Context: an optimization exercise on an open-source flow, tuned for small area. The choices shown serve that exercise and are no tape-out recipe. Where RTL was checked, it was by simulation tests only, not by an equivalence proof against the original. Some runs may be left out. An edit can pass the tests and still lose a function that they never use. Only the layout flow was run in runs 5 and 6; the RTL was not checked for function there. No activity file was given, so power comes from the tool's default toggle rates.

$ cat design/flow/design.v
module Divide_By_N_Counter (clk, enable, reset, OUT, COUNT);
    parameter N = 16;
    input clk, enable, reset;
    output reg [3:0] COUNT;
    output reg OUT;
    always @ (posedge clk or posedge reset) begin
        if (reset)
        begin
            COUNT <= 4'b0;
            OUT   <= 1'b0;
        end
        else if (enable)
        begin
            if (COUNT == N-2) begin
                OUT <= 1'b1;
                COUNT <= N-1;
            end
            else if (COUNT == N-1) begin
                OUT <= 1'b0;
                COUNT <= 4'b0;
            end
            else begin
                OUT <= 1'b0;
                COUNT <= COUNT + 1'b1;
            end
        end
    end
endmodule
module ClockGenNM(clock, enable, reset, N, Nout);
    input clock, enable, reset;
    input [31:0] N;
    output reg Nout;
    reg [31:0] count;
    reg [31:0] target;
    always @ (posedge clock, posedge reset)
    begin
        if (reset)
        begin
            Nout   <= 1'b0;
            count  <= 32'b0;
            target <= 32'b0;
        end
        else if (enable)
        begin
            count <= count + 8'b10000000;
            if (count[31:7] == target[31:7])
            begin
                target <= target + N;
                Nout <= ~Nout;
            end
        end
    end
endmodule
module BAUD_GEN(clk, enable, BRD, reset, Nout);
    input clk, reset, enable;
    input [31:0] BRD;
    output Nout;
    ClockGenNM baudGen
    (
        .clock  (clk),
        .enable (enable),
        .reset  (reset),
        .N      (BRD),
        .Nout   (Nout)
    );
endmodule
module FIFO(
        output reg [8:0] DataOut,
        output     [8:0] Head,
        input      [8:0] DataIn,
        input            read, write, clk, reset, ClearOV,
        output     [2:0] states
        );
        reg [3:0] ReadPtr, WritePtr;
        reg [4:0] PtrDiff;            
        reg       OV;
        reg [8:0] Stack [15:0];       
        wire Empty = (PtrDiff == 5'd0);
        wire Full  = (PtrDiff == 5'd16);
        assign states = {Empty, Full, OV};
        assign Head = Stack[ReadPtr];
        wire do_read  = read && !Empty;
        wire do_write = write && !Full;
        always @ (posedge clk)
        begin
            if (do_write)
                Stack[WritePtr] <= DataIn;
        end
        always @ (posedge clk, posedge reset)
        begin
            if (reset) begin
                DataOut  <= 9'b0;
                ReadPtr  <= 4'b0;
                WritePtr <= 4'b0;
                PtrDiff  <= 5'b0;
                OV       <= 1'b0;
            end
            else begin
                if (do_read) begin
                    DataOut <= Stack[ReadPtr];
                    ReadPtr <= ReadPtr + 1'b1;
                end
                if (do_write)
                    WritePtr <= WritePtr + 1'b1;
                if (do_read && !do_write)
                    PtrDiff <= PtrDiff - 1'b1;
                else if (do_write && !do_read)
                    PtrDiff <= PtrDiff + 1'b1;
                if (write && Full)
                    OV <= 1'b1;
                else if (ClearOV)
                    OV <= 1'b0;
            end
        end
endmodule
module transmitter (
    input       clk,
    input       reset,
    input       tx_clk_enable,     
    input       tx_request,        
    input [8:0] tx_data,           
    input [1:0] parityMode,        
    input       wordSize,          
    output reg  tx_Ack,            
    output reg  tx_out             
    );
    parameter START = 4'd0,    
              A     = 4'd1,    
              B     = 4'd2,    
              C     = 4'd3,    
              D     = 4'd4,    
              E     = 4'd5,    
              F     = 4'd6,    
              G     = 4'd7,    
              H     = 4'd8,    
              I     = 4'd9,    
              J     = 4'd10,   
              IDLE  = 4'd11;   
    reg [3:0] state;
    reg [3:0] nextstate;
    reg [8:0] latch_data;
    reg tx_enable_perBRD;
    wire clk_enableDiv16In;
    wire clk_enable;
    always @ (posedge clk or posedge reset)
    begin
        if (reset)
            tx_enable_perBRD <= 1'b0;
        else
            tx_enable_perBRD <= tx_clk_enable;
    end
    assign clk_enableDiv16In = tx_clk_enable & !tx_enable_perBRD;
    Divide_By_N_Counter div16
    (
        .clk    (clk),
        .enable (clk_enableDiv16In),
        .reset  (reset),
        .OUT    (clk_enable),
        .COUNT  ()
    );
    always @ (posedge clk or posedge reset)
    begin
        if (reset)
        begin
            state      <= IDLE;
            nextstate  <= IDLE;
            latch_data <= 9'b0;
            tx_Ack     <= 1'b0;
            tx_out     <= 1'b1;
        end
        else if (clk_enable)
        begin
            state <= nextstate;
        end
        else
        begin
            case (state)
                IDLE:
                begin
                    if (!tx_request)
                    begin
                        nextstate <= START;
                        tx_Ack <= 1'b1;
                    end
                end
                START:
                begin
                    tx_out <= 1'b0;
                    latch_data <= tx_data;                                   
                    nextstate <= A;
                end
                A: begin tx_out <= latch_data[0]; nextstate <= B; end       
                B: begin tx_out <= latch_data[1]; nextstate <= C; end       
                C: begin tx_out <= latch_data[2]; nextstate <= D; end       
                D: begin tx_out <= latch_data[3]; nextstate <= E; end       
                E: begin tx_out <= latch_data[4]; nextstate <= F; end       
                F: begin tx_out <= latch_data[5]; nextstate <= G; end       
                G: begin
                    tx_out <= latch_data[6];                                 
                    if (wordSize)                                           
                        nextstate <= H;
                    else if (parityMode != 2'b0)
                        nextstate <= I;                                      
                    else
                        nextstate <= J;                                      
                end
                H:
                begin
                    tx_out <= latch_data[7];                                 
                    if (parityMode != 2'b0)
                        nextstate <= I;                                      
                    else
                        nextstate <= J;                                      
                end
                I: begin tx_out <= latch_data[8]; nextstate <= J; end       
                J: begin tx_out <= 1'b1; nextstate <= IDLE; tx_Ack <= 1'b0; end  
                default: nextstate <= IDLE;
            endcase
        end
    end
endmodule
module reciever (
    input       clk,
    input       reset,
    input       rx_clk_enable,     
    input [1:0] parityMode,        
    input       wordSize,          
    output      PE,                
    output reg  FE,                
    input       clearPE,
    input       clearFE,
    input       rxIn_pin,          
    output reg  rxwr_request,      
    output reg [8:0] rx_data       
    );
    parameter FINDFALLINGEDGE  = 4'd0,          
                 VERIFYSTART         = 4'd1,          
                 B0                   = 4'd2,          
                 B1                    = 4'd3,          
                 B2                    = 4'd4,         
                 B3                    = 4'd5,          
                 B4                    = 4'd6,          
                 B5                    = 4'd7,          
                 B6                    = 4'd8,          
                 B7                    = 4'd9,          
                 BP                    = 4'd10,      
                 STOP                 = 4'd11,      
                 IDLE                    = 4'd12;         
    reg [3:0] state;
    reg [3:0] nextstate;
    assign PE = 1'b0;
    reg rx_enable_perBRD;
    wire clk_enable;
    always @ (posedge clk or posedge reset)
    begin
        if (reset)
            rx_enable_perBRD <= 1'b0;
        else
            rx_enable_perBRD <= rx_clk_enable;
    end
    assign clk_enable = rx_clk_enable & !rx_enable_perBRD;
    reg [3:0] phase;
    reg bit7;
    reg bit8;
    reg bit9;
    reg FE_set;
    always @ (posedge clk or posedge reset)
    begin
        if (reset)
            FE <= 1'b0;
        else if (clk_enable && FE_set)
            FE <= 1'b1;
        else if (clearFE)
            FE <= 1'b0;
    end
    always @ (*)
    begin
        FE_set = 1'b0;
        if (state == STOP && phase == 4'd15 && !((bit7 & bit8) | (bit8 & bit9) | (bit9 & bit7)))
            FE_set = 1'b1;
    end
    always @ (posedge clk or posedge reset)
    begin
        if (reset)
        begin
            state        <= IDLE;
            nextstate    <= IDLE;
            phase        <= 4'b0;
            rx_data      <= 9'b0;
            rxwr_request <= 1'b0;
            bit7         <= 1'b0;
            bit8         <= 1'b0;
            bit9         <= 1'b0;
        end
        else if (clk_enable)
        begin
            state <= nextstate;
            case(state)
                IDLE:
                begin
                    if(rxIn_pin)
                        phase <= phase + 1'b1;
                    else
                        phase <= 1'b0;
                    if(phase >= 4'd8)
                        nextstate <= FINDFALLINGEDGE;
                end
                FINDFALLINGEDGE:
                begin
                    rxwr_request <= 1'b0;
                    if(rxIn_pin == 0)
                    begin
                        nextstate <= VERIFYSTART;
                        phase <= 1'b0;
                    end
                end
                VERIFYSTART: 
                begin 
                    phase <= phase + 1'b1;
                    if(phase == 4'd7)
                        bit7 <= rxIn_pin;
                    if(phase == 4'd8)
                        bit8 <= rxIn_pin;
                    if(phase == 4'd9)
                        bit9 <= rxIn_pin;
                    if(phase == 4'd15)
                    begin
                        if( !((bit7 & bit8) | (bit8 & bit9) | (bit9 & bit7)))
                        begin
                            nextstate <= B0;                                       
                            phase <= 4'd0;
                        end
                        else
                            nextstate <= IDLE;                                     
                    end
                end 
                B0:    
                begin    
                    phase <= phase + 1'b1;
                    if(phase == 4'd7)
                        bit7 <= rxIn_pin;
                    if(phase == 4'd8)
                        bit8 <= rxIn_pin;
                    if(phase == 4'd9)
                        bit9 <= rxIn_pin;                    
                    if(phase == 4'd15)
                    begin
                        if( ((bit7 & bit8) | (bit8 & bit9) | (bit9 & bit7)))
                            rx_data[0] <= 1'b1;                           
                        else
                            rx_data[0] <= 1'b0;                           
                        nextstate <= B1;    
                        phase <= 4'd0;
                    end
                end
                B1: 
                begin    
                    phase <= phase + 1'b1;
                    if(phase == 4'd7)
                        bit7 <= rxIn_pin;
                    if(phase == 4'd8)
                        bit8 <= rxIn_pin;
                    if(phase == 4'd9)
                        bit9 <= rxIn_pin;                    
                    if(phase == 4'd15)
                    begin
                        if( ((bit7 & bit8) | (bit8 & bit9) | (bit9 & bit7)))
                            rx_data[1] <= 1'b1;                           
                        else
                            rx_data[1] <= 1'b0;                           
                        nextstate <= B2;    
                        phase <= 4'd0;
                    end
                end
                B2: 
                begin    
                    phase <= phase + 1'b1;
                    if(phase == 4'd7)
                        bit7 <= rxIn_pin;
                    if(phase == 4'd8)
                        bit8 <= rxIn_pin;
                    if(phase == 4'd9)
                        bit9 <= rxIn_pin;                    
                    if(phase == 4'd15)
                    begin
                        if( ((bit7 & bit8) | (bit8 & bit9) | (bit9 & bit7)))
                            rx_data[2] <= 1'b1;                           
                        else
                            rx_data[2] <= 1'b0;                           
                        nextstate <= B3;    
                        phase <= 4'd0;
                    end
                end
                B3:  
                begin    
                    phase <= phase + 1'b1;
                    if(phase == 4'd7)
                        bit7 <= rxIn_pin;
                    if(phase == 4'd8)
                        bit8 <= rxIn_pin;
                    if(phase == 4'd9)
                        bit9 <= rxIn_pin;                    
                    if(phase == 4'd15)
                    begin
                        if( ((bit7 & bit8) | (bit8 & bit9) | (bit9 & bit7)))
                            rx_data[3] <= 1'b1;                           
                        else
                            rx_data[3] <= 1'b0;                           
                        nextstate <= B4;    
                        phase <= 4'd0;
                    end
                end
                B4:  
                begin    
                    phase <= phase + 1'b1;
                    if(phase == 4'd7)
                        bit7 <= rxIn_pin;
                    if(phase == 4'd8)
                        bit8 <= rxIn_pin;
                    if(phase == 4'd9)
                        bit9 <= rxIn_pin;                    
                    if(phase == 4'd15)
                    begin
                        if( ((bit7 & bit8) | (bit8 & bit9) | (bit9 & bit7)))
                            rx_data[4] <= 1'b1;                           
                        else
                            rx_data[4] <= 1'b0;                           
                        nextstate <= B5;    
                        phase <= 4'd0;
                    end
                end
                B5: 
                begin    
                    phase <= phase + 1'b1;
                    if(phase == 4'd7)
                        bit7 <= rxIn_pin;
                    if(phase == 4'd8)
                        bit8 <= rxIn_pin;
                    if(phase == 4'd9)
                        bit9 <= rxIn_pin;                    
                    if(phase == 4'd15)
                    begin
                        if( ((bit7 & bit8) | (bit8 & bit9) | (bit9 & bit7)))
                            rx_data[5] <= 1'b1;                           
                        else
                            rx_data[5] <= 1'b0;                           
                        nextstate <= B6;    
                        phase <= 4'd0;
                    end
                end
                B6:  
                begin    
                    phase <= phase + 1'b1;
                    if(phase == 4'd7)
                        bit7 <= rxIn_pin;
                    if(phase == 4'd8)
                        bit8 <= rxIn_pin;
                    if(phase == 4'd9)
                        bit9 <= rxIn_pin;    
                    if(phase == 4'd15)
                    begin
                        if( ((bit7 & bit8) | (bit8 & bit9) | (bit9 & bit7)))
                        begin
                            rx_data[6] <= 1'b1;                           
                        end
                        else
                        begin
                            rx_data[6] <= 1'b0;                           
                        end
                        phase <= 4'd0;
                        if((wordSize  == 0) && (parityMode == 0))   
                        begin 
                            rx_data[7] <= 1'b0;                             
                            rx_data[8] <= 1'b0;                             
                            nextstate <= STOP;                                 
                        end
                        else if(wordSize)
                        begin
                            nextstate <= B7; 
                        end
                        else if(parityMode)
                        begin
                            nextstate <= BP; 
                        end
                    end
                end
                B7:  
                begin    
                    phase <= phase + 1'b1;
                    if(phase == 4'd7)
                        bit7 <= rxIn_pin;
                    if(phase == 4'd8)
                        bit8 <= rxIn_pin;
                    if(phase == 4'd9)
                        bit9 <= rxIn_pin;                    
                    if(phase == 4'd15)
                    begin
                        if( ((bit7 & bit8) | (bit8 & bit9) | (bit9 & bit7)))
                        begin
                            rx_data[7] <= 1'b1;                              
                            phase <= 4'd0;
                            if(parityMode) 
                            begin
                                nextstate <= BP;                               
                            end
                            else
                            begin
                                rx_data[8] <= 1'b0;                           
                                nextstate <= STOP;                                
                            end    
                        end
                        else
                        begin
                            rx_data[7] <= 1'b0;                              
                            phase <= 4'd0;    
                            if(parityMode) 
                            begin
                                nextstate <= BP;                               
                            end
                            else
                            begin
                                rx_data[8] <= 1'b0;                           
                                nextstate <= STOP;                                
                            end
                        end                    
                    end
                end             
                BP:  
                begin    
                    phase <= phase + 1'b1;
                    if(phase == 4'd7)
                        bit7 <= rxIn_pin;
                    if(phase == 4'd8)
                        bit8 <= rxIn_pin;
                    if(phase == 4'd9)
                        bit9 <= rxIn_pin;                    
                    if(phase == 4'd15)
                    begin
                        if( ((bit7 & bit8) | (bit8 & bit9) | (bit9 & bit7)))
                            rx_data[8] <= 1'b1;                           
                        else
                            rx_data[8] <= 1'b0;                           
                        nextstate <= STOP;    
                        phase <= 4'd0;
                    end
                end                
                STOP:   
                begin    
                    phase <= phase + 1'b1;
                    if(phase == 4'd7)
                        bit7 <= rxIn_pin;
                    if(phase == 4'd8)
                        bit8 <= rxIn_pin;
                    if(phase == 4'd9)
                        bit9 <= rxIn_pin;                    
                    if(phase == 4'd15)
                    begin
                        nextstate <= IDLE;    
                        phase <= 4'd0;
                        rxwr_request <= 1'b1;                     
                    end
                end        
                default: nextstate <= IDLE;
            endcase
        end
    end
endmodule
module uart (
    clk,
    reset,
    address,
    chipselect,
    writedata,
    readdata,
    write,
    read,
    uart_clk_out,
    uart_rx,
    uart_tx
);
    input   clk, reset;
    input            read, write, chipselect;
    input [2:0]      address;
    input [31:0]     writedata;
    output reg [31:0] readdata;
    input        uart_rx;
    output       uart_clk_out;
    output       uart_tx;
    reg [31:0] latch_data;
    reg [7:0]  STATUS;
    reg [7:0]  RXFO_TXFO_FE_PE_clear_request;
    reg [31:0] CONTROL;
    reg [31:0] BRD;
    wire [8:0] transmitter_data;
    wire       clk_enable;
    reg last_write;
    reg last_read;
    reg wrFIFO;
    reg rdFIFO;
    wire [8:0] rx_head;
    wire [2:0] states_txfifo;
    wire [2:0] states_rxfifo;
    parameter DATA_REG    = 3'b000;
    parameter STATUS_REG  = 3'b001;
    parameter CONTROL_REG = 3'b010;
    parameter BRD_REG     = 3'b011;
    always @ (posedge clk or posedge reset)
    begin
        if (reset)
        begin
            last_write <= 1'b0;
            last_read  <= 1'b0;
        end
        else
        begin
            last_write <= write;
            last_read  <= read;
        end
    end
    always @ (posedge clk or posedge reset)
    begin
        if (reset)
        begin
            readdata <= 32'b0;
            rdFIFO   <= 1'b0;
        end
        else
        begin
            if (read && chipselect && (address == DATA_REG) && (!last_read))
            begin
                rdFIFO <= 1'b1;
            end
            else if (rdFIFO == 1'b1)
            begin
                readdata <= states_rxfifo[2] ? 32'b0 : {23'b0, rx_head};
                rdFIFO   <= 1'b0;
            end
            if (read && chipselect && (address == STATUS_REG))
                readdata <= {24'b0, STATUS};
            if (read && chipselect && (address == CONTROL_REG))
                readdata <= CONTROL;
            if (read && chipselect && (address == BRD_REG))
                readdata <= BRD;
        end
    end
    wire PE;
    wire FE;
    always @ (posedge clk or posedge reset)
    begin
        if (reset)
            STATUS <= 8'b0010_0100;
        else if (RXFO_TXFO_FE_PE_clear_request != 8'b0)
            STATUS <= STATUS & ~RXFO_TXFO_FE_PE_clear_request;
        else
            STATUS <= {PE, FE, states_txfifo, states_rxfifo};
    end
    reg W1C_STROBE;
    always @ (posedge clk or posedge reset)
    begin
        if (reset)
        begin
            latch_data <= 32'b0;
            wrFIFO     <= 1'b0;
            CONTROL    <= 32'd0;
            BRD        <= 32'b0;
            RXFO_TXFO_FE_PE_clear_request <= 8'b0;
            W1C_STROBE <= 1'b0;
        end
        else
        begin
            if (write && chipselect && (address == DATA_REG) && (!last_write))    
            begin
                latch_data <= writedata;
                wrFIFO <= 1'b1;
            end
            else
                wrFIFO <= 1'b0;
            if (write && chipselect && (address == STATUS_REG) && (!W1C_STROBE))  
            begin
                if (writedata[0] || writedata[3] || writedata[6] || writedata[7])
                begin
                    RXFO_TXFO_FE_PE_clear_request <= writedata[7:0] & 8'b1100_1001;
                    W1C_STROBE <= 1'b1;
                end
            end
            else
            begin
                RXFO_TXFO_FE_PE_clear_request <= 8'b0;
                W1C_STROBE <= 1'b0;
            end
            if (write && chipselect && (address == CONTROL_REG))                  
                CONTROL <= writedata;
            else
                CONTROL[4] <= uart_clk_out;
            if (write && chipselect && (address == BRD_REG))                      
                BRD <= writedata;
        end
    end
    BAUD_GEN baudGen
    (
        .clk    (clk),
        .enable (CONTROL[3]),
        .reset  (reset),
        .BRD    (BRD),
        .Nout   (clk_enable)
    );
    assign uart_clk_out = clk_enable;
    wire tx_read_Ack;        
    reg  rd_tx_fifo;         
    reg  last_tx_read_Ack;   
    always @ (posedge clk or posedge reset)
    begin
        if (reset)
        begin
            last_tx_read_Ack <= 1'b0;
            rd_tx_fifo       <= 1'b0;
        end
        else
        begin
            last_tx_read_Ack <= tx_read_Ack;
            rd_tx_fifo       <= tx_read_Ack & !last_tx_read_Ack;
        end
    end
    wire rx_write_Ack;       
    reg  rd_rx_fifo;         
    reg  last_rx_write_Ack;  
    always @ (posedge clk or posedge reset)
    begin
        if (reset)
        begin
            last_rx_write_Ack <= 1'b0;
            rd_rx_fifo        <= 1'b0;
        end
        else
        begin
            last_rx_write_Ack <= rx_write_Ack;
            rd_rx_fifo        <= rx_write_Ack & !last_rx_write_Ack;
        end
    end
    transmitter tx
    (
        .clk           (clk),
        .reset         (reset),
        .tx_clk_enable (clk_enable),
        .tx_request    (STATUS[5]),
        .tx_data       (transmitter_data),
        .parityMode    (CONTROL[2:1]),
        .wordSize      (CONTROL[0]),
        .tx_Ack        (tx_read_Ack),
        .tx_out        (uart_tx)
    );
    FIFO txfifo
    (
        .DataIn   (latch_data[8:0]),
        .DataOut  (transmitter_data),
        .Head     (),
        .write    (wrFIFO),
        .read     (rd_tx_fifo),
        .clk      (clk),
        .reset    (reset),
        .states   (states_txfifo),
        .ClearOV  (RXFO_TXFO_FE_PE_clear_request[3])
    );
    wire [8:0] received;
    reciever rx
    (
        .clk           (clk),
        .reset         (reset),
        .rx_clk_enable (clk_enable),
        .parityMode    (CONTROL[2:1]),
        .wordSize      (CONTROL[0]),
        .PE            (PE),
        .FE            (FE),
        .clearFE       (RXFO_TXFO_FE_PE_clear_request[6]),
        .clearPE       (RXFO_TXFO_FE_PE_clear_request[7]),
        .rxIn_pin      (uart_rx),
        .rxwr_request  (rx_write_Ack),
        .rx_data       (received)
    );
    FIFO rxfifo
    (
        .DataIn   (received),        
        .DataOut  (),
        .Head     (rx_head),         
        .write    (rd_rx_fifo),      
        .read     (rdFIFO),          
        .clk      (clk),
        .reset    (reset),
        .states   (states_rxfifo),
        .ClearOV  (RXFO_TXFO_FE_PE_clear_request[0])
    );
endmodule
$ cat design/flow/run.sh
#!/bin/bash
# synth_recipe.tcl (not shown) runs the flow's synth.tcl, then flattens the netlist and writes it again
# the make line also repeats each setting of config.mk as NAME=value (left out here)
make -C /OpenROAD-flow-scripts/flow DESIGN_CONFIG=/design/flow/config.mk WORK_HOME=/design/flow/orfs CLKGATE_MAP_FILE= SYNTH_SCRIPT=/design/flow/synth_recipe.tcl finish
$ cat design/flow/config.mk
export PLATFORM = sky130hd
export DESIGN_NAME = uart
export DESIGN_NICKNAME = uart
export VERILOG_FILES = /design/flow/design.v
export SDC_FILE = /design/flow/constraint.sdc
export NUM_CORES = 4
export LEC_CHECK = 0
export CAP_MARGIN = 20
export CORE_MARGIN = 2
export CORE_UTILIZATION = 40
export PLACE_DENSITY = 0.6
export SLEW_MARGIN = 20
$ cat design/flow/constraint.sdc
create_clock -name core_clock -period 10.0 [get_ports {clk}]
set_input_delay 2.0000 -clock core_clock [delete_from_list [all_inputs] [get_ports {clk}]]
set_output_delay 2.0000 -clock core_clock [all_outputs]
set_load 0.01 [all_outputs]
Fig. 1: run 1, M1 wires
Cells faint in the background.
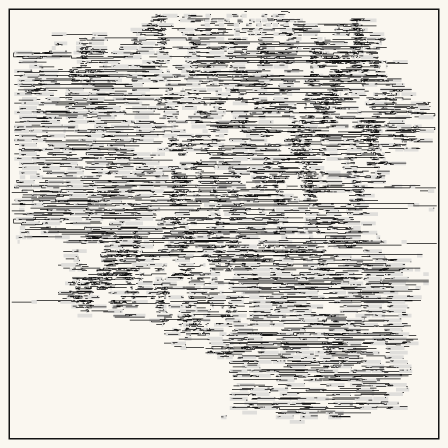
main direction: horizontal
longest straight run: 107 um
nets with wire on the layer: 1832
met1 usage: 0.254
DRT Wirelength: 55500 um

Fig. 2: run 1, the metal 2 layer
The bar under the picture is 100 um long.
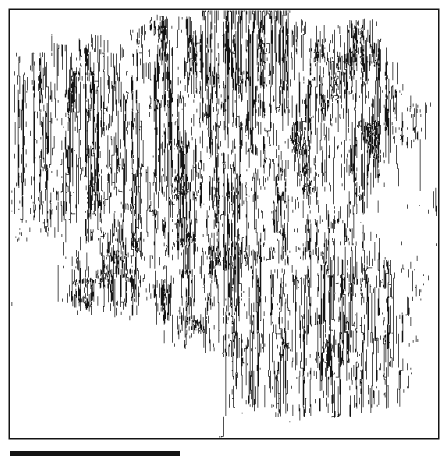
main direction: vertical
wire length on this layer: 25.8 mm
nets with wire on the layer: 1641
share of all routed wire: 46%
longest straight run: 81.9 um
total vias in the final route: 14500
met2 demand-to-capacity share in global routing: 0.279

Fig. 3: run 1, the metal 3 layer
The bar under the picture is 100 um long.
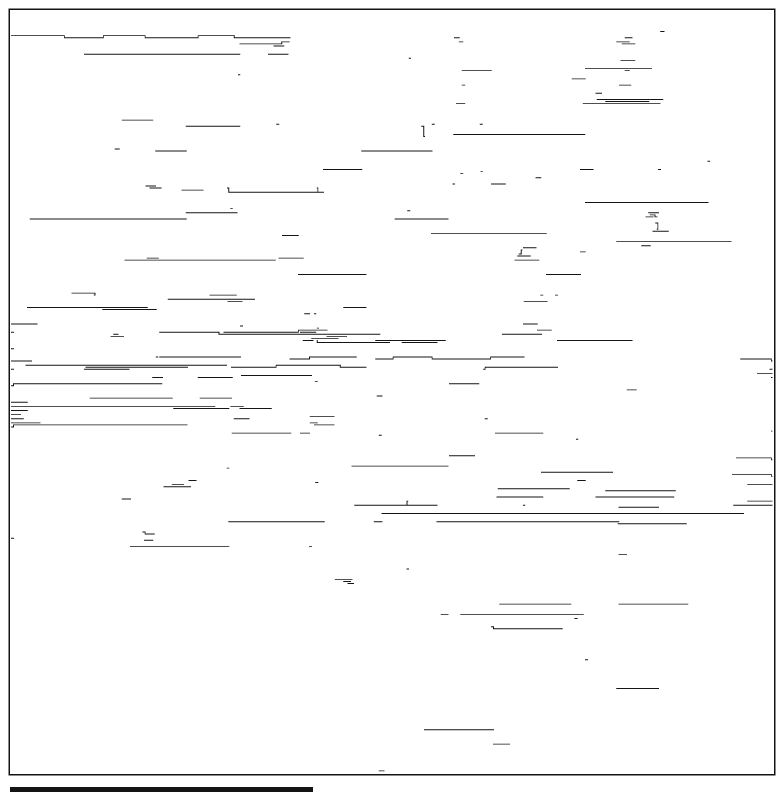
share of all routed wire: 4.7%
longest straight run: 119 um
nets with wire on the layer: 124
wire length on this layer: 2620 um
main direction: horizontal
met3 capacity usage during global routing: 0.0302

Fig. 4: run 1, finished layout with every layer on
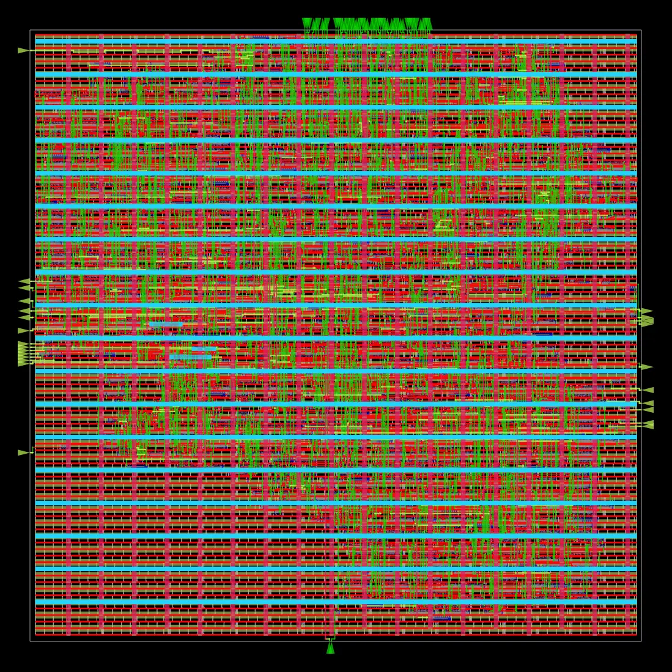
num rows: 91
area of the die: 63600 sq um

==> PnR_summary.wiki, run 1 <==
{| class="wikitable"
! Metric !! Value
|-
| Portion of total power attributed to sequential cells || 0.481
|-
| Family of cells with the greatest summed delay on the critical path || buffers and inverters
|-
| Final net count || 1935
|-
| Simple logic cell fraction of the synthesized area || 0.0825
|-
| Dominant register cell in the synthesized netlist || sky130_fd_sc_hd__edfxtp_1
|-
| Peak supply drop || between 150 and 200 uV
|-
| Total Negative Setup Slacks || 0 ps
|-
| CP max FO || 6
|-
| Via count of the first global-routing pass || between 10000 and 15000
|-
| Final setup violation count || 0
|-
| Post-CTS Repair Setup Buffers || 0
|-
| Cell type contributing the most total cell area after synthesis || sky130_fd_sc_hd__edfxtp_1
|-
| Cell variety after synth || 64
|-
| Post-synth EDFFs || between 200 and 300
|-
| Multi-input gate area in the final layout || ~9000 sq um
|-
| Least-Margin Pin Slew || approximately 1100 ps
|-
| Run status || timing/DRC/antenna clean
|-
| Capturing element type of the critical path || output pin
|-
| Sequential fraction of the synthesis area || 0.628
|-
| I/O Buffers || 74
|-
| Data required time of the critical path || about 8000 ps
|-
| TritonCTS clock tree || built
|-
| Number of hold violations in the final report || 0
|-
| Number of standard cells after synthesis || about 1800
|-
| Die Span Y || approximately 250 um
|-
| Number of flip-flops and latches in the synthesized netlist || 560
|-
| First-pass GRT wire length || ~87000 um
|-
| Warnings, synthesis || 6
|-
| Half-perimeter wire length of the detailed placement result || approximately 37000 um
|-
| Count of nets left with antenna violations after detail routing || 0
|-
| Number of vias per cell || about 5.4
|-
| Setup repair after global routing missed its margin || false
|-
| Starting density of the core || 0.402
|-
| Final Wtd Congestion || a little under 0.9
|-
| Clock group share of total power || 0.368
|-
| Horizontal die dimension || about 250 um
|-
| Max-cap violations || 0
|-
| Dominant combinational cell family by area after synthesis || multiplexers
|-
| Overall Global Routing Usage || 0.177
|-
| Worst EP arrival || between 1500 and 2000 ps
|-
| Number of buffers inserted during clock tree synthesis || between 50 and 60
|-
| Top post-synthesis cells by area || sky130_fd_sc_hd__edfxtp_1 35%, sky130_fd_sc_hd__dfrtp_1 26%, sky130_fd_sc_hd__mux4_2 8.1%, sky130_fd_sc_hd__mux2_2 4.2%, sky130_fd_sc_hd__nand2_1 3.3%
|}
run 1: sequential cells by signal, indices dropped and copies added, names as in the netlist, 5 cells and up:
register                count
baudGen.baudGen.count      25
baudGen.baudGen.target     32
txfifo.Stack              144
txfifo.PtrDiff              5
STATUS                      8
CONTROL                    32
rxfifo.PtrDiff              5
rxfifo.Stack              144
tx.latch_data               9
rx.rx_data                  9
txfifo.DataOut              9
BRD                        32
latch_data                  9
readdata                   32
run 1: metrics by stage:
step           hold slack [ps]  setup slack [ps]  instances  area (sq um)
2_1_floorplan              367               526       1773         24700
3_3_place_gp               386              5480       2567         26200
3_5_place_dp               387              5340       2567         26200
4_1_cts                    395              6010       2678         28200
5_1_grt                    402              6100       2679         28200
6_report                   394              6200       2679         28200
run 1: kinds of logic after synthesis:
group,Yosys count
flip-flops,560
AND/OR/NAND/NOR,440
AO/OA/AOI/OAI,276
multiplexers,212
buffers and inverters,123
XOR/XNOR,105
adder cells (fa/ha/maj),57
run 1: cell usage in the layout, fill, tap and decap left out, types with 50 or more instances in the layout:
cell type	netlist	layout
sky130_fd_sc_hd__edfxtp_1	288	288
sky130_fd_sc_hd__dfrtp_1	259	257
sky130_fd_sc_hd__nand2_1	220	219
sky130_fd_sc_hd__o21ai_0	110	110
sky130_fd_sc_hd__mux2_2	93	93
sky130_fd_sc_hd__mux4_2	89	89
sky130_fd_sc_hd__clkdlybuf4s50_1	0	73
sky130_fd_sc_hd__nor2_1	72	71
sky130_fd_sc_hd__a21oi_1	61	61
sky130_fd_sc_hd__clkbuf_16	0	60
sky130_fd_sc_hd__xnor2_1	55	55
sky130_fd_sc_hd__ha_1	55	55
sky130_fd_sc_hd__xor2_1	50	50
run 1: power by group through the flow:
stage          clock (uW)  sequential (uW)  combinational, uW
3_3_place_gp            0             2940                885
5_1_grt              2370             2940               1030
4_1_cts              2280             2910                917
3_5_place_dp            0             2950                910
2_1_floorplan           0             2830                704
6_report             2230             2910                915
run 1: worst paths after layout:
check	from	to	slack, ps	cells past startpoint
max in group asynchronous	reset	rx.bit9	6750	3
hold reg to reg	last_rx_write_Ack	rd_rx_fifo	390	1
setup reg to reg	txfifo.PtrDiff[1]	txfifo.PtrDiff[4]	6520	13
hold / removal	last_rx_write_Ack	rd_rx_fifo	390	1
min in group asynchronous	reset	baudGen.baudGen.count[28]	1860	2
setup / recovery	baudGen.baudGen.Nout	uart_clk_out	6200	1
run 1: routing by layer:
layer	up-vias	track usage	wire, um
li1	6726	-	-
met1	7331	0.254	25600
met2	310	0.279	25800
met3	96	0.0302	2620
met4	6	0.0522	1430
met5	-	0	35
run 1: cell type report:
cell class | count | share of cell area
clock buffers | 79 | 0.0582
repair buffers | 88 | 0.0302
clock inverters | 32 | 0.0127
well taps | 790 | 0.0350
diodes | 1 | 0.0000887
inverters | 39 | 0.00545
flip-flops and latches | 560 | 0.548
multi-input cells | 1090 | 0.310
==> run 2: a larger rewrite; changed files in full <==
==> design/flow/design.v <==
module Divide_By_N_Counter (clk, enable, reset, OUT, COUNT);
    input clk, enable, reset;
    output reg [3:0] COUNT;
    output OUT;
    assign OUT = &COUNT;
    always @ (posedge clk or posedge reset) begin
        if (reset)
            COUNT <= 4'b0;
        else if (enable)
            COUNT <= COUNT + 1'b1;
    end
endmodule
module ClockGenNM(clock, enable, reset, N, Nout);
    input clock, enable, reset;
    input [31:0] N;
    output reg Nout;
    reg [31:0] d;
    wire hit = (d[31:7] == 25'd0);
    wire [31:0] base = hit ? N + {25'd0, d[6:0]} : d;
    always @ (posedge clock, posedge reset)
    begin
        if (reset)
        begin
            Nout <= 1'b0;
            d    <= 32'b0;
        end
        else if (enable)
        begin
            d <= {base[31:7] - 1'b1, base[6:0]};
            if (hit)
                Nout <= ~Nout;
        end
    end
endmodule
module BAUD_GEN(clk, enable, BRD, reset, Nout);
    input clk, reset, enable;
    input [31:0] BRD;
    output Nout;
    ClockGenNM baudGen
    (
        .clock  (clk),
        .enable (enable),
        .reset  (reset),
        .N      (BRD),
        .Nout   (Nout)
    );
endmodule
module FIFO(
        output reg [8:0] DataOut,
        output     [8:0] Head,
        input      [8:0] DataIn,
        input            read, write, clk, reset, ClearOV,
        output     [2:0] states
        );
        reg [4:0] top;
        reg       OV;
        reg [143:0] Stack;            
        wire Empty = top[4];
        wire Full  = (top == 5'd15);
        assign states = {Empty, Full, OV};
        assign Head = Stack[9*top[3:0] +: 9];
        wire do_read  = read && !Empty;
        wire do_write = write && !Full;
        always @ (posedge clk)
        begin
            if (do_write)
                Stack <= {Stack[134:0], DataIn};
        end
        always @ (posedge clk, posedge reset)
        begin
            if (reset) begin
                DataOut <= 9'b0;
                top     <= 5'b11111;
                OV      <= 1'b0;
            end
            else begin
                if (do_read)
                    DataOut <= Head;
                if (do_read && !do_write)
                    top <= top - 1'b1;
                else if (do_write && !do_read)
                    top <= top + 1'b1;
                if (write && Full)
                    OV <= 1'b1;
                else if (ClearOV)
                    OV <= 1'b0;
            end
        end
endmodule
module transmitter (
    input       clk,
    input       reset,
    input       tx_tick,           
    input       tx_request,        
    input [8:0] tx_data,           
    input [1:0] parityMode,        
    input       wordSize,          
    output      tx_Ack,            
    output reg  tx_out             
    );
    parameter START = 4'd0,    
              A     = 4'd1,    
              B     = 4'd2,    
              C     = 4'd3,    
              D     = 4'd4,    
              E     = 4'd5,    
              F     = 4'd6,    
              G     = 4'd7,    
              H     = 4'd8,    
              I     = 4'd9,    
              J     = 4'd10,   
              IDLE  = 4'd11;   
    reg [3:0] state;
    reg [3:0] nextstate;
    wire clk_enable;
    assign tx_Ack = (nextstate != IDLE);
    Divide_By_N_Counter div16
    (
        .clk    (clk),
        .enable (tx_tick),
        .reset  (reset),
        .OUT    (clk_enable),
        .COUNT  ()
    );
    always @ (posedge clk or posedge reset)
    begin
        if (reset)
        begin
            state      <= IDLE;
            nextstate  <= IDLE;
            tx_out     <= 1'b1;
        end
        else if (clk_enable)
        begin
            state <= nextstate;
        end
        else
        begin
            case (state)
                IDLE: if (!tx_request) nextstate <= START;
                START: begin tx_out <= 1'b0; nextstate <= A; end
                A: begin tx_out <= tx_data[0]; nextstate <= B; end
                B: begin tx_out <= tx_data[1]; nextstate <= C; end
                C: begin tx_out <= tx_data[2]; nextstate <= D; end
                D: begin tx_out <= tx_data[3]; nextstate <= E; end
                E: begin tx_out <= tx_data[4]; nextstate <= F; end
                F: begin tx_out <= tx_data[5]; nextstate <= G; end
                G: begin
                    tx_out <= tx_data[6];
                    if (wordSize)
                        nextstate <= H;
                    else if (parityMode != 2'b0)
                        nextstate <= I;
                    else
                        nextstate <= J;
                end
                H:
                begin
                    tx_out <= tx_data[7];
                    if (parityMode != 2'b0)
                        nextstate <= I;
                    else
                        nextstate <= J;
                end
                I: begin tx_out <= tx_data[8]; nextstate <= J; end
                J: begin tx_out <= 1'b1; nextstate <= IDLE; end
                default: nextstate <= IDLE;
            endcase
        end
    end
endmodule
module reciever (
    input       clk,
    input       reset,
    input       rx_tick,           
    input [1:0] parityMode,        
    input       wordSize,          
    output reg  FE,                
    input       clearFE,
    input       rxIn_pin,          
    output      rx_done,           
    output reg [8:0] rx_data       
    );
    parameter FINDFALLINGEDGE = 4'd0,
              VERIFYSTART     = 4'd1,
              B0              = 4'd2,
              B6              = 4'd8,
              B7              = 4'd9,
              BP              = 4'd10,
              STOP            = 4'd11,
              IDLE            = 4'd12;
    reg [3:0] state;
    reg [3:0] nextstate;
    reg [3:0] phase;
    reg bit7, bit8, bit9;
    wire maj = (bit7 & bit8) | (bit8 & bit9) | (bit9 & bit7);
    wire last_phase = (phase == 4'd15);
    wire in_bit = (state >= VERIFYSTART) && (state <= STOP);
    assign rx_done = rx_tick && (state == STOP) && last_phase;
    always @ (posedge clk or posedge reset)
    begin
        if (reset)
            FE <= 1'b0;
        else if (rx_done && !maj)
            FE <= 1'b1;
        else if (clearFE)
            FE <= 1'b0;
    end
    always @ (posedge clk or posedge reset)
    begin
        if (reset)
        begin
            state     <= IDLE;
            nextstate <= IDLE;
            phase     <= 4'b0;
            rx_data   <= 9'b0;
            bit7      <= 1'b0;
            bit8      <= 1'b0;
            bit9      <= 1'b0;
        end
        else if (rx_tick)
        begin
            state <= nextstate;
            if (state == IDLE)
            begin
                if (rxIn_pin)
                    phase <= phase + 1'b1;
                else
                    phase <= 4'd0;
                if (phase >= 4'd8)
                    nextstate <= FINDFALLINGEDGE;
            end
            else if (state == FINDFALLINGEDGE)
            begin
                if (!rxIn_pin)
                begin
                    nextstate <= VERIFYSTART;
                    phase <= 4'd0;
                end
            end
            else if (in_bit)
            begin
                phase <= phase + 1'b1;
                if (phase == 4'd7)
                    bit7 <= rxIn_pin;
                if (phase == 4'd8)
                    bit8 <= rxIn_pin;
                if (phase == 4'd9)
                    bit9 <= rxIn_pin;
                if (last_phase)
                begin
                    if (state == VERIFYSTART)
                        nextstate <= maj ? IDLE : B0;
                    else if (state < B6)
                    begin
                        rx_data[state - B0] <= maj;
                        nextstate <= state + 1'b1;
                    end
                    else if (state == B6)
                    begin
                        rx_data[6] <= maj;
                        if (!wordSize && parityMode == 2'b0)
                        begin
                            rx_data[8:7] <= 2'b00;
                            nextstate <= STOP;
                        end
                        else if (wordSize)
                            nextstate <= B7;
                        else
                            nextstate <= BP;
                    end
                    else if (state == B7)
                    begin
                        rx_data[7] <= maj;
                        if (parityMode != 2'b0)
                            nextstate <= BP;
                        else
                        begin
                            rx_data[8] <= 1'b0;
                            nextstate <= STOP;
                        end
                    end
                    else if (state == BP)
                    begin
                        rx_data[8] <= maj;
                        nextstate <= STOP;
                    end
                    else
                        nextstate <= IDLE;
                end
            end
            else
                nextstate <= IDLE;
        end
    end
endmodule
module uart (
    clk,
    reset,
    address,
    chipselect,
    writedata,
    readdata,
    write,
    read,
    uart_clk_out,
    uart_rx,
    uart_tx
);
    input   clk, reset;
    input            read, write, chipselect;
    input [2:0]      address;
    input [31:0]     writedata;
    output reg [31:0] readdata;
    input        uart_rx;
    output       uart_clk_out;
    output       uart_tx;
    reg [8:0]  latch_data;
    reg [6:0]  STATUS;
    reg [31:0] CONTROL;
    reg [31:0] BRD;
    reg last_write;
    reg last_read;
    reg wrFIFO;
    reg rdFIFO;
    reg W1C_STROBE;
    reg clr_rxo, clr_txo, clr_fe;
    wire [8:0] rx_head;
    wire [8:0] tx_word;
    wire [2:0] states_txfifo;
    wire [2:0] states_rxfifo;
    wire       FE;
    wire sel = chipselect;
    wire wr_data = write && sel && (address == 3'd0) && !last_write;
    wire wr_stat = write && sel && (address == 3'd1) && !W1C_STROBE;
    wire wr_ctrl = write && sel && (address == 3'd2);
    wire wr_brd  = write && sel && (address == 3'd3);
    wire rd_data = read && sel && (address == 3'd0) && !last_read;
    always @ (posedge clk or posedge reset)
    begin
        if (reset)
        begin
            last_write <= 1'b0;
            last_read  <= 1'b0;
        end
        else
        begin
            last_write <= write;
            last_read  <= read;
        end
    end
    always @ (posedge clk or posedge reset)
    begin
        if (reset)
        begin
            readdata <= 32'b0;
            rdFIFO   <= 1'b0;
        end
        else
        begin
            rdFIFO <= rd_data;
            if (read && sel && (address == 3'd1))
                readdata <= {25'b0, STATUS};
            else if (read && sel && (address == 3'd2))
                readdata <= CONTROL;
            else if (read && sel && (address == 3'd3))
                readdata <= BRD;
            else if (rdFIFO)
                readdata <= {23'b0, states_rxfifo[2] ? 9'b0 : rx_head};
        end
    end
    always @ (posedge clk or posedge reset)
    begin
        if (reset)
            STATUS <= 7'b010_0100;
        else if (W1C_STROBE)
            STATUS <= STATUS & ~{clr_fe, 2'b00, clr_txo, 2'b00, clr_rxo};
        else
            STATUS <= {FE, states_txfifo, states_rxfifo};
    end
    always @ (posedge clk or posedge reset)
    begin
        if (reset)
        begin
            latch_data <= 9'b0;
            wrFIFO     <= 1'b0;
            CONTROL    <= 32'd0;
            BRD        <= 32'b0;
            W1C_STROBE <= 1'b0;
            clr_rxo    <= 1'b0;
            clr_txo    <= 1'b0;
            clr_fe     <= 1'b0;
        end
        else
        begin
            if (wr_data)
                latch_data <= writedata[8:0];
            wrFIFO <= wr_data;
            W1C_STROBE <= wr_stat && (writedata[0] || writedata[3] || writedata[6] || writedata[7]);
            clr_rxo    <= wr_stat && writedata[0];
            clr_txo    <= wr_stat && writedata[3];
            clr_fe     <= wr_stat && writedata[6];
            if (wr_ctrl)
                CONTROL <= writedata;
            else
                CONTROL[4] <= uart_clk_out;
            if (wr_brd)
                BRD <= writedata;
        end
    end
    wire baud;
    reg  baud_q;
    BAUD_GEN baudGen
    (
        .clk    (clk),
        .enable (CONTROL[3]),
        .reset  (reset),
        .BRD    (BRD),
        .Nout   (baud)
    );
    assign uart_clk_out = baud;
    always @ (posedge clk or posedge reset)
    begin
        if (reset)
            baud_q <= 1'b0;
        else
            baud_q <= baud;
    end
    wire tick = baud && !baud_q;
    wire tx_Ack;
    reg  last_tx_Ack;
    reg  rd_tx_fifo;
    wire rx_done;
    reg  rx_done_q;
    reg  wr_rx_fifo;
    always @ (posedge clk or posedge reset)
    begin
        if (reset)
        begin
            last_tx_Ack <= 1'b0;
            rd_tx_fifo  <= 1'b0;
            rx_done_q   <= 1'b0;
            wr_rx_fifo  <= 1'b0;
        end
        else
        begin
            last_tx_Ack <= tx_Ack;
            rd_tx_fifo  <= tx_Ack & !last_tx_Ack;
            rx_done_q   <= rx_done;
            wr_rx_fifo  <= rx_done_q;
        end
    end
    transmitter tx
    (
        .clk        (clk),
        .reset      (reset),
        .tx_tick    (tick),
        .tx_request (STATUS[5]),
        .tx_data    (tx_word),
        .parityMode (CONTROL[2:1]),
        .wordSize   (CONTROL[0]),
        .tx_Ack     (tx_Ack),
        .tx_out     (uart_tx)
    );
    FIFO txfifo
    (
        .DataIn   (latch_data),
        .DataOut  (tx_word),
        .Head     (),
        .write    (wrFIFO),
        .read     (rd_tx_fifo),
        .clk      (clk),
        .reset    (reset),
        .states   (states_txfifo),
        .ClearOV  (clr_txo)
    );
    wire [8:0] received;
    reciever rx
    (
        .clk        (clk),
        .reset      (reset),
        .rx_tick    (tick),
        .parityMode (CONTROL[2:1]),
        .wordSize   (CONTROL[0]),
        .FE         (FE),
        .clearFE    (clr_fe),
        .rxIn_pin   (uart_rx),
        .rx_done    (rx_done),
        .rx_data    (received)
    );
    FIFO rxfifo
    (
        .DataIn   (received),
        .DataOut  (),
        .Head     (rx_head),
        .write    (wr_rx_fifo),
        .read     (rdFIFO),
        .clk      (clk),
        .reset    (reset),
        .states   (states_rxfifo),
        .ClearOV  (clr_rxo)
    );
endmodule
==> design/flow/config.mk <==
export PLATFORM = sky130hd
export DESIGN_NAME = uart
export DESIGN_NICKNAME = uart
export VERILOG_FILES = /design/flow/design.v
export SDC_FILE = /design/flow/constraint.sdc
export NUM_CORES = 4
export LEC_CHECK = 0
export ABC_AREA = 1
export CAP_MARGIN = 20
export CORE_MARGIN = 2
export CORE_UTILIZATION = 65
export PLACE_DENSITY = 0.75
export SLEW_MARGIN = 20
Fig. 5: run 2, M1 wires
Cells faint in the background.
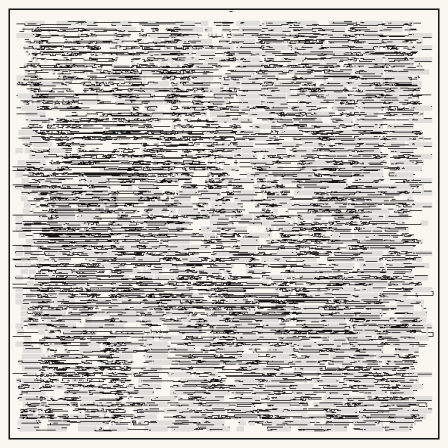
longest straight run: 48.8 um
share of all routed wire: 43%
main direction: horizontal
nets with wire on the layer: 2323
DRT Wirelength: 54800 um
met1 usage: 0.436

Fig. 6: run 2, finished layout with every layer on
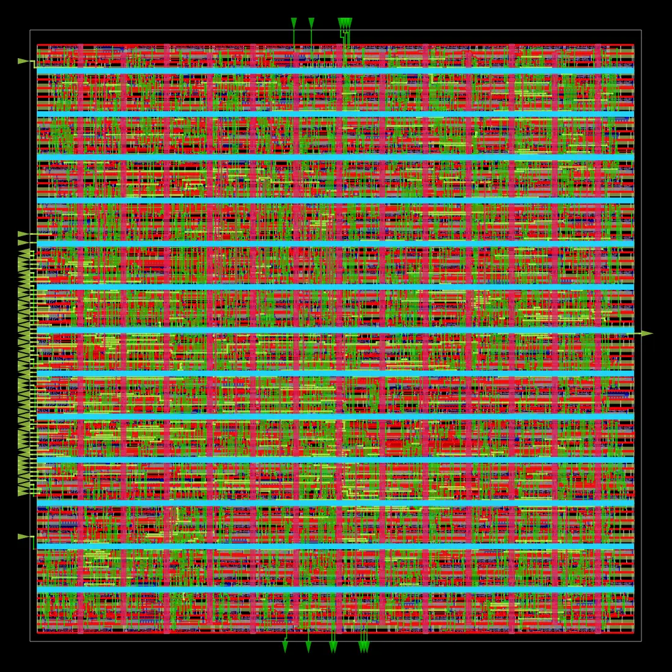
I/O pin cnt: 75
non-filler cells in the finished layout: 2899
final core utilization: 0.746
area of the die: 37000 sq um

==> PnR_summary.wiki, run 2 <==
{| class="wikitable"
! Metric !! Value
|-
| Path length in cells of the critical path || 11 (was 1)
|-
| Num rows || 68 (was 91)
|-
| Cell type contributing the most total cell area after synthesis || sky130_fd_sc_hd__edfxtp_1 (unchanged)
|-
| Final Wtd Congestion || 0.925 (was 0.872)
|-
| Top post-synthesis cells by area || sky130_fd_sc_hd__edfxtp_1 37%, sky130_fd_sc_hd__dfrtp_1 21%, sky130_fd_sc_hd__nand2_1 7.8%, sky130_fd_sc_hd__o21ai_0 6.7%, sky130_fd_sc_hd__nor2_1 4.4% (was sky130_fd_sc_hd__edfxtp_1 35%, sky130_fd_sc_hd__dfrtp_1 26%, sky130_fd_sc_hd__mux4_2 8.1%, sky130_fd_sc_hd__mux2_2 4.2%, sky130_fd_sc_hd__nand2_1 3.3%)
|-
| Warnings, synthesis || 6 (unchanged)
|-
| Area of all placed cells without fillers || 25900 sq um (was 28200 sq um)
|-
| CP max FO || 22 (was 6)
|-
| Family of cells with the greatest summed delay on the critical path || buffers and inverters (unchanged)
|-
| Run status || timing/DRC/antenna clean (unchanged)
|-
| TritonCTS clock tree || built (unchanged)
|-
| Area of placed instances || 24200 sq um (was 26200 sq um)
|-
| Number of flip-flops and latches in the synthesized netlist || 505 (was 560)
|-
| Sequential fraction of the synthesis area || 0.612 (was 0.628)
|-
| Final setup violation count || 0 (unchanged)
|-
| Met2 WL || 25600 um (was 25800 um)
|-
| Registers with the most flip-flops || rxfifo.Stack: 144 flops, txfifo.Stack: 144 flops (unchanged)
|-
| Post-CTS Repair Setup Buffers || 0 (unchanged)
|-
| First-pass GRT wire length || 87300 um (was 86800 um)
|-
| Number of vias per cell || 5.97 (was 5.40)
|-
| Dominant register cell in the synthesized netlist || sky130_fd_sc_hd__edfxtp_1 (unchanged)
|-
| Number of hold violations in the final report || 0 (unchanged)
|-
| Number of buffers inserted during clock tree synthesis || 50 (was 59)
|-
| Least-Margin Pin Slew || 1060 ps (was 1080 ps)
|-
| Commonest cells after routing, fill and taps aside || 478 x sky130_fd_sc_hd__nand2_1, 308 x sky130_fd_sc_hd__o21ai_0, 288 x sky130_fd_sc_hd__edfxtp_1 (was 288 x sky130_fd_sc_hd__edfxtp_1, 257 x sky130_fd_sc_hd__dfrtp_1, 219 x sky130_fd_sc_hd__nand2_1)
|-
| Worst hold path stage count || 0 (was 1)
|-
| Worst setup slack for register-to-register paths || 5610 ps (was 6520 ps)
|-
| Total Negative Setup Slacks || 0 ps (unchanged)
|-
| I/O Buffers || 74 (unchanged)
|-
| Via count of the first global-routing pass || 16700 (was 14600)
|-
| Post-synth EDFFs || 288 (unchanged)
|-
| Cell variety after synth || 55 (was 64)
|-
| Worst EP arrival || 4960 ps (was 1800 ps)
|-
| Most common cell after layout, fill and taps aside || sky130_fd_sc_hd__nand2_1 (was sky130_fd_sc_hd__edfxtp_1)
|-
| Overall Global Routing Usage || 0.304 (was 0.177)
|-
| Timing startpoint of the critical path || address[1] (was baudGen.baudGen.Nout)
|-
| Number of standard cells after synthesis || 2354 (was 1773)
|-
| Starting density of the core || 0.664 (was 0.402)
|-
| # diodes || 0 (was 1)
|-
| Data required time of the critical path || 10530 ps (was 8000 ps)
|}
Fig. 7: run 2, signal wires on met4
The bar under the picture is 50 um long.
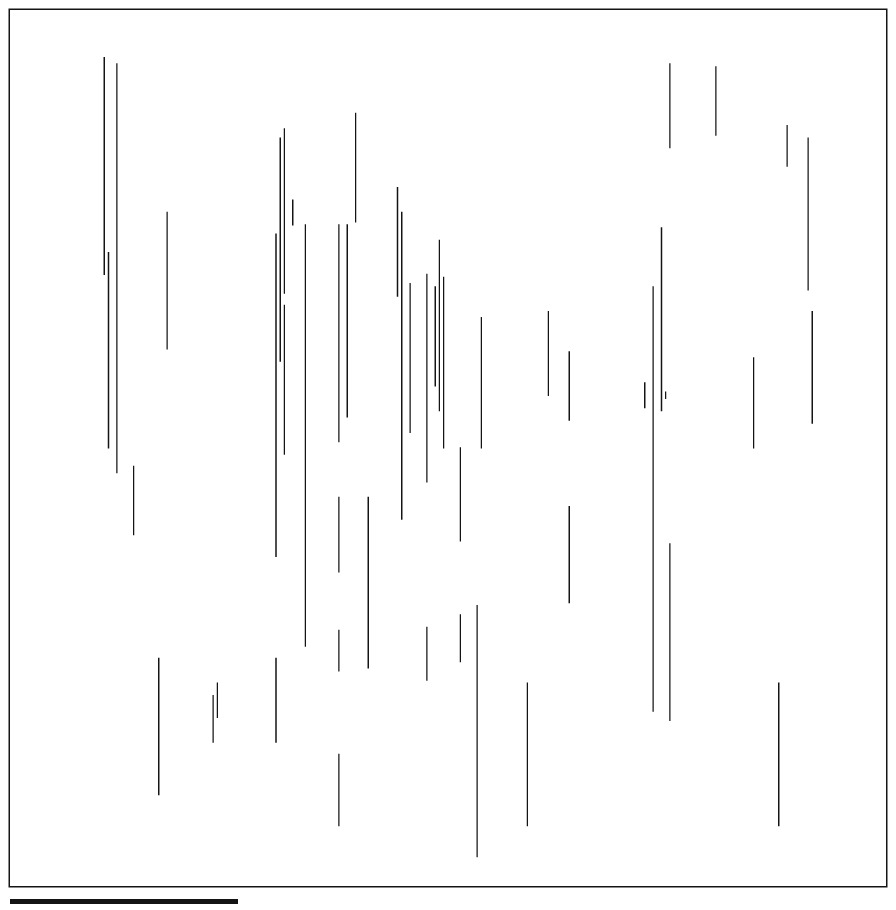
share of all routed wire: 2.9%
nets with wire on the layer: 33
main direction: vertical
total vias in the final route: 17300

## run 2: logic make-up (layout without fill, tap and decap cells)
kind of cell / after synthesis / in the layout / synth area share
flops: 505 / 505 / 0.612
compound gates: 483 / 483 / 0.119
mux: 2 / 2 / 0.000922
simple gates: 995 / 995 / 0.188
buf+inv: 313 / 403 / 0.0526
xor+xnor: 25 / 25 / 0.00949
fa+ha+maj: 31 / 31 / 0.0178
## run 2: layer usage
layer  vias up  GRT usage
li1       8147          -
met1      8305      0.436
met3       115     0.0475
met4         0      0.104
met2       739      0.478
met5         -          0
## run 2: area by class of cell
type                    count  area [sq um]  share of cell area
clock buffers              63          1330              0.0514
clock inverters            28           378              0.0146
inverters                 221           837              0.0323
multi-input cells        1536          7770               0.300
flip-flops and latches    505         14100               0.545
well taps                 455           569              0.0220
repair buffers             91           901              0.0348
## run 2: worst max path at each step
stage | endpoint | slack, ps
2_1_floorplan | txfifo.top[4] | 1120
3_3_place_gp | readdata[7] | 5160
3_5_place_dp | readdata[7] | 5040
4_1_cts | txfifo.top[4] | 5660
5_1_grt | txfifo.top[4] | 5220
6_report | readdata[8] | 5570
## run 2: report_power, final
group	leakage [uW]	total [uW]	switching [uW]	internal, uW
logic	0.00441	1590	1060	534
registers	0.00529	2640	237	2410
clock network	0.000827	1960	802	1150
## run 2: through the flow
step,hold slack (ps),total power (uW),cells,util
5_1_grt,348,6520,2899,0.746
6_report,346,6190,2899,0.746
4_1_cts,345,6210,2898,0.745
3_5_place_dp,336,4240,2807,0.696
2_1_floorplan,331,3720,2354,-
3_3_place_gp,334,4180,2806,0.695
==> run 2 -> run 3 <==
--- a/design/flow/config.mk
+++ b/design/flow/config.mk
@@ -8,6 +8,6 @@
 export ABC_AREA = 1
 export CAP_MARGIN = 20
 export CORE_MARGIN = 2
-export CORE_UTILIZATION = 65
-export PLACE_DENSITY = 0.75
+export CORE_UTILIZATION = 40
+export PLACE_DENSITY = 0.6
 export SLEW_MARGIN = 20
Fig. 8: run 3, M1 wires
Cells faint in the background.
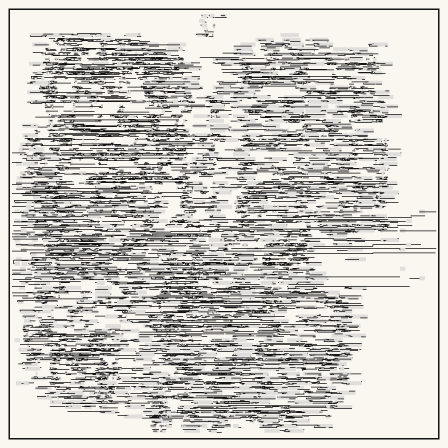
main direction: horizontal
longest straight run: 105 um
DRT Wirelength: 57100 um
total vias in the final route: 16900

Fig. 9: run 3, finished layout with every layer on
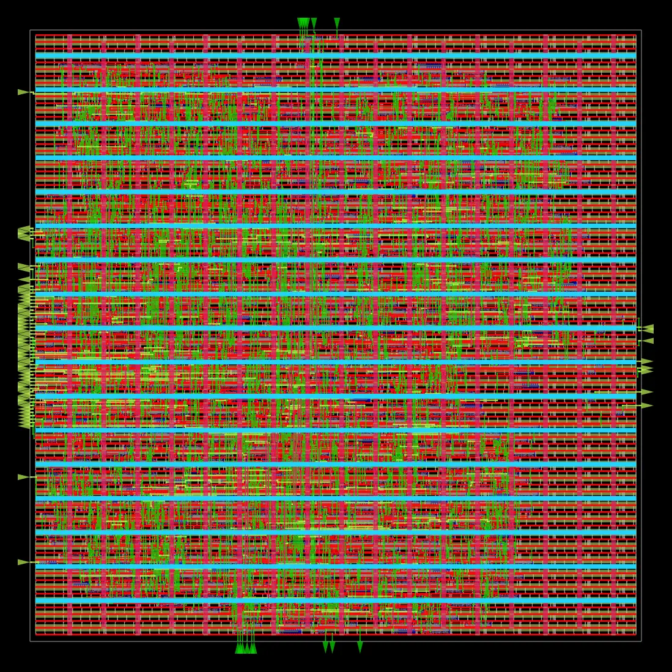
horizontal die dimension: 244 um
final core utilization: 0.460
area of the die: 59600 sq um
area of all placed cells without fillers: 26400 sq um
num rows: 88

==> PnR_summary.wiki, run 3 <==
{| class="wikitable"
! Metric !! Value
|-
| Final setup violation count || 0 (unchanged)
|-
| Number of vias per cell || 5.26 (was 5.97)
|-
| Max-cap violations || 0 (unchanged)
|-
| Slowest stage cell, crit path || sky130_fd_sc_hd__nand2_1 (unchanged)
|-
| # diodes || 0 (unchanged)
|-
| Post-synth EDFFs || 288 (unchanged)
|-
| I/O Buffers || 74 (unchanged)
|-
| Family of cells with the greatest summed delay on the critical path || buffers and inverters (unchanged)
|-
| Setup repair after global routing missed its margin || false (unchanged)
|-
| Endpoint of the worst hold path || wr_rx_fifo (unchanged)
|-
| Most common cell after layout, fill and taps aside || sky130_fd_sc_hd__nand2_1 (unchanged)
|-
| Count of nets left with antenna violations after detail routing || 0 (unchanged)
|-
| Startpoint of the lowest-slack hold path || rx_done_q (unchanged)
|-
| Number of buffers inserted during clock tree synthesis || 54 (was 50)
|-
| Capturing element type of the critical path || flop (unchanged)
|-
| Dominant register cell in the synthesized netlist || sky130_fd_sc_hd__edfxtp_1 (unchanged)
|-
| Worst setup slack for register-to-register paths || 6190 ps (was 5610 ps)
|-
| Cell type contributing the most total cell area after synthesis || sky130_fd_sc_hd__edfxtp_1 (unchanged)
|-
| Final-report max-slew violation count || 0 (unchanged)
|-
| Registers with the most flip-flops || rxfifo.Stack: 144 flops, txfifo.Stack: 144 flops (unchanged)
|-
| Data required time of the critical path || 10530 ps (about the same)
|-
| CP max FO || 22 (unchanged)
|-
| Worst EP arrival || 5130 ps (was 4960 ps)
|-
| Half-perimeter wire length of the detailed placement result || 37900 um (was 36100 um)
|-
| Top post-synthesis cells by area || sky130_fd_sc_hd__edfxtp_1 37%, sky130_fd_sc_hd__dfrtp_1 21%, sky130_fd_sc_hd__nand2_1 7.8%, sky130_fd_sc_hd__o21ai_0 6.7%, sky130_fd_sc_hd__nor2_1 4.4% (unchanged)
|-
| Overall power consumption || 6310 uW (was 6190 uW)
|-
| Origin of the critical flop-to-flop path || txfifo.top[0] (was txfifo.top[1])
|-
| I/O pin cnt || 75 (unchanged)
|-
| Starting density of the core || 0.402 (was 0.664)
|-
| Total Negative Setup Slacks || 0 ps (unchanged)
|-
| Cell variety after synth || 55 (unchanged)
|-
| Reg2Reg Capture Point || txfifo.top[4] (unchanged)
|-
| Min Clock Period, post-route || 4610 ps (was 4430 ps)
|-
| Worst hold path stage count || 0 (unchanged)
|-
| Via count of the first global-routing pass || 16600 (was 16700)
|-
| Final net count || 2483 (was 2477)
|-
| Non-filler cells in the finished layout || 3219 (was 2899)
|-
| TritonCTS clock tree || built (unchanged)
|-
| Commonest cells after routing, fill and taps aside || 478 x sky130_fd_sc_hd__nand2_1, 308 x sky130_fd_sc_hd__o21ai_0, 288 x sky130_fd_sc_hd__edfxtp_1 (unchanged)
|-
| Run status || timing/DRC/antenna clean (unchanged)
|-
| Clock-pin slew reported for the worst setup and hold paths after clock tree synthesis || 60 ps (about the same)
|-
| Core region area || 57400 sq um (was 34700 sq um)
|-
| Place WS || 4960 ps (was 5040 ps)
|-
| Post-CTS Repair Setup Buffers || 0 (unchanged)
|-
| Area of placed instances || 24600 sq um (was 24200 sq um)
|-
| Number of flip-flops and latches in the synthesized netlist || 505 (unchanged)
|-
| Sequential fraction of the synthesis area || 0.612 (unchanged)
|-
| Min setup slack post-route || 5390 ps (was 5570 ps)
|-
| Number of hold violations in the final report || 0 (unchanged)
|-
| Overall Global Routing Usage || 0.194 (was 0.304)
|-
| Least-Margin Pin Slew || 1040 ps (was 1060 ps)
|-
| Warnings, synthesis || 6 (unchanged)
|-
| Number of standard cells after synthesis || 2354 (unchanged)
|-
| Final Wtd Congestion || 0.871 (was 0.925)
|-
| Peak supply drop || 140 uV (was 187 uV)
|-
| Fillers || 5326 (was 2400)
|-
| Instance count after placement with tap cells included || 3120 (was 2807)
|-
| First-pass GRT wire length || 92200 um (was 87300 um)
|}
Fig. 10: run 3, signal wires on met4
The bar under the picture is 50 um long.
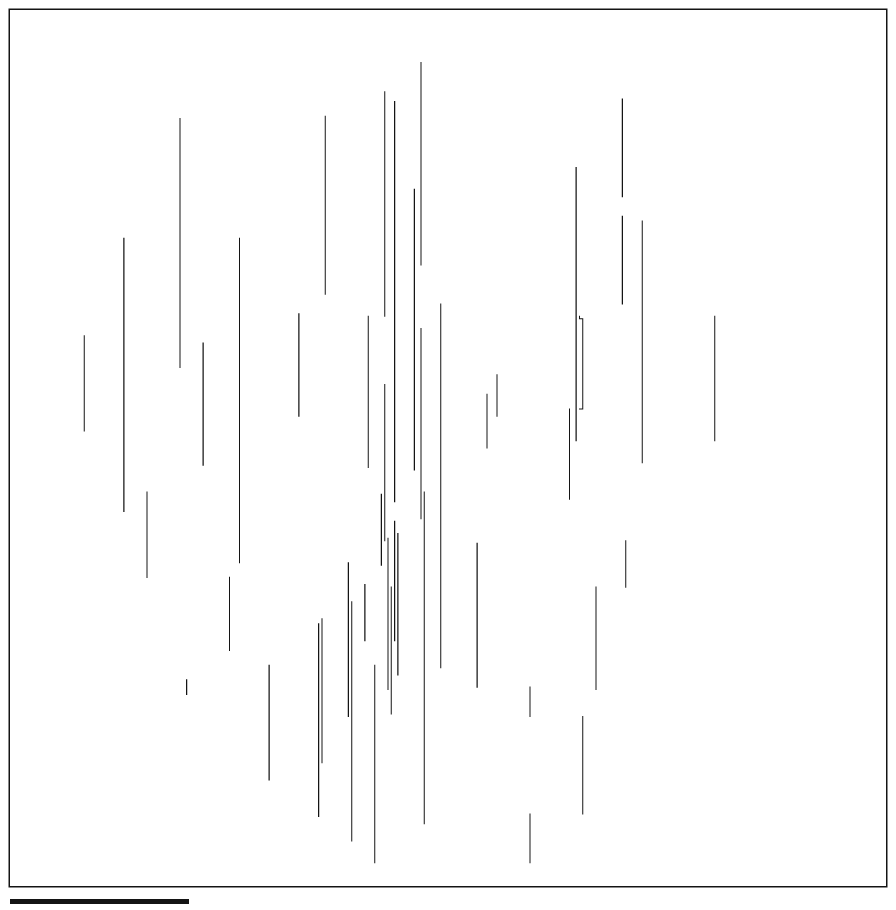
wire length on this layer: 1980 um
share of all routed wire: 3.5%
nets with wire on the layer: 31
longest straight run: 112 um

[run 3: changes by cell type in the layout (fill, tap and decap cells not counted), moves of 3 or more]
cell	previous run	this run
sky130_fd_sc_hd__buf_4	15	18
sky130_fd_sc_hd__clkinv_4	5	1
sky130_fd_sc_hd__clkbuf_16	50	55
sky130_fd_sc_hd__clkbuf_8	3	6
sky130_fd_sc_hd__clkinv_2	7	15
[run 3: cells by family (layout without fill, tap and decap cells)]
group	count (synthesis)	count (layout)	share of synthesized area
flops	505	505	0.612
compound gates	483	483	0.119
buf+inv	313	413	0.0526
xor+xnor	25	25	0.00949
mux	2	2	0.000922
fa+ha+maj	31	31	0.0178
simple gates	995	995	0.188
[run 3: worst max path at each step]
stage                             start       endpoint  slack, ps  cells past startpoint
final                        address[1]    readdata[8]       5390                     11
after global routing         address[1]    readdata[7]       5140                     11
after CTS                    address[1]    readdata[6]       5590                     10
after detailed placement     address[1]    readdata[8]       4960                     11
after global placement       address[1]    readdata[8]       5020                     11
after floorplan           txfifo.top[0]  txfifo.top[4]       1120                     14
[run 3: final cells by class]
type	count	area, sq um	area share
Inverter	221	837	0.0317
Timing Repair Buffer	93	887	0.0336
Tap cell	765	957	0.0363
Sequential cell	505	14100	0.534
Clock inverter	29	337	0.0127
Multi-Input combinational cell	1536	7780	0.295
Clock buffer	70	1490	0.0565
[run 3: worst reg2reg max path: stages (launching register included)]
cell and delay, ps:
sky130_fd_sc_hd__dfstp_2 370, sky130_fd_sc_hd__inv_2 220, sky130_fd_sc_hd__buf_4 570, sky130_fd_sc_hd__nor3_1 330, sky130_fd_sc_hd__nor2_4 130, sky130_fd_sc_hd__buf_4 620, sky130_fd_sc_hd__inv_1 130, sky130_fd_sc_hd__ha_1 290
sky130_fd_sc_hd__ha_1 340, sky130_fd_sc_hd__nand2_1 80, sky130_fd_sc_hd__nor2_1 40, sky130_fd_sc_hd__a211oi_1 240, sky130_fd_sc_hd__nor2_1 70, sky130_fd_sc_hd__nor2_1 150, sky130_fd_sc_hd__xor2_1 160
[run 3: per-layer routing]
| layer | part of all wire | routed length, um | global-route usage | vias up |
|---|---|---|---|---|
| met3 | 0.056 | 3180 | 0.0383 | 103 |
| met4 | 0.035 | 1980 | 0.0692 | 0 |
| li1 | - | - | - | 8161 |
| met2 | 0.44 | 25400 | 0.298 | 464 |
| met1 | 0.47 | 26500 | 0.274 | 8190 |
| met5 | 0 | 0 | 0 | - |
[run 3: per-stage QoR]
stage,util,hold slack (ps)
2_1_floorplan,-,331
3_3_place_gp,0.428,337
3_5_place_dp,0.428,342
4_1_cts,0.460,355
5_1_grt,0.460,365
6_report,0.460,350
[run 3: where the power goes]
group / switching (uW) / internal [uW]
logic: 1080 / 536
registers: 220 / 2410
clock network: 832 / 1230
total: 2130 / 4170
==> run 3 -> run 4 <==
--- a/design/flow/config.mk
+++ b/design/flow/config.mk
@@ -5,7 +5,6 @@
 export SDC_FILE = /design/flow/constraint.sdc
 export NUM_CORES = 4
 export LEC_CHECK = 0
-export ABC_AREA = 1
 export CAP_MARGIN = 20
 export CORE_MARGIN = 2
 export CORE_UTILIZATION = 40
Fig. 11: run 4, finished layout with every layer on
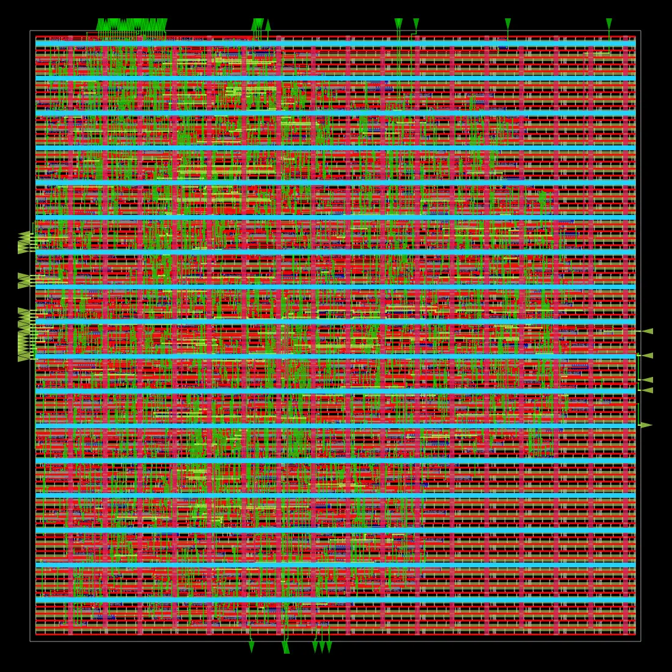
Die Span Y: 239 um
DRT Wirelength: 48100 um
final core utilization: 0.463
non-filler cells in the finished layout: 2315

Fig. 12: run 4, the metal 3 layer
The bar under the picture is 50 um long.
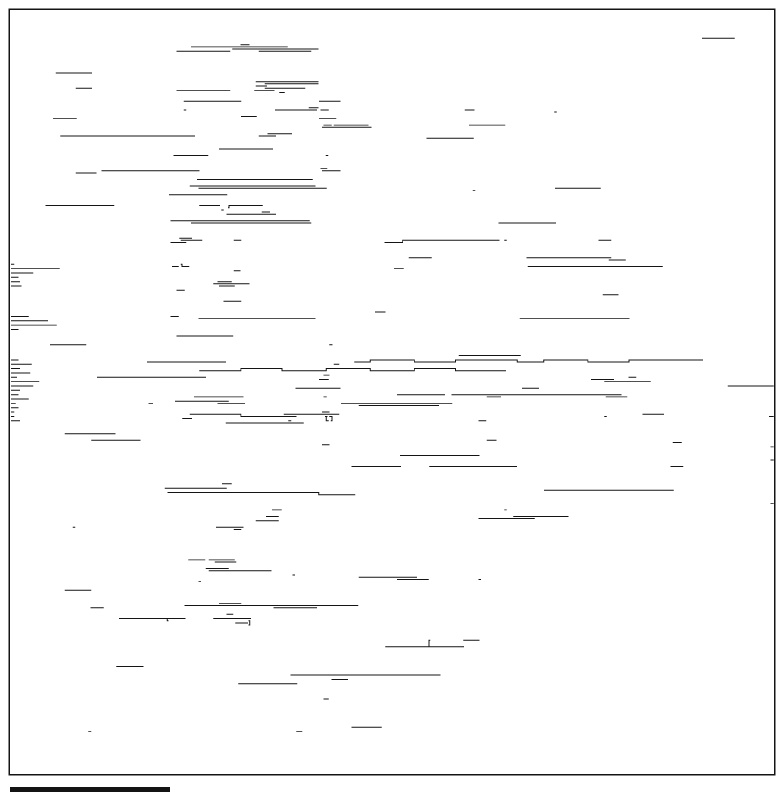
longest straight run: 54.1 um
main direction: horizontal
wire length on this layer: 2370 um
share of all routed wire: 4.9%
met3 capacity usage during global routing: 0.0252
total vias in the final route: 13200

==> PnR_summary.wiki, run 4 <==
{| class="wikitable"
! Metric !! Value
|-
| Run status || timing/DRC/antenna clean (unchanged)
|-
| Sequential fraction of the synthesis area || 0.639 (was 0.612)
|-
| Core region area || 54900 sq um (was 57400 sq um)
|-
| I/O pin cnt || 75 (unchanged)
|-
| Multi-input gate area in the final layout || 7460 sq um (was 7780 sq um)
|-
| Horizontal die dimension || 239 um (was 244 um)
|-
| Warnings, synthesis || 6 (unchanged)
|-
| Data required time of the critical path || 10530 ps (about the same)
|-
| Post-synth EDFFs || 288 (unchanged)
|-
| Dominant register cell in the synthesized netlist || sky130_fd_sc_hd__edfxtp_1 (unchanged)
|-
| Min setup slack post-route || 5470 ps (was 5390 ps)
|-
| Part of the power in combinational logic || 0.228 (was 0.256)
|-
| Registers with the most flip-flops || rxfifo.Stack: 144 flops, txfifo.Stack: 144 flops (unchanged)
|-
| Final Wtd Congestion || 0.879 (was 0.871)
|-
| Clock-pin slew reported for the worst setup and hold paths after clock tree synthesis || 60 ps (about the same)
|-
| Cell variety after synth || 77 (was 55)
|-
| Internal power consumption || 4280 uW (was 4170 uW)
|-
| First-pass GRT wire length || 75900 um (was 92200 um)
|-
| Via count of the first global-routing pass || 13100 (was 16600)
|-
| Cell type contributing the most total cell area after synthesis || sky130_fd_sc_hd__edfxtp_1 (unchanged)
|-
| Sequential standard cell area || 14100 sq um (unchanged)
|-
| CP max FO || 8 (was 22)
|-
| Total Negative Setup Slacks || 0 ps (unchanged)
|-
| Peak supply drop || 126 uV (was 140 uV)
|-
| Num rows || 86 (was 88)
|-
| Capturing element type of the critical path || flop (unchanged)
|-
| Max-cap violations || 0 (unchanged)
|-
| Setup repair after global routing missed its margin || false (unchanged)
|-
| Number of standard cells after synthesis || 1501 (was 2354)
|-
| Net Switching || 1800 uW (was 2130 uW)
|-
| Count of nets left with antenna violations after detail routing || 0 (unchanged)
|-
| Overall power consumption || 6080 uW (was 6310 uW)
|-
| Most common cell after layout, fill and taps aside || sky130_fd_sc_hd__edfxtp_1 (was sky130_fd_sc_hd__nand2_1)
|-
| Final setup violation count || 0 (unchanged)
|-
| Instance count after placement with tap cells included || 2215 (was 3120)
|-
| Number of flip-flops and latches in the synthesized netlist || 505 (unchanged)
|-
| Place WS || 5240 ps (was 4960 ps)
|-
| Clock group share of total power || 0.327 (about the same)
|-
| Number of hold violations in the final report || 0 (unchanged)
|-
| Switching share of power || 0.296 (was 0.338)
|-
| I/O Buffers || 74 (unchanged)
|-
| Post-CTS Repair Setup Buffers || 0 (unchanged)
|-
| Overall Global Routing Usage || 0.170 (was 0.194)
|-
| Number of buffers inserted during clock tree synthesis || 52 (was 54)
|-
| Least-Margin Pin Slew || 1090 ps (was 1040 ps)
|}
Fig. 13: run 4, the metal 2 layer
The bar under the picture is 50 um long.
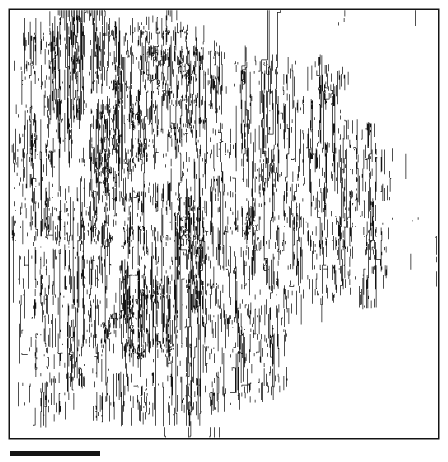
share of all routed wire: 45%
nets with wire on the layer: 1454
main direction: vertical
wire length on this layer: 21.7 mm
longest straight run: 79.9 um
met2 demand-to-capacity share in global routing: 0.254

run 4: worst max-delay path, stage by stage (launching register included):
cell,delay [ps]
sky130_fd_sc_hd__dfrtp_1,360
sky130_fd_sc_hd__ha_1,220
sky130_fd_sc_hd__inv_1,70
sky130_fd_sc_hd__fa_1,400
sky130_fd_sc_hd__nand2b_1,180
sky130_fd_sc_hd__a21o_1,270
sky130_fd_sc_hd__mux2i_1,170
sky130_fd_sc_hd__nor3_1,230
sky130_fd_sc_hd__nor2_1,90
sky130_fd_sc_hd__nor2_1,160
sky130_fd_sc_hd__ha_1,250
sky130_fd_sc_hd__nand3b_1,100
sky130_fd_sc_hd__a211oi_1,220
sky130_fd_sc_hd__a211oi_1,130
sky130_fd_sc_hd__nor4_2,370
sky130_fd_sc_hd__o2111ai_1,340
sky130_fd_sc_hd__nor3_1,550
sky130_fd_sc_hd__and3_1,260
sky130_fd_sc_hd__xnor2_1,110
run 4: power groups by stage:
| stage | clock [uW] | sequential [uW] | combinational, uW |
|---|---|---|---|
| floorplan | 0 | 2600 | 1080 |
| global placement | 0 | 2740 | 1370 |
| detailed placement | 0 | 2740 | 1380 |
| CTS | 2050 | 2700 | 1400 |
| global route | 2120 | 2740 | 1530 |
| finish | 1990 | 2700 | 1390 |
run 4: area by class of cell:
cell class / instances / area share
tap: 704 / 0.0347
sequential: 505 / 0.556
clock buffer: 73 / 0.0575
clock inverter: 25 / 0.0113
timing repair buffer: 90 / 0.0360
multi-input combinational: 849 / 0.294
inverter: 69 / 0.0107
run 4: layer usage:
| metal | part of all wire | track usage | vias to the layer above |
|---|---|---|---|
| met2 | 0.45 | 0.254 | 349 |
| met5 | 0 | 0 | - |
| met1 | 0.48 | 0.256 | 6880 |
| met3 | 0.049 | 0.0252 | 74 |
| li1 | - | - | 5945 |
| met4 | 0.023 | 0.0538 | 0 |
run 4: through the flow:
stage,hold WS [ps],instance area [sq um]
floorplan,331,22100
global placement,332,23500
detailed placement,342,23600
CTS,355,25300
global route,381,25400
finish,349,25400
run 4: path summary, 6_finish.rpt:
kind | to | startpoint | depth (start not counted) | slack [ps]
setup / recovery | baudGen.baudGen.d[31] | BRD[0] | 18 | 5470
hold / removal | wr_rx_fifo | rx_done_q | 0 | 350
setup reg to reg | baudGen.baudGen.d[31] | BRD[0] | 18 | 5470
hold reg to reg | wr_rx_fifo | rx_done_q | 0 | 350
max in group asynchronous | rx.state[2] | reset | 5 | 6630
min in group asynchronous | baudGen.baudGen.d[29] | reset | 2 | 1830
run 4: kinds of logic after synthesis:
family,share of synthesized area
buffers and inverters,0.0258
DFF,0.639
adders and majority gates,0.0190
xor gates and xnor gates,0.0155
AOI/OAI and AO/OA,0.0827
muxes,0.146
and+or+nand+nor,0.0726
==> run 4 -> run 5 <==
--- a/design/flow/design.v
+++ b/design/flow/design.v
@@ -87,6 +87,52 @@
             end
         end
 endmodule
+module TXFIFO(
+        output reg [8:0] DataOut,
+        input      [8:0] DataIn,
+        input            read, wreq, clk, reset, ClearOV,
+        output     [2:0] states
+        );
+        reg [4:0] top;                
+        reg       pend;
+        reg       ovset;
+        reg       OV;
+        reg [143:0] Stack;            
+        wire Empty = pend ? (top == 5'd0) : top[4];
+        wire Full  = !pend && (top == 5'd15);
+        assign states = {Empty, Full, OV};
+        wire do_read = read && !Empty;
+        wire shift   = wreq && !((top == 5'd15) && !do_read);
+        always @ (posedge clk)
+        begin
+            if (shift)
+                Stack <= {Stack[134:0], DataIn};
+        end
+        always @ (posedge clk, posedge reset)
+        begin
+            if (reset) begin
+                DataOut <= 9'b0;
+                top     <= 5'b11111;
+                pend    <= 1'b0;
+                ovset   <= 1'b0;
+                OV      <= 1'b0;
+            end
+            else begin
+                pend  <= shift;
+                ovset <= wreq && !shift;
+                if (do_read)
+                    DataOut <= Stack[9*top[3:0] +: 9];
+                if (do_read && !shift)
+                    top <= top - 1'b1;
+                else if (shift && !do_read)
+                    top <= top + 1'b1;
+                if (ovset)
+                    OV <= 1'b1;
+                else if (ClearOV)
+                    OV <= 1'b0;
+            end
+        end
+endmodule
 module transmitter (
     input       clk,
     input       reset,
@@ -315,13 +361,11 @@
     input        uart_rx;
     output       uart_clk_out;
     output       uart_tx;
-    reg [8:0]  latch_data;
     reg [6:0]  STATUS;
     reg [31:0] CONTROL;
     reg [31:0] BRD;
     reg last_write;
     reg last_read;
-    reg wrFIFO;
     reg rdFIFO;
     reg W1C_STROBE;
     reg clr_rxo, clr_txo, clr_fe;
@@ -382,8 +426,6 @@
     begin
         if (reset)
         begin
-            latch_data <= 9'b0;
-            wrFIFO     <= 1'b0;
             CONTROL    <= 32'd0;
             BRD        <= 32'b0;
             W1C_STROBE <= 1'b0;
@@ -393,9 +435,6 @@
         end
         else
         begin
-            if (wr_data)
-                latch_data <= writedata[8:0];
-            wrFIFO <= wr_data;
             W1C_STROBE <= wr_stat && (writedata[0] || writedata[3] || writedata[6] || writedata[7]);
             clr_rxo    <= wr_stat && writedata[0];
             clr_txo    <= wr_stat && writedata[3];
@@ -462,12 +501,11 @@
         .tx_Ack     (tx_Ack),
         .tx_out     (uart_tx)
     );
-    FIFO txfifo
+    TXFIFO txfifo
     (
-        .DataIn   (latch_data),
+        .DataIn   (writedata[8:0]),
         .DataOut  (tx_word),
-        .Head     (),
-        .write    (wrFIFO),
+        .wreq     (wr_data),
         .read     (rd_tx_fifo),
         .clk      (clk),
         .reset    (reset),
--- a/design/flow/config.mk
+++ b/design/flow/config.mk
@@ -7,6 +7,7 @@
 export LEC_CHECK = 0
 export CAP_MARGIN = 20
 export CORE_MARGIN = 2
-export CORE_UTILIZATION = 40
-export PLACE_DENSITY = 0.6
+export CORE_UTILIZATION = 65
+export CTS_BUF_LIST = sky130_fd_sc_hd__clkbuf_4
+export PLACE_DENSITY = 0.75
 export SLEW_MARGIN = 20
Fig. 14: run 5, the metal 3 layer
The bar under the picture is 50 um long.
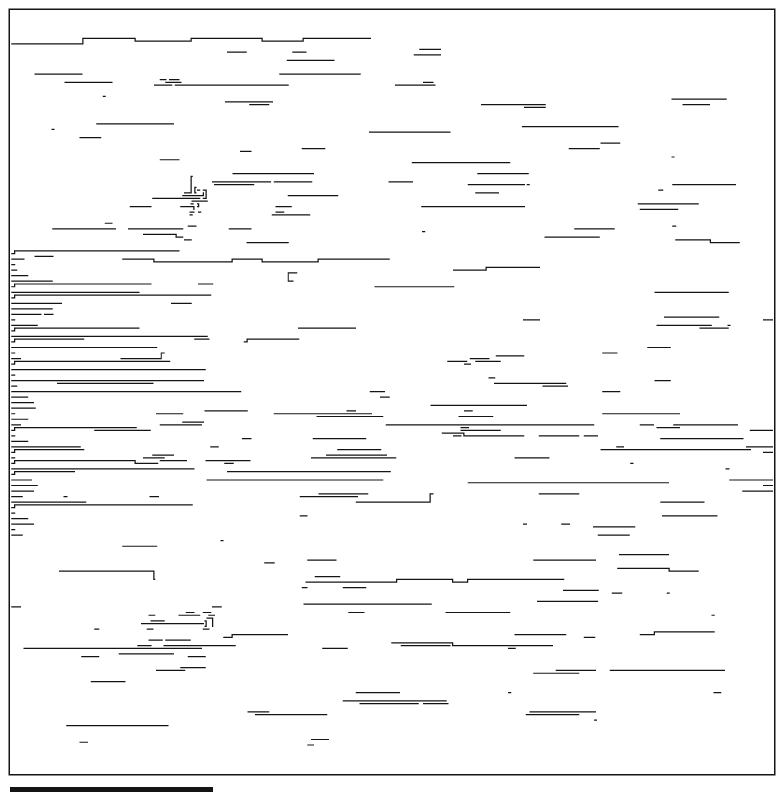
wire length on this layer: 3270 um
main direction: horizontal
nets with wire on the layer: 198
total vias in the final route: 13600
met3 capacity usage during global routing: 0.0695
DRT Wirelength: 45200 um

Fig. 15: run 5, the metal 2 layer
The bar under the picture is 50 um long.
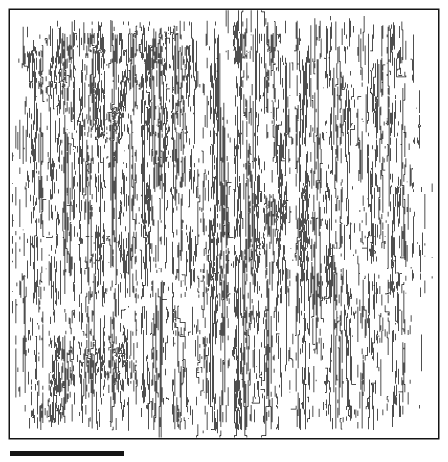
wire length on this layer: 20.8 mm
nets with wire on the layer: 1542
share of all routed wire: 46%
met2 demand-to-capacity share in global routing: 0.397

==> PnR_summary.wiki, run 5 <==
{| class="wikitable"
! Metric !! Value
|-
| Sequential fraction of the synthesis area || 0.631 (was 0.639)
|-
| Number of standard cells after synthesis || 1504 (was 1501)
|-
| Clock-pin slew reported for the worst setup and hold paths after clock tree synthesis || 70 ps (was 60 ps)
|-
| Clock group share of total power || 0.305 (was 0.327)
|-
| Cell variety after synth || 82 (was 77)
|-
| Half-perimeter wire length of the detailed placement result || 28800 um (was 30300 um)
|-
| Min Clock Period, post-route || 4800 ps (was 4530 ps)
|-
| Count of nets left with antenna violations after detail routing || 0 (unchanged)
|-
| Horizontal die dimension || 188 um (was 239 um)
|-
| Run status || timing/DRC/antenna clean (unchanged)
|-
| Commonest cells after routing, fill and taps aside || 288 x sky130_fd_sc_hd__edfxtp_1, 189 x sky130_fd_sc_hd__clkbuf_4, 186 x sky130_fd_sc_hd__dfrtp_1 (was 288 x sky130_fd_sc_hd__edfxtp_1, 194 x sky130_fd_sc_hd__dfrtp_1, 96 x sky130_fd_sc_hd__mux2_2)
|-
| Cell type contributing the most total cell area after synthesis || sky130_fd_sc_hd__edfxtp_1 (unchanged)
|-
| Switching share of power || 0.304 (was 0.296)
|-
| Data required time of the critical path || 10690 ps (was 10530 ps)
|-
| Registers with the most flip-flops || rxfifo.Stack: 144 flops, txfifo.Stack: 144 flops (unchanged)
|-
| Worst EP arrival || 5490 ps (was 5070 ps)
|-
| Final-report max-slew violation count || 0 (unchanged)
|-
| TritonCTS clock tree || built (unchanged)
|-
| Number of vias per cell || 6.18 (was 5.72)
|-
| Top post-synthesis cells by area || sky130_fd_sc_hd__edfxtp_1 39%, sky130_fd_sc_hd__dfrtp_1 21%, sky130_fd_sc_hd__mux4_2 9.3%, sky130_fd_sc_hd__mux2_2 5.0%, sky130_fd_sc_hd__dfstp_2 2.7% (was sky130_fd_sc_hd__edfxtp_1 39%, sky130_fd_sc_hd__dfrtp_1 22%, sky130_fd_sc_hd__mux4_2 9.3%, sky130_fd_sc_hd__mux2_2 4.9%, sky130_fd_sc_hd__dfstp_2 2.7%)
|-
| I/O Buffers || 74 (unchanged)
|-
| Internal power consumption || 3940 uW (was 4280 uW)
|-
| Capturing element type of the critical path || flop (unchanged)
|-
| Starting density of the core || 0.659 (was 0.403)
|-
| Net Switching || 1720 uW (was 1800 uW)
|-
| First-pass GRT wire length || 74400 um (was 75900 um)
|-
| Fillers || 2115 (was 4771)
|-
| Sequential standard cell area || 13900 sq um (was 14100 sq um)
|-
| Portion of total power attributed to sequential cells || 0.463 (was 0.445)
|-
| Most common cell after layout, fill and taps aside || sky130_fd_sc_hd__edfxtp_1 (unchanged)
|}
Fig. 16: run 5, finished layout with every layer on
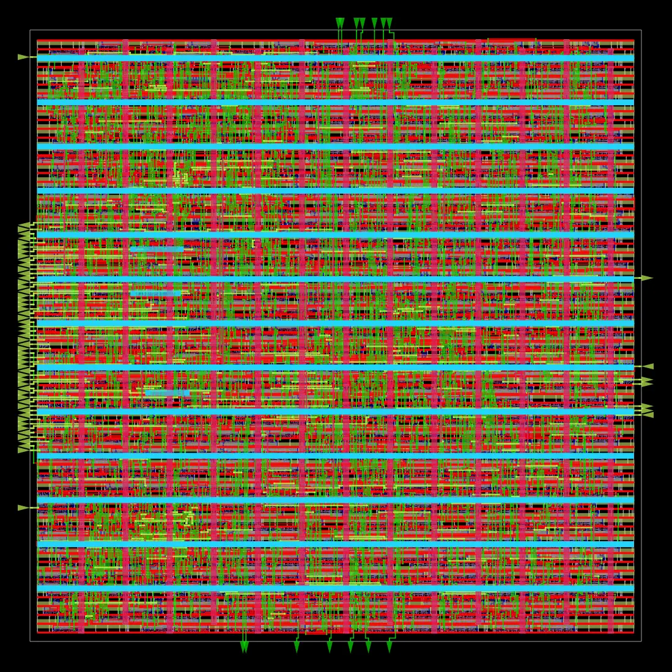
num rows: 67
Die Span Y: 188 um
area of the die: 35400 sq um

run 5: cell types whose count changed after synthesis, sizes merged, moves of 11 or more:
| cell | delta |
|---|---|
| mux2i | +29 |
| inv | -25 |
| a222oi | -23 |
| nand2 | +15 |
| a22oi | -11 |
run 5: cells by family after synthesis:
family | after synthesis | synth area share
AO/OA/AOI/OAI | 245 | 0.0710
AND/OR/NAND/NOR | 332 | 0.0775
adder cells (fa/ha/maj) | 32 | 0.0191
multiplexers | 226 | 0.160
XOR/XNOR | 48 | 0.0191
flip-flops | 497 | 0.631
buffers and inverters | 124 | 0.0230
run 5: final timing paths:
kind | end | slack [ps] | start | cells past startpoint
max | baudGen.baudGen.d[31] | 5200 | BRD[0] | 16
min | wr_rx_fifo | 350 | rx_done_q | 0
max reg2reg | baudGen.baudGen.d[31] | 5200 | BRD[0] | 16
min reg2reg | wr_rx_fifo | 350 | rx_done_q | 0
max in group asynchronous | BRD[8] | 6440 | reset | 4
min in group asynchronous | readdata[23] | 1710 | reset | 2
run 5: area by class of cell:
cell class                 instances  share of cell area
antenna                            1            0.000101
clock buffer                     189              0.0572
clock inverter                    40             0.00904
inverter                          44             0.00717
multi-input combinational        883               0.308
sequential                       497               0.561
tap                              448              0.0226
timing repair buffer              89              0.0344
run 5: through the flow:
stage               cell area, sq um  setup slack (ps)  hold WS (ps)
detailed placement             23100              4880           340
CTS                            24800              5340           355
global placement               23100              4980           331
global route                   24800              4770           382
finish                         24800              5200           353
floorplan                      22100              2330           331
run 5: routing by layer:
| layer | up-vias | track usage | wire (um) |
|---|---|---|---|
| met2 | 495 | 0.397 | 20800 |
| met5 | - | 0 | 40 |
| met3 | 79 | 0.0695 | 3270 |
| li1 | 6119 | - | - |
| met1 | 6851 | 0.407 | 20300 |
| met4 | 6 | 0.0806 | 835 |
run 5: critical path: stages, from the launching register on:
cell and delay (ps):
sky130_fd_sc_hd__dfrtp_1 390, sky130_fd_sc_hd__ha_1 250, sky130_fd_sc_hd__fa_1 470, sky130_fd_sc_hd__a211o_1 350, sky130_fd_sc_hd__a21boi_2 430, sky130_fd_sc_hd__nor2_1 250, sky130_fd_sc_hd__nand2_1 150, sky130_fd_sc_hd__xnor2_1 70
sky130_fd_sc_hd__a21oi_1 180, sky130_fd_sc_hd__ha_1 200, sky130_fd_sc_hd__nor2b_1 230, sky130_fd_sc_hd__nand3_1 120, sky130_fd_sc_hd__a211oi_2 330, sky130_fd_sc_hd__nand3_1 340, sky130_fd_sc_hd__nor3_1 540, sky130_fd_sc_hd__nand4_1 180
sky130_fd_sc_hd__xor2_1 180
run 5: power by group through the flow:
stage | registers [uW] | clock network (uW) | logic, uW
after floorplan | 2520 | 0 | 1060
after global placement | 2650 | 0 | 1290
after detailed placement | 2660 | 0 | 1310
after CTS | 2620 | 1780 | 1320
after global routing | 2660 | 1880 | 1450
final | 2620 | 1730 | 1310
==> run 5 -> run 6 <==
--- a/design/flow/config.mk
+++ b/design/flow/config.mk
@@ -8,6 +8,7 @@
 export CAP_MARGIN = 20
 export CORE_MARGIN = 2
 export CORE_UTILIZATION = 65
-export CTS_BUF_LIST = sky130_fd_sc_hd__clkbuf_4
+export CTS_BUF_LIST = sky130_fd_sc_hd__clkbuf_2
+export CTS_CLUSTER_SIZE = 10
 export PLACE_DENSITY = 0.75
 export SLEW_MARGIN = 20
Fig. 17: run 6, M1 wires
Cells faint in the background.
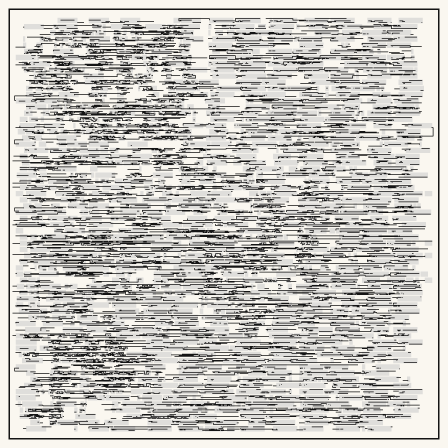
longest straight run: 63.9 um
main direction: horizontal
nets with wire on the layer: 1615
met1 usage: 0.398
DRT Wirelength: 44700 um
total vias in the final route: 13400

Fig. 18: run 6, signal wires on met4
The bar under the picture is 50 um long.
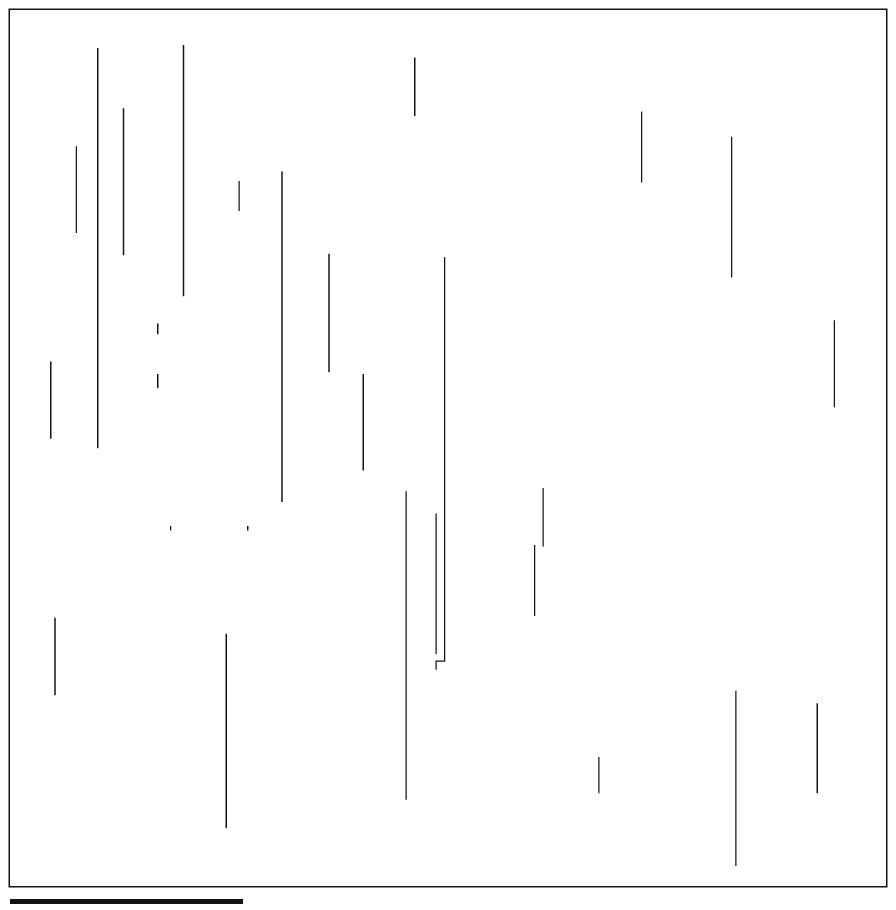
nets with wire on the layer: 17
share of all routed wire: 1.7%

==> PnR_summary.wiki, run 6 <==
{| class="wikitable"
! Metric !! Value
|-
| Total Negative Setup Slacks || 0 ps (unchanged)
|-
| Area of the die || 35400 sq um (unchanged)
|-
| Final setup violation count || 0 (unchanged)
|-
| Final core utilization || 0.725 (was 0.741)
|-
| Max-cap violations || 0 (unchanged)
|-
| Die Span Y || 188 um (unchanged)
|-
| Sequential fraction of the synthesis area || 0.631 (unchanged)
|-
| Count of nets left with antenna violations after detail routing || 0 (unchanged)
|-
| Cell type contributing the most total cell area after synthesis || sky130_fd_sc_hd__edfxtp_1 (unchanged)
|-
| Num rows || 67 (unchanged)
|-
| Top post-synthesis cells by area || sky130_fd_sc_hd__edfxtp_1 39%, sky130_fd_sc_hd__dfrtp_1 21%, sky130_fd_sc_hd__mux4_2 9.3%, sky130_fd_sc_hd__mux2_2 5.0%, sky130_fd_sc_hd__dfstp_2 2.7% (unchanged)
|-
| Worst setup slack for register-to-register paths || 5230 ps (was 5200 ps)
|-
| Number of vias per cell || 6.14 (was 6.18)
|-
| Internal power consumption || 3540 uW (was 3940 uW)
|-
| Core region area || 33400 sq um (unchanged)
|-
| Horizontal die dimension || 188 um (unchanged)
|-
| Final-report max-slew violation count || 0 (unchanged)
|-
| Part of the power in combinational logic || 0.250 (was 0.232)
|-
| Min Clock Period, post-route || 4770 ps (was 4800 ps)
|-
| Final net count || 1706 (was 1708)
|-
| Capturing element type of the critical path || flop (unchanged)
|-
| Portion of total power attributed to sequential cells || 0.500 (was 0.463)
|-
| First-pass GRT wire length || 73300 um (was 74400 um)
|-
| Post-synth EDFFs || 288 (unchanged)
|-
| Run status || timing/DRC/antenna clean (unchanged)
|-
| Final Wtd Congestion || 0.869 (unchanged)
|-
| Worst EP arrival || 5680 ps (was 5490 ps)
|-
| Clock group share of total power || 0.250 (was 0.305)
|-
| Warnings, synthesis || 7 (unchanged)
|-
| Data required time of the critical path || 10910 ps (was 10690 ps)
|-
| Via count of the first global-routing pass || 13400 (was 13500)
|-
| Post-CTS Repair Setup Buffers || 0 (unchanged)
|-
| CP max FO || 11 (unchanged)
|-
| Least-Margin Pin Slew || 1020 ps (was 1050 ps)
|-
| Setup repair after global routing missed its margin || false (unchanged)
|-
| Peak supply drop || 134 uV (was 165 uV)
|-
| Number of flip-flops and latches in the synthesized netlist || 497 (unchanged)
|-
| Final hold slack || 364 ps (was 353 ps)
|-
| Overall Global Routing Usage || 0.266 (was 0.271)
|}
Fig. 19: run 6, the metal 2 layer
The bar under the picture is 50 um long.
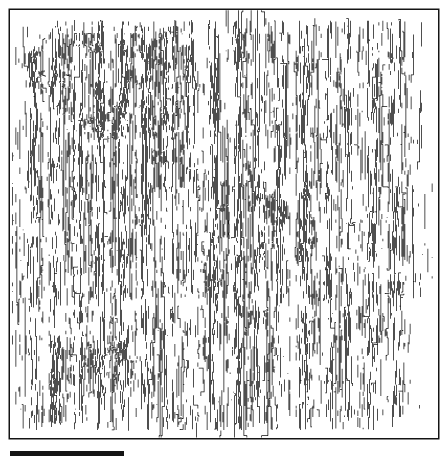
wire length on this layer: 20.6 mm
main direction: vertical
nets with wire on the layer: 1534
longest straight run: 80.9 um
share of all routed wire: 46%
met2 demand-to-capacity share in global routing: 0.392

run 6: cell counts after synthesis:
No cell type changed its count.
run 6: logic make-up (layout without fill, tap and decap cells):
family | after synthesis | after routing | synth area share
other | 0 | 1 | 0
buffers and inverters | 124 | 357 | 0.0230
adder cells (fa/ha/maj) | 32 | 32 | 0.0191
AND/OR/NAND/NOR | 332 | 332 | 0.0775
AO/OA/AOI/OAI | 245 | 245 | 0.0710
flip-flops | 497 | 497 | 0.631
XOR/XNOR | 48 | 48 | 0.0191
multiplexers | 226 | 226 | 0.160
run 6: worst paths after layout:
kind                            from                    end  cells past startpoint
min reg2reg                rx_done_q             wr_rx_fifo                      0
max reg2reg                   BRD[0]  baudGen.baudGen.d[31]                     16
max                           BRD[0]  baudGen.baudGen.d[31]                     16
min in group asynchronous      reset          rx.rx_data[6]                      2
min                        rx_done_q             wr_rx_fifo                      0
max in group asynchronous      reset                 BRD[8]                      4
run 6: stage by stage:
stage          std cells  cell area (sq um)  power, uW
2_1_floorplan       1504              22100       3580
3_3_place_gp        1961              23100       3940
3_5_place_dp        1961              23100       3970
4_1_cts             2185              24200       5300
5_1_grt             2186              24300       5570
6_report            2186              24300       5240
run 6: layout make-up:
| cell class | instances | area, sq um | share of cell area |
|---|---|---|---|
| well taps | 448 | 561 | 0.0231 |
| clock buffers | 181 | 906 | 0.0374 |
| clock inverters | 43 | 205 | 0.00846 |
| multi-input cells | 883 | 7640 | 0.315 |
| inverters | 44 | 178 | 0.00733 |
| repair buffers | 89 | 852 | 0.0351 |
| flip-flops and latches | 497 | 13900 | 0.573 |
| diodes | 1 | 2.50 | 0.000103 |
run 6: metal layers:
layer  up-vias  part of all wire
met5         -           0.00099
met4         6             0.017
met3        68             0.071
met2       440              0.46
met1      6788              0.45
li1       6113                 -
run 6: critical path, cell delays in order, from the launching register on:
cell and delay [ps]:
sky130_fd_sc_hd__dfrtp_1 410, sky130_fd_sc_hd__ha_1 250, sky130_fd_sc_hd__fa_1 480, sky130_fd_sc_hd__a211o_1 350, sky130_fd_sc_hd__a21boi_2 440, sky130_fd_sc_hd__nor2_1 250, sky130_fd_sc_hd__nand2_1 150, sky130_fd_sc_hd__xnor2_1 70
sky130_fd_sc_hd__a21oi_1 180, sky130_fd_sc_hd__ha_1 190, sky130_fd_sc_hd__nor2b_1 220, sky130_fd_sc_hd__nand3_1 110, sky130_fd_sc_hd__a211oi_2 340, sky130_fd_sc_hd__nand3_1 350, sky130_fd_sc_hd__nor3_1 500, sky130_fd_sc_hd__nand4_1 180
sky130_fd_sc_hd__xor2_1 170
run 6: power groups by stage:
| stage | clock network (uW) | registers, uW | logic (uW) |
|---|---|---|---|
| floorplan | 0 | 2520 | 1060 |
| global placement | 0 | 2650 | 1290 |
| detailed placement | 0 | 2660 | 1310 |
| CTS | 1360 | 2620 | 1320 |
| global route | 1460 | 2650 | 1450 |
| finish | 1310 | 2620 | 1310 |
==> run 6 -> run 7 <==
--- a/design/flow/design.v
+++ b/design/flow/design.v
@@ -15,8 +15,11 @@
     input [31:0] N;
     output reg Nout;
     reg [31:0] d;
-    wire hit = (d[31:7] == 25'd0);
-    wire [31:0] base = hit ? N + {25'd0, d[6:0]} : d;
+    wire        hit  = ~|d[31:7];
+    wire [7:0]  slo  = {1'b0, N[6:0]} + {1'b0, d[6:0]};
+    wire [24:0] hi   = hit ? N[31:7] : d[31:7];
+    wire [24:0] hi_n = (hit && slo[7]) ? N[31:7] : hi - 1'b1;
+    wire [6:0]  lo_n = hit ? slo[6:0] : d[6:0];
     always @ (posedge clock, posedge reset)
     begin
         if (reset)
@@ -26,7 +29,7 @@
         end
         else if (enable)
         begin
-            d <= {base[31:7] - 1'b1, base[6:0]};
+            d <= {hi_n, lo_n};
             if (hit)
                 Nout <= ~Nout;
         end
--- a/design/flow/config.mk
+++ b/design/flow/config.mk
@@ -8,7 +8,8 @@
 export CAP_MARGIN = 20
 export CORE_MARGIN = 2
 export CORE_UTILIZATION = 65
-export CTS_BUF_LIST = sky130_fd_sc_hd__clkbuf_2
-export CTS_CLUSTER_SIZE = 10
+export CTS_BUF_LIST = sky130_fd_sc_hd__clkbuf_8
+export CTS_CLUSTER_DIAMETER = 50
+export CTS_CLUSTER_SIZE = 14
 export PLACE_DENSITY = 0.75
 export SLEW_MARGIN = 20
Fig. 20: run 7, the metal 2 layer
The bar under the picture is 50 um long.
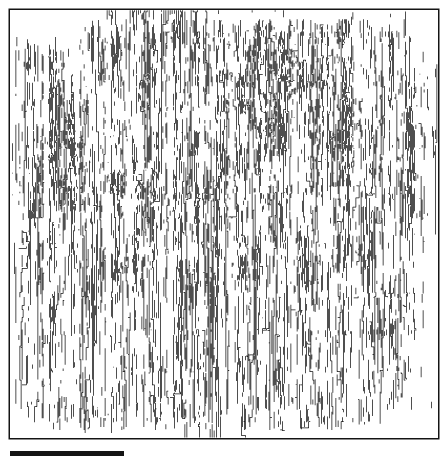
share of all routed wire: 46%
wire length on this layer: 20.5 mm
longest straight run: 76.2 um
main direction: vertical
nets with wire on the layer: 1428
total vias in the final route: 13000
met2 demand-to-capacity share in global routing: 0.389
DRT Wirelength: 44200 um

Fig. 21: run 7, the metal 3 layer
The bar under the picture is 50 um long.
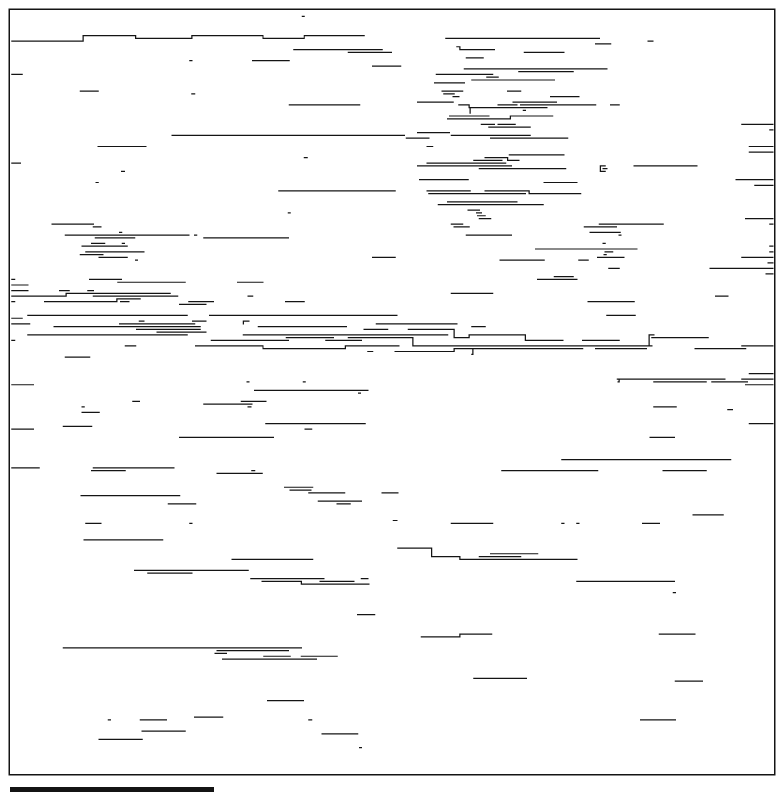
wire length on this layer: 2860 um
share of all routed wire: 6.5%
main direction: horizontal
longest straight run: 58.7 um
nets with wire on the layer: 159
met3 capacity usage during global routing: 0.0371

==> PnR_summary.wiki, run 7 <==
{| class="wikitable"
! Metric !! Value
|-
| Count of nets left with antenna violations after detail routing || 0 (unchanged)
|-
| Min Clock Period, post-route || 5120 ps (was 4770 ps)
|-
| Commonest cells after routing, fill and taps aside || 288 x sky130_fd_sc_hd__edfxtp_1, 186 x sky130_fd_sc_hd__dfrtp_1, 121 x sky130_fd_sc_hd__nand2_1 (was 288 x sky130_fd_sc_hd__edfxtp_1, 186 x sky130_fd_sc_hd__dfrtp_1, 181 x sky130_fd_sc_hd__clkbuf_2)
|-
| Startpoint of the lowest-slack hold path || rx_done_q (unchanged)
|-
| Max-cap violations || 0 (unchanged)
|-
| Endpoint of the worst hold path || wr_rx_fifo (unchanged)
|-
| Final-report max-slew violation count || 0 (unchanged)
|-
| Number of standard cells after synthesis || 1488 (was 1504)
|-
| Run status || timing/DRC/antenna clean (unchanged)
|-
| Peak supply drop || 176 uV (was 134 uV)
|-
| Area of all placed cells without fillers || 24100 sq um (was 24300 sq um)
|-
| Number of flip-flops and latches in the synthesized netlist || 497 (unchanged)
|-
| Horizontal die dimension || 188 um (about the same)
|-
| Final net count || 1626 (was 1706)
|-
| Half-perimeter wire length of the detailed placement result || 28300 um (was 28800 um)
|-
| Final setup violation count || 0 (unchanged)
|-
| CP Buf/Inv Count || 3 (was 0)
|-
| First-pass GRT wire length || 71200 um (was 73300 um)
|-
| Final Wtd Congestion || 0.889 (was 0.869)
|-
| Warnings, synthesis || 7 (unchanged)
|-
| Starting density of the core || 0.656 (was 0.659)
|-
| Origin of the critical flop-to-flop path || txfifo.top[1] (was BRD[0])
|-
| Family of cells with the greatest summed delay on the critical path || buffers and inverters (was simple AND/OR/NAND/NOR gates)
|-
| Number of hold violations in the final report || 0 (unchanged)
|-
| Die Span Y || 188 um (about the same)
|-
| Number of buffers inserted during clock tree synthesis || 47 (was 119)
|-
| Least-Margin Pin Slew || 1050 ps (was 1020 ps)
|-
| Num rows || 67 (unchanged)
|-
| TritonCTS clock tree || built (unchanged)
|-
| Cell type contributing the most total cell area after synthesis || sky130_fd_sc_hd__edfxtp_1 (unchanged)
|-
| Reg2Reg Capture Point || txfifo.Stack[43] (was baudGen.baudGen.d[31])
|-
| Overall Global Routing Usage || 0.258 (was 0.266)
|-
| Total Negative Setup Slacks || 0 ps (unchanged)
|-
| I/O Buffers || 74 (unchanged)
|-
| Dominant register cell in the synthesized netlist || sky130_fd_sc_hd__edfxtp_1 (unchanged)
|-
| Core region area || 33400 sq um (about the same)
|-
| Via count of the first global-routing pass || 13000 (was 13400)
|-
| Number of vias per cell || 6.38 (was 6.14)
|-
| Top post-synthesis cells by area || sky130_fd_sc_hd__edfxtp_1 40%, sky130_fd_sc_hd__dfrtp_1 21%, sky130_fd_sc_hd__mux4_2 9.4%, sky130_fd_sc_hd__mux2_2 4.3%, sky130_fd_sc_hd__dfstp_2 2.8% (was sky130_fd_sc_hd__edfxtp_1 39%, sky130_fd_sc_hd__dfrtp_1 21%, sky130_fd_sc_hd__mux4_2 9.3%, sky130_fd_sc_hd__mux2_2 5.0%, sky130_fd_sc_hd__dfstp_2 2.7%)
|-
| Delay of the slowest cell on the worst path || 870 ps (was 500 ps)
|-
| Fillers || 2221 (was 2206)
|-
| Sequential fraction of the synthesis area || 0.635 (was 0.631)
|-
| Area of placed instances || 23000 sq um (was 23100 sq um)
|-
| Clock-pin slew reported for the worst setup and hold paths after clock tree synthesis || 90 ps (was 120 ps)
|-
| I/O pin cnt || 75 (unchanged)
|-
| Post-CTS Repair Setup Buffers || 0 (unchanged)
|-
| Most common cell after layout, fill and taps aside || sky130_fd_sc_hd__edfxtp_1 (unchanged)
|-
| Area of the die || 35200 sq um (was 35400 sq um)
|-
| Post-synth EDFFs || 288 (unchanged)
|-
| CP max FO || 82 (was 11)
|-
| Capturing element type of the critical path || flop (unchanged)
|-
| Worst setup slack for register-to-register paths || 5760 ps (was 5230 ps)
|-
| Worst hold path stage count || 0 (unchanged)
|-
| Setup repair after global routing missed its margin || false (unchanged)
|-
| Slowest stage cell, crit path || sky130_fd_sc_hd__buf_4 (was sky130_fd_sc_hd__nor3_1)
|}
Fig. 22: run 7, signal wires on met4
The bar under the picture is 50 um long.
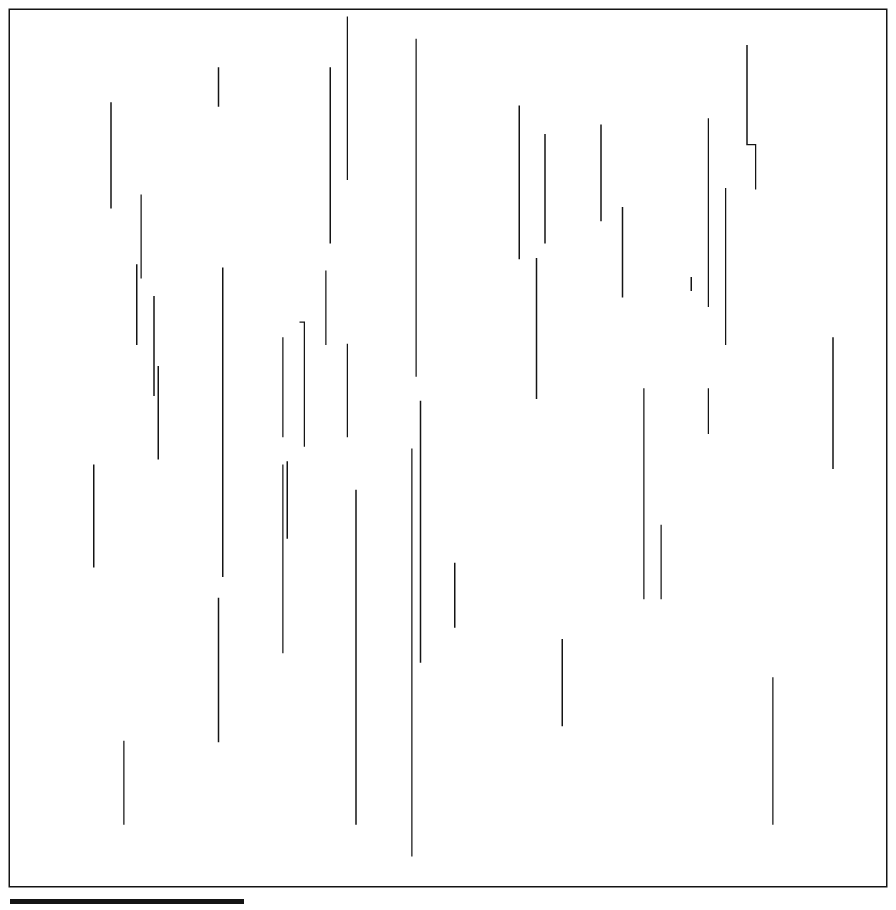
share of all routed wire: 2.6%
main direction: vertical
nets with wire on the layer: 24

==> run 7: worst max-delay path by stage <==
stage               depth (start not counted)                end       start
finish                                      7   txfifo.Stack[43]  chipselect
global route                                7   txfifo.Stack[89]  chipselect
CTS                                         7  txfifo.Stack[125]  chipselect
detailed placement                          7   txfifo.Stack[17]  chipselect
global placement                            7  txfifo.Stack[116]  chipselect
floorplan                                   1             BRD[0]       reset
==> run 7: cell type report <==
type | count | area (sq um) | share of cell area
clock buffers | 51 | 702 | 0.0292
clock inverters | 37 | 343 | 0.0142
inverters | 37 | 151 | 0.00629
multi-input cells | 883 | 7520 | 0.313
flip-flops and latches | 497 | 13900 | 0.578
well taps | 448 | 561 | 0.0233
repair buffers | 88 | 881 | 0.0366
==> run 7: cell families after synthesis <==
group / count (synthesis) / synth area share
XOR/XNOR: 24 / 0.00960
buffers and inverters: 108 / 0.0220
adder cells (fa/ha/maj): 31 / 0.0187
multiplexers: 214 / 0.155
AND/OR/NAND/NOR: 328 / 0.0757
AO/OA/AOI/OAI: 286 / 0.0840
flip-flops: 497 / 0.635
==> run 7: report_power, final <==
group,switching (uW),internal (uW)
registers,266,2340
clock network,703,641
logic,541,588
total,1510,3560
==> run 7: per-layer routing <==
metal / track usage / vias up / wire length (um)
li1: - / 5864 / -
met1: 0.397 / 6614 / 19700
met2: 0.389 / 460 / 20500
met3: 0.0371 / 83 / 2860
met4: 0.0806 / 0 / 1140
met5: 0 / - / 0
==> run 7: metrics by stage <==
stage                      util  power (uW)  setup WS (ps)  instances  hold WS (ps)
after floorplan               -        3430           2330       1488           331
after global placement    0.688        3740           4390       1951           336
after detailed placement  0.688        3770           4310       1951           353
after CTS                 0.720        5120           5000       2039           372
after global routing      0.721        5330           4710       2041           378
final                     0.721        5070           4880       2041           372
==> run 7 -> run 8 <==
--- a/design/flow/config.mk
+++ b/design/flow/config.mk
@@ -8,8 +8,6 @@
 export CAP_MARGIN = 20
 export CORE_MARGIN = 2
 export CORE_UTILIZATION = 65
-export CTS_BUF_LIST = sky130_fd_sc_hd__clkbuf_8
-export CTS_CLUSTER_DIAMETER = 50
-export CTS_CLUSTER_SIZE = 14
+export CTS_BUF_LIST = sky130_fd_sc_hd__clkbuf_4
 export PLACE_DENSITY = 0.75
 export SLEW_MARGIN = 20
Fig. 23: run 8, M1 wires
Cells faint in the background.
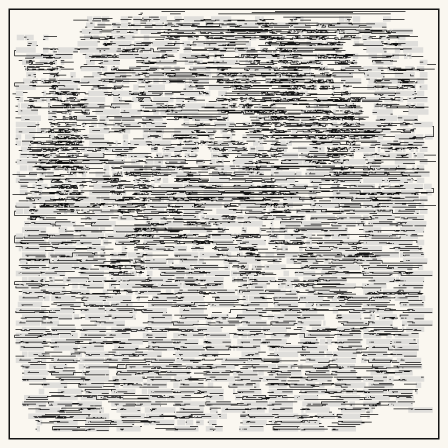
nets with wire on the layer: 1604
longest straight run: 75.4 um
main direction: horizontal
share of all routed wire: 45%
wire length on this layer: 20.2 mm
DRT Wirelength: 45100 um
total vias in the final route: 13500
met1 usage: 0.389

Fig. 24: run 8, signal wires on met4
The bar under the picture is 50 um long.
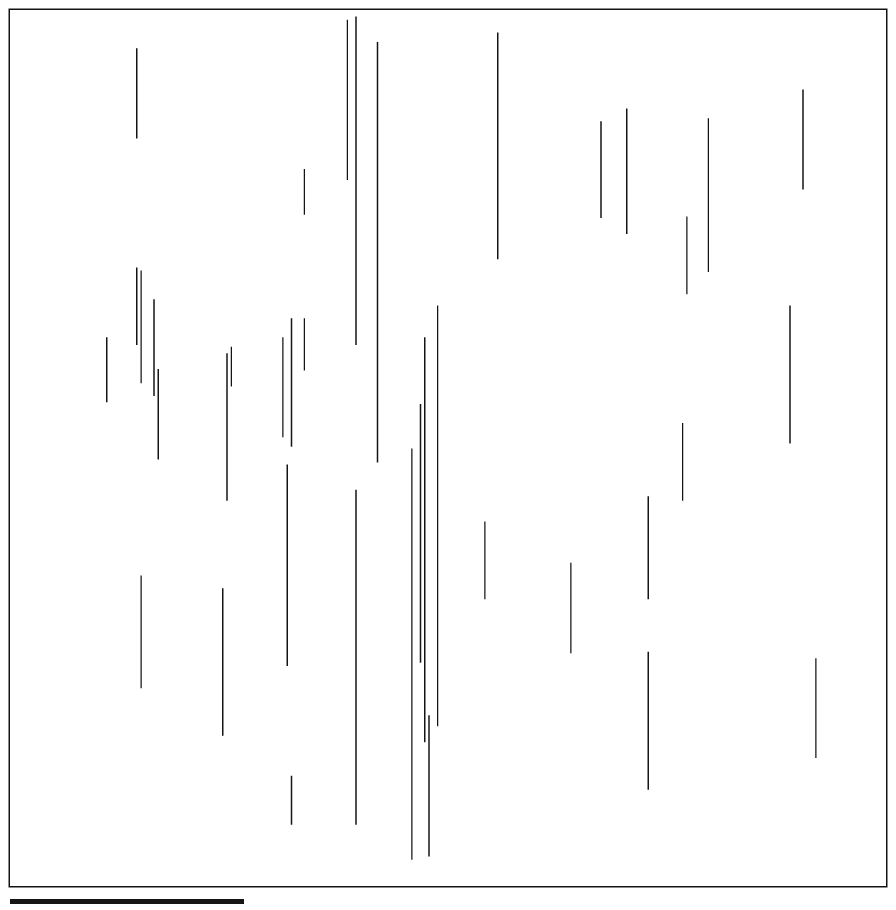
share of all routed wire: 2.8%
nets with wire on the layer: 30

==> PnR_summary.wiki, run 8 <==
{| class="wikitable"
! Metric !! Value
|-
| Simple logic cell fraction of the synthesized area || 0.0757 (unchanged)
|-
| Min Clock Period, post-route || 4910 ps (was 5120 ps)
|-
| Fillers || 2205 (was 2221)
|-
| First-pass GRT wire length || 72800 um (was 71200 um)
|-
| Compound-cell area share of the yosys netlist || 0.0840 (unchanged)
|-
| Path length in cells of the critical path || 7 (unchanged)
|-
| Part of the power in combinational logic || 0.206 (was 0.222)
|-
| Dominant combinational cell family by area after synthesis || multiplexers (unchanged)
|-
| Overall Global Routing Usage || 0.265 (was 0.258)
|-
| Worst EP arrival || 5310 ps (was 5350 ps)
|-
| Starting density of the core || 0.656 (unchanged)
|-
| Number of hold violations in the final report || 0 (unchanged)
|-
| Multi-input gate area in the final layout || 7520 sq um (unchanged)
|-
| Clock-pin slew reported for the worst setup and hold paths after clock tree synthesis || 70 ps (was 90 ps)
|-
| Portion of total power attributed to sequential cells || 0.476 (was 0.513)
|-
| Data required time of the critical path || 10400 ps (was 10240 ps)
|-
| Most common cell after layout, fill and taps aside || sky130_fd_sc_hd__edfxtp_1 (unchanged)
|-
| Non-filler cells in the finished layout || 2184 (was 2041)
|-
| Sequential fraction of the synthesis area || 0.635 (unchanged)
|-
| Run status || timing/DRC/antenna clean (unchanged)
|-
| Family of cells with the greatest summed delay on the critical path || buffers and inverters (unchanged)
|-
| Crit path to || txfifo.Stack[125] (was txfifo.Stack[43])
|-
| Max-cap violations || 0 (unchanged)
|-
| Series of cell instances along the critical path || clkdlybuf4s50_1 -> nor2b_1 -> nand2_1 -> or4_1 -> nand2b_1 -> inv_4 -> buf_4 (unchanged)
|-
| Capturing element type of the critical path || flop (unchanged)
|-
| Half-perimeter wire length of the detailed placement result || 28300 um (unchanged)
|-
| Number of standard cells after synthesis || 1488 (unchanged)
|-
| Cell variety after synth || 88 (unchanged)
|-
| Worst setup slack for register-to-register paths || 5820 ps (was 5760 ps)
|-
| Area of the die || 35200 sq um (unchanged)
|}
Fig. 25: run 8, the metal 2 layer
The bar under the picture is 50 um long.
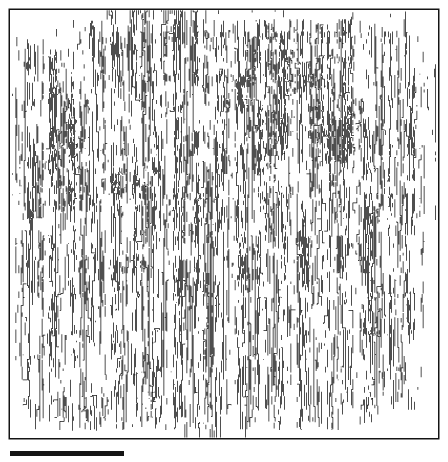
main direction: vertical
wire length on this layer: 20.7 mm
met2 demand-to-capacity share in global routing: 0.390

[run 8: worst min-delay path by stage]
stage	cells past startpoint	slack (ps)	endpoint	from
after floorplan	0	330	wr_rx_fifo	rx_done_q
after global placement	0	340	wr_rx_fifo	rx_done_q
after detailed placement	0	350	wr_rx_fifo	rx_done_q
after CTS	0	400	wr_rx_fifo	rx_done_q
after global routing	0	400	wr_rx_fifo	rx_done_q
final	0	390	wr_rx_fifo	rx_done_q
[run 8: power groups by stage]
stage | logic, uW | registers (uW) | clock network, uW
after global routing | 1240 | 2630 | 1900
after global placement | 1100 | 2630 | 0
after floorplan | 912 | 2520 | 0
after CTS | 1140 | 2600 | 1790
after detailed placement | 1130 | 2640 | 0
final | 1130 | 2600 | 1740
[run 8: cell type report]
| class | instances | area share |
|---|---|---|
| flip-flops and latches | 497 | 0.563 |
| multi-input cells | 883 | 0.305 |
| clock buffers | 191 | 0.0581 |
| repair buffers | 88 | 0.0357 |
| well taps | 448 | 0.0227 |
| clock inverters | 38 | 0.00912 |
| inverters | 37 | 0.00613 |
| diodes | 2 | 0.000203 |
[run 8: logic make-up after synthesis]
logic type / Yosys count
buffers and inverters: 108
multiplexers: 214
AND/OR/NAND/NOR: 328
AO/OA/AOI/OAI: 286
flip-flops: 497
adder cells (fa/ha/maj): 31
XOR/XNOR: 24
[run 8: worst reg2reg max path: cells and delay by family (launching register included)]
family          cells  cell delay [ps]
buf+inv             2             1490
flops               1             1200
simple gates        4              810
compound gates      1              260
[run 8: per-layer routing]
metal	up-vias	GRT usage	share of wire
li1	6116	-	-
met1	6829	0.389	0.45
met2	476	0.390	0.46
met3	88	0.0597	0.064
met4	0	0.112	0.028
met5	-	0	0
[run 8: metrics by stage]
step                instance area (sq um)  total power (uW)  utilization  setup WS, ps
detailed placement                  23000              3770        0.688          4310
finish                              24700              5470        0.740          5090
global placement                    23000              3740        0.688          4390
global route                        24700              5780        0.740          4910
floorplan                           21900              3430            -          2330
CTS                                 24600              5530        0.738          5210

## Gallery

M1 wires.
Cells faint in the background.
panel A
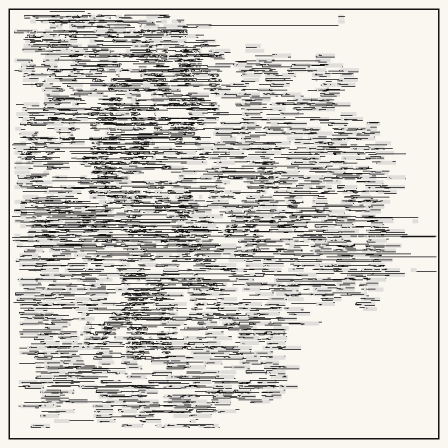
panel B
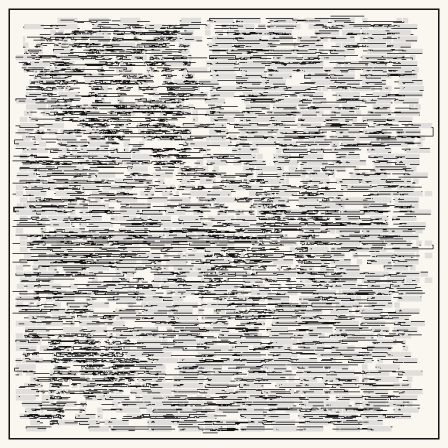
panel C
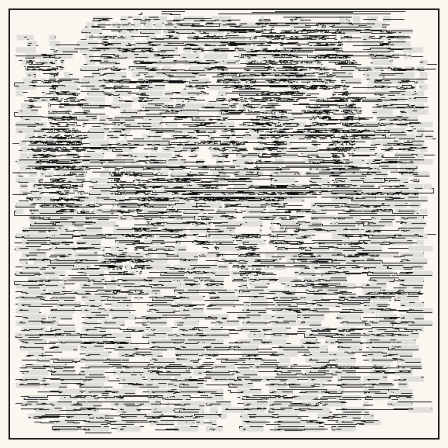
- panel C = run 7
- panel A = run 4
- panel B = run 5

Key to panel A:
share of all routed wire: 48%
main direction: horizontal
wire length on this layer: 23.0 mm
nets with wire on the layer: 1554


==> layout pictures side by side <==
The metal 3 layer.
The bar under the picture is 50 um long.
Plate I
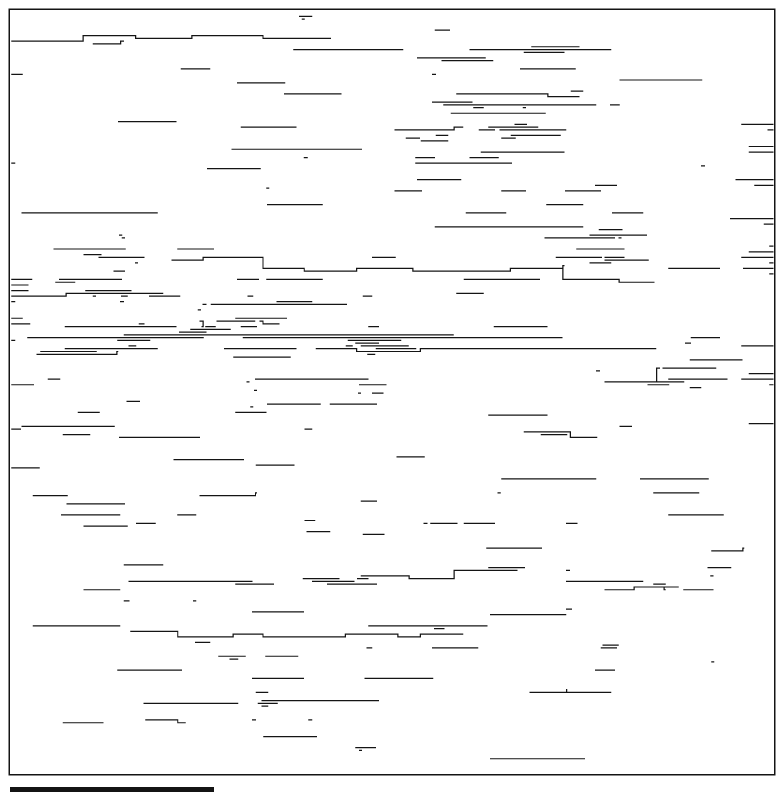
Plate II
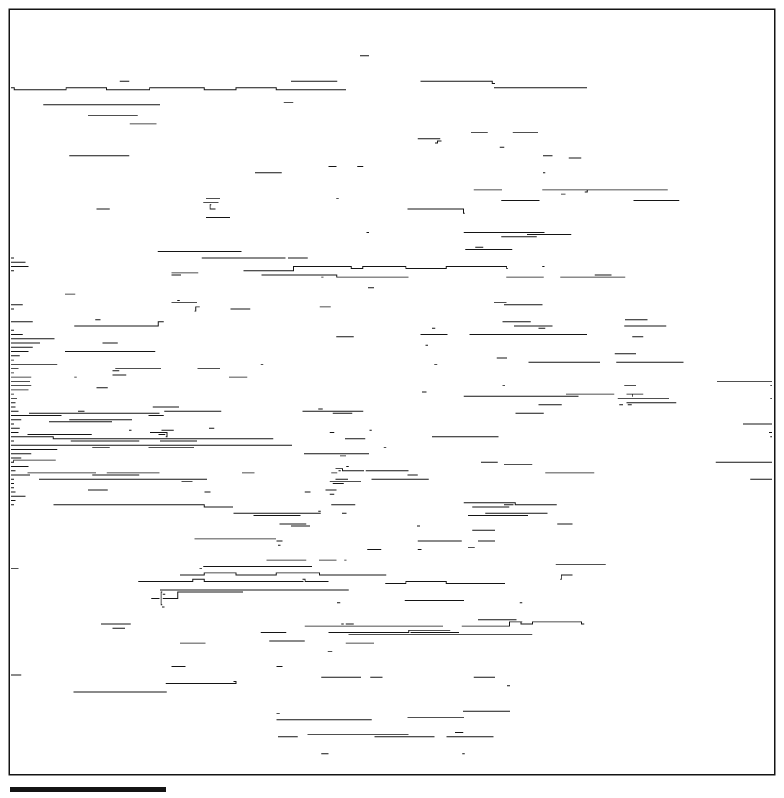
Of these, largest die: Plate II
- run 8 = Plate I
- run 3 = Plate II

-- static timing again, ports no longer ideal --
No port has a modelled driver above. Below, the same layouts with a new extraction and two added sets of constraints. Step 1 sets driving cells, clkbuf_16 on the clock port and buf_2 on the other inputs (assumed; they add their load-dependent delay and slew). Step 2 times the ports against the registers' clock, not the clock port: input delays grow and output delays shrink by t, the midpoint of the rising clock arrivals with the driver on. Three values: no drivers, after step 1, after step 2; two values: the first two.
run	shift t [ns]	slack for setup (ns)	latest minus earliest clock arrival (ns)
run 1	0.665	6.200 / 6.141 / 5.642	0.026 / 0.026
run 2	0.643	5.574 / 5.607 / 4.964	0.015 / 0.015
run 3	0.648	5.392 / 5.430 / 4.782	0.022 / 0.022
run 4	0.660	5.468 / 5.468 / 5.468	0.038 / 0.038
run 5	0.867	5.196 / 5.196 / 5.089	0.046 / 0.045
run 6	1.054	5.233 / 5.233 / 5.068	0.065 / 0.065
run 7	0.667	4.884 / 4.908 / 4.241	0.033 / 0.034
run 8	0.832	5.088 / 5.113 / 4.281	0.045 / 0.045
After both steps setup and hold are still met in every run listed. The setup slack of run 8, which loses most, moves by +0.025 ns with the drivers and by -0.807 ns with both steps.
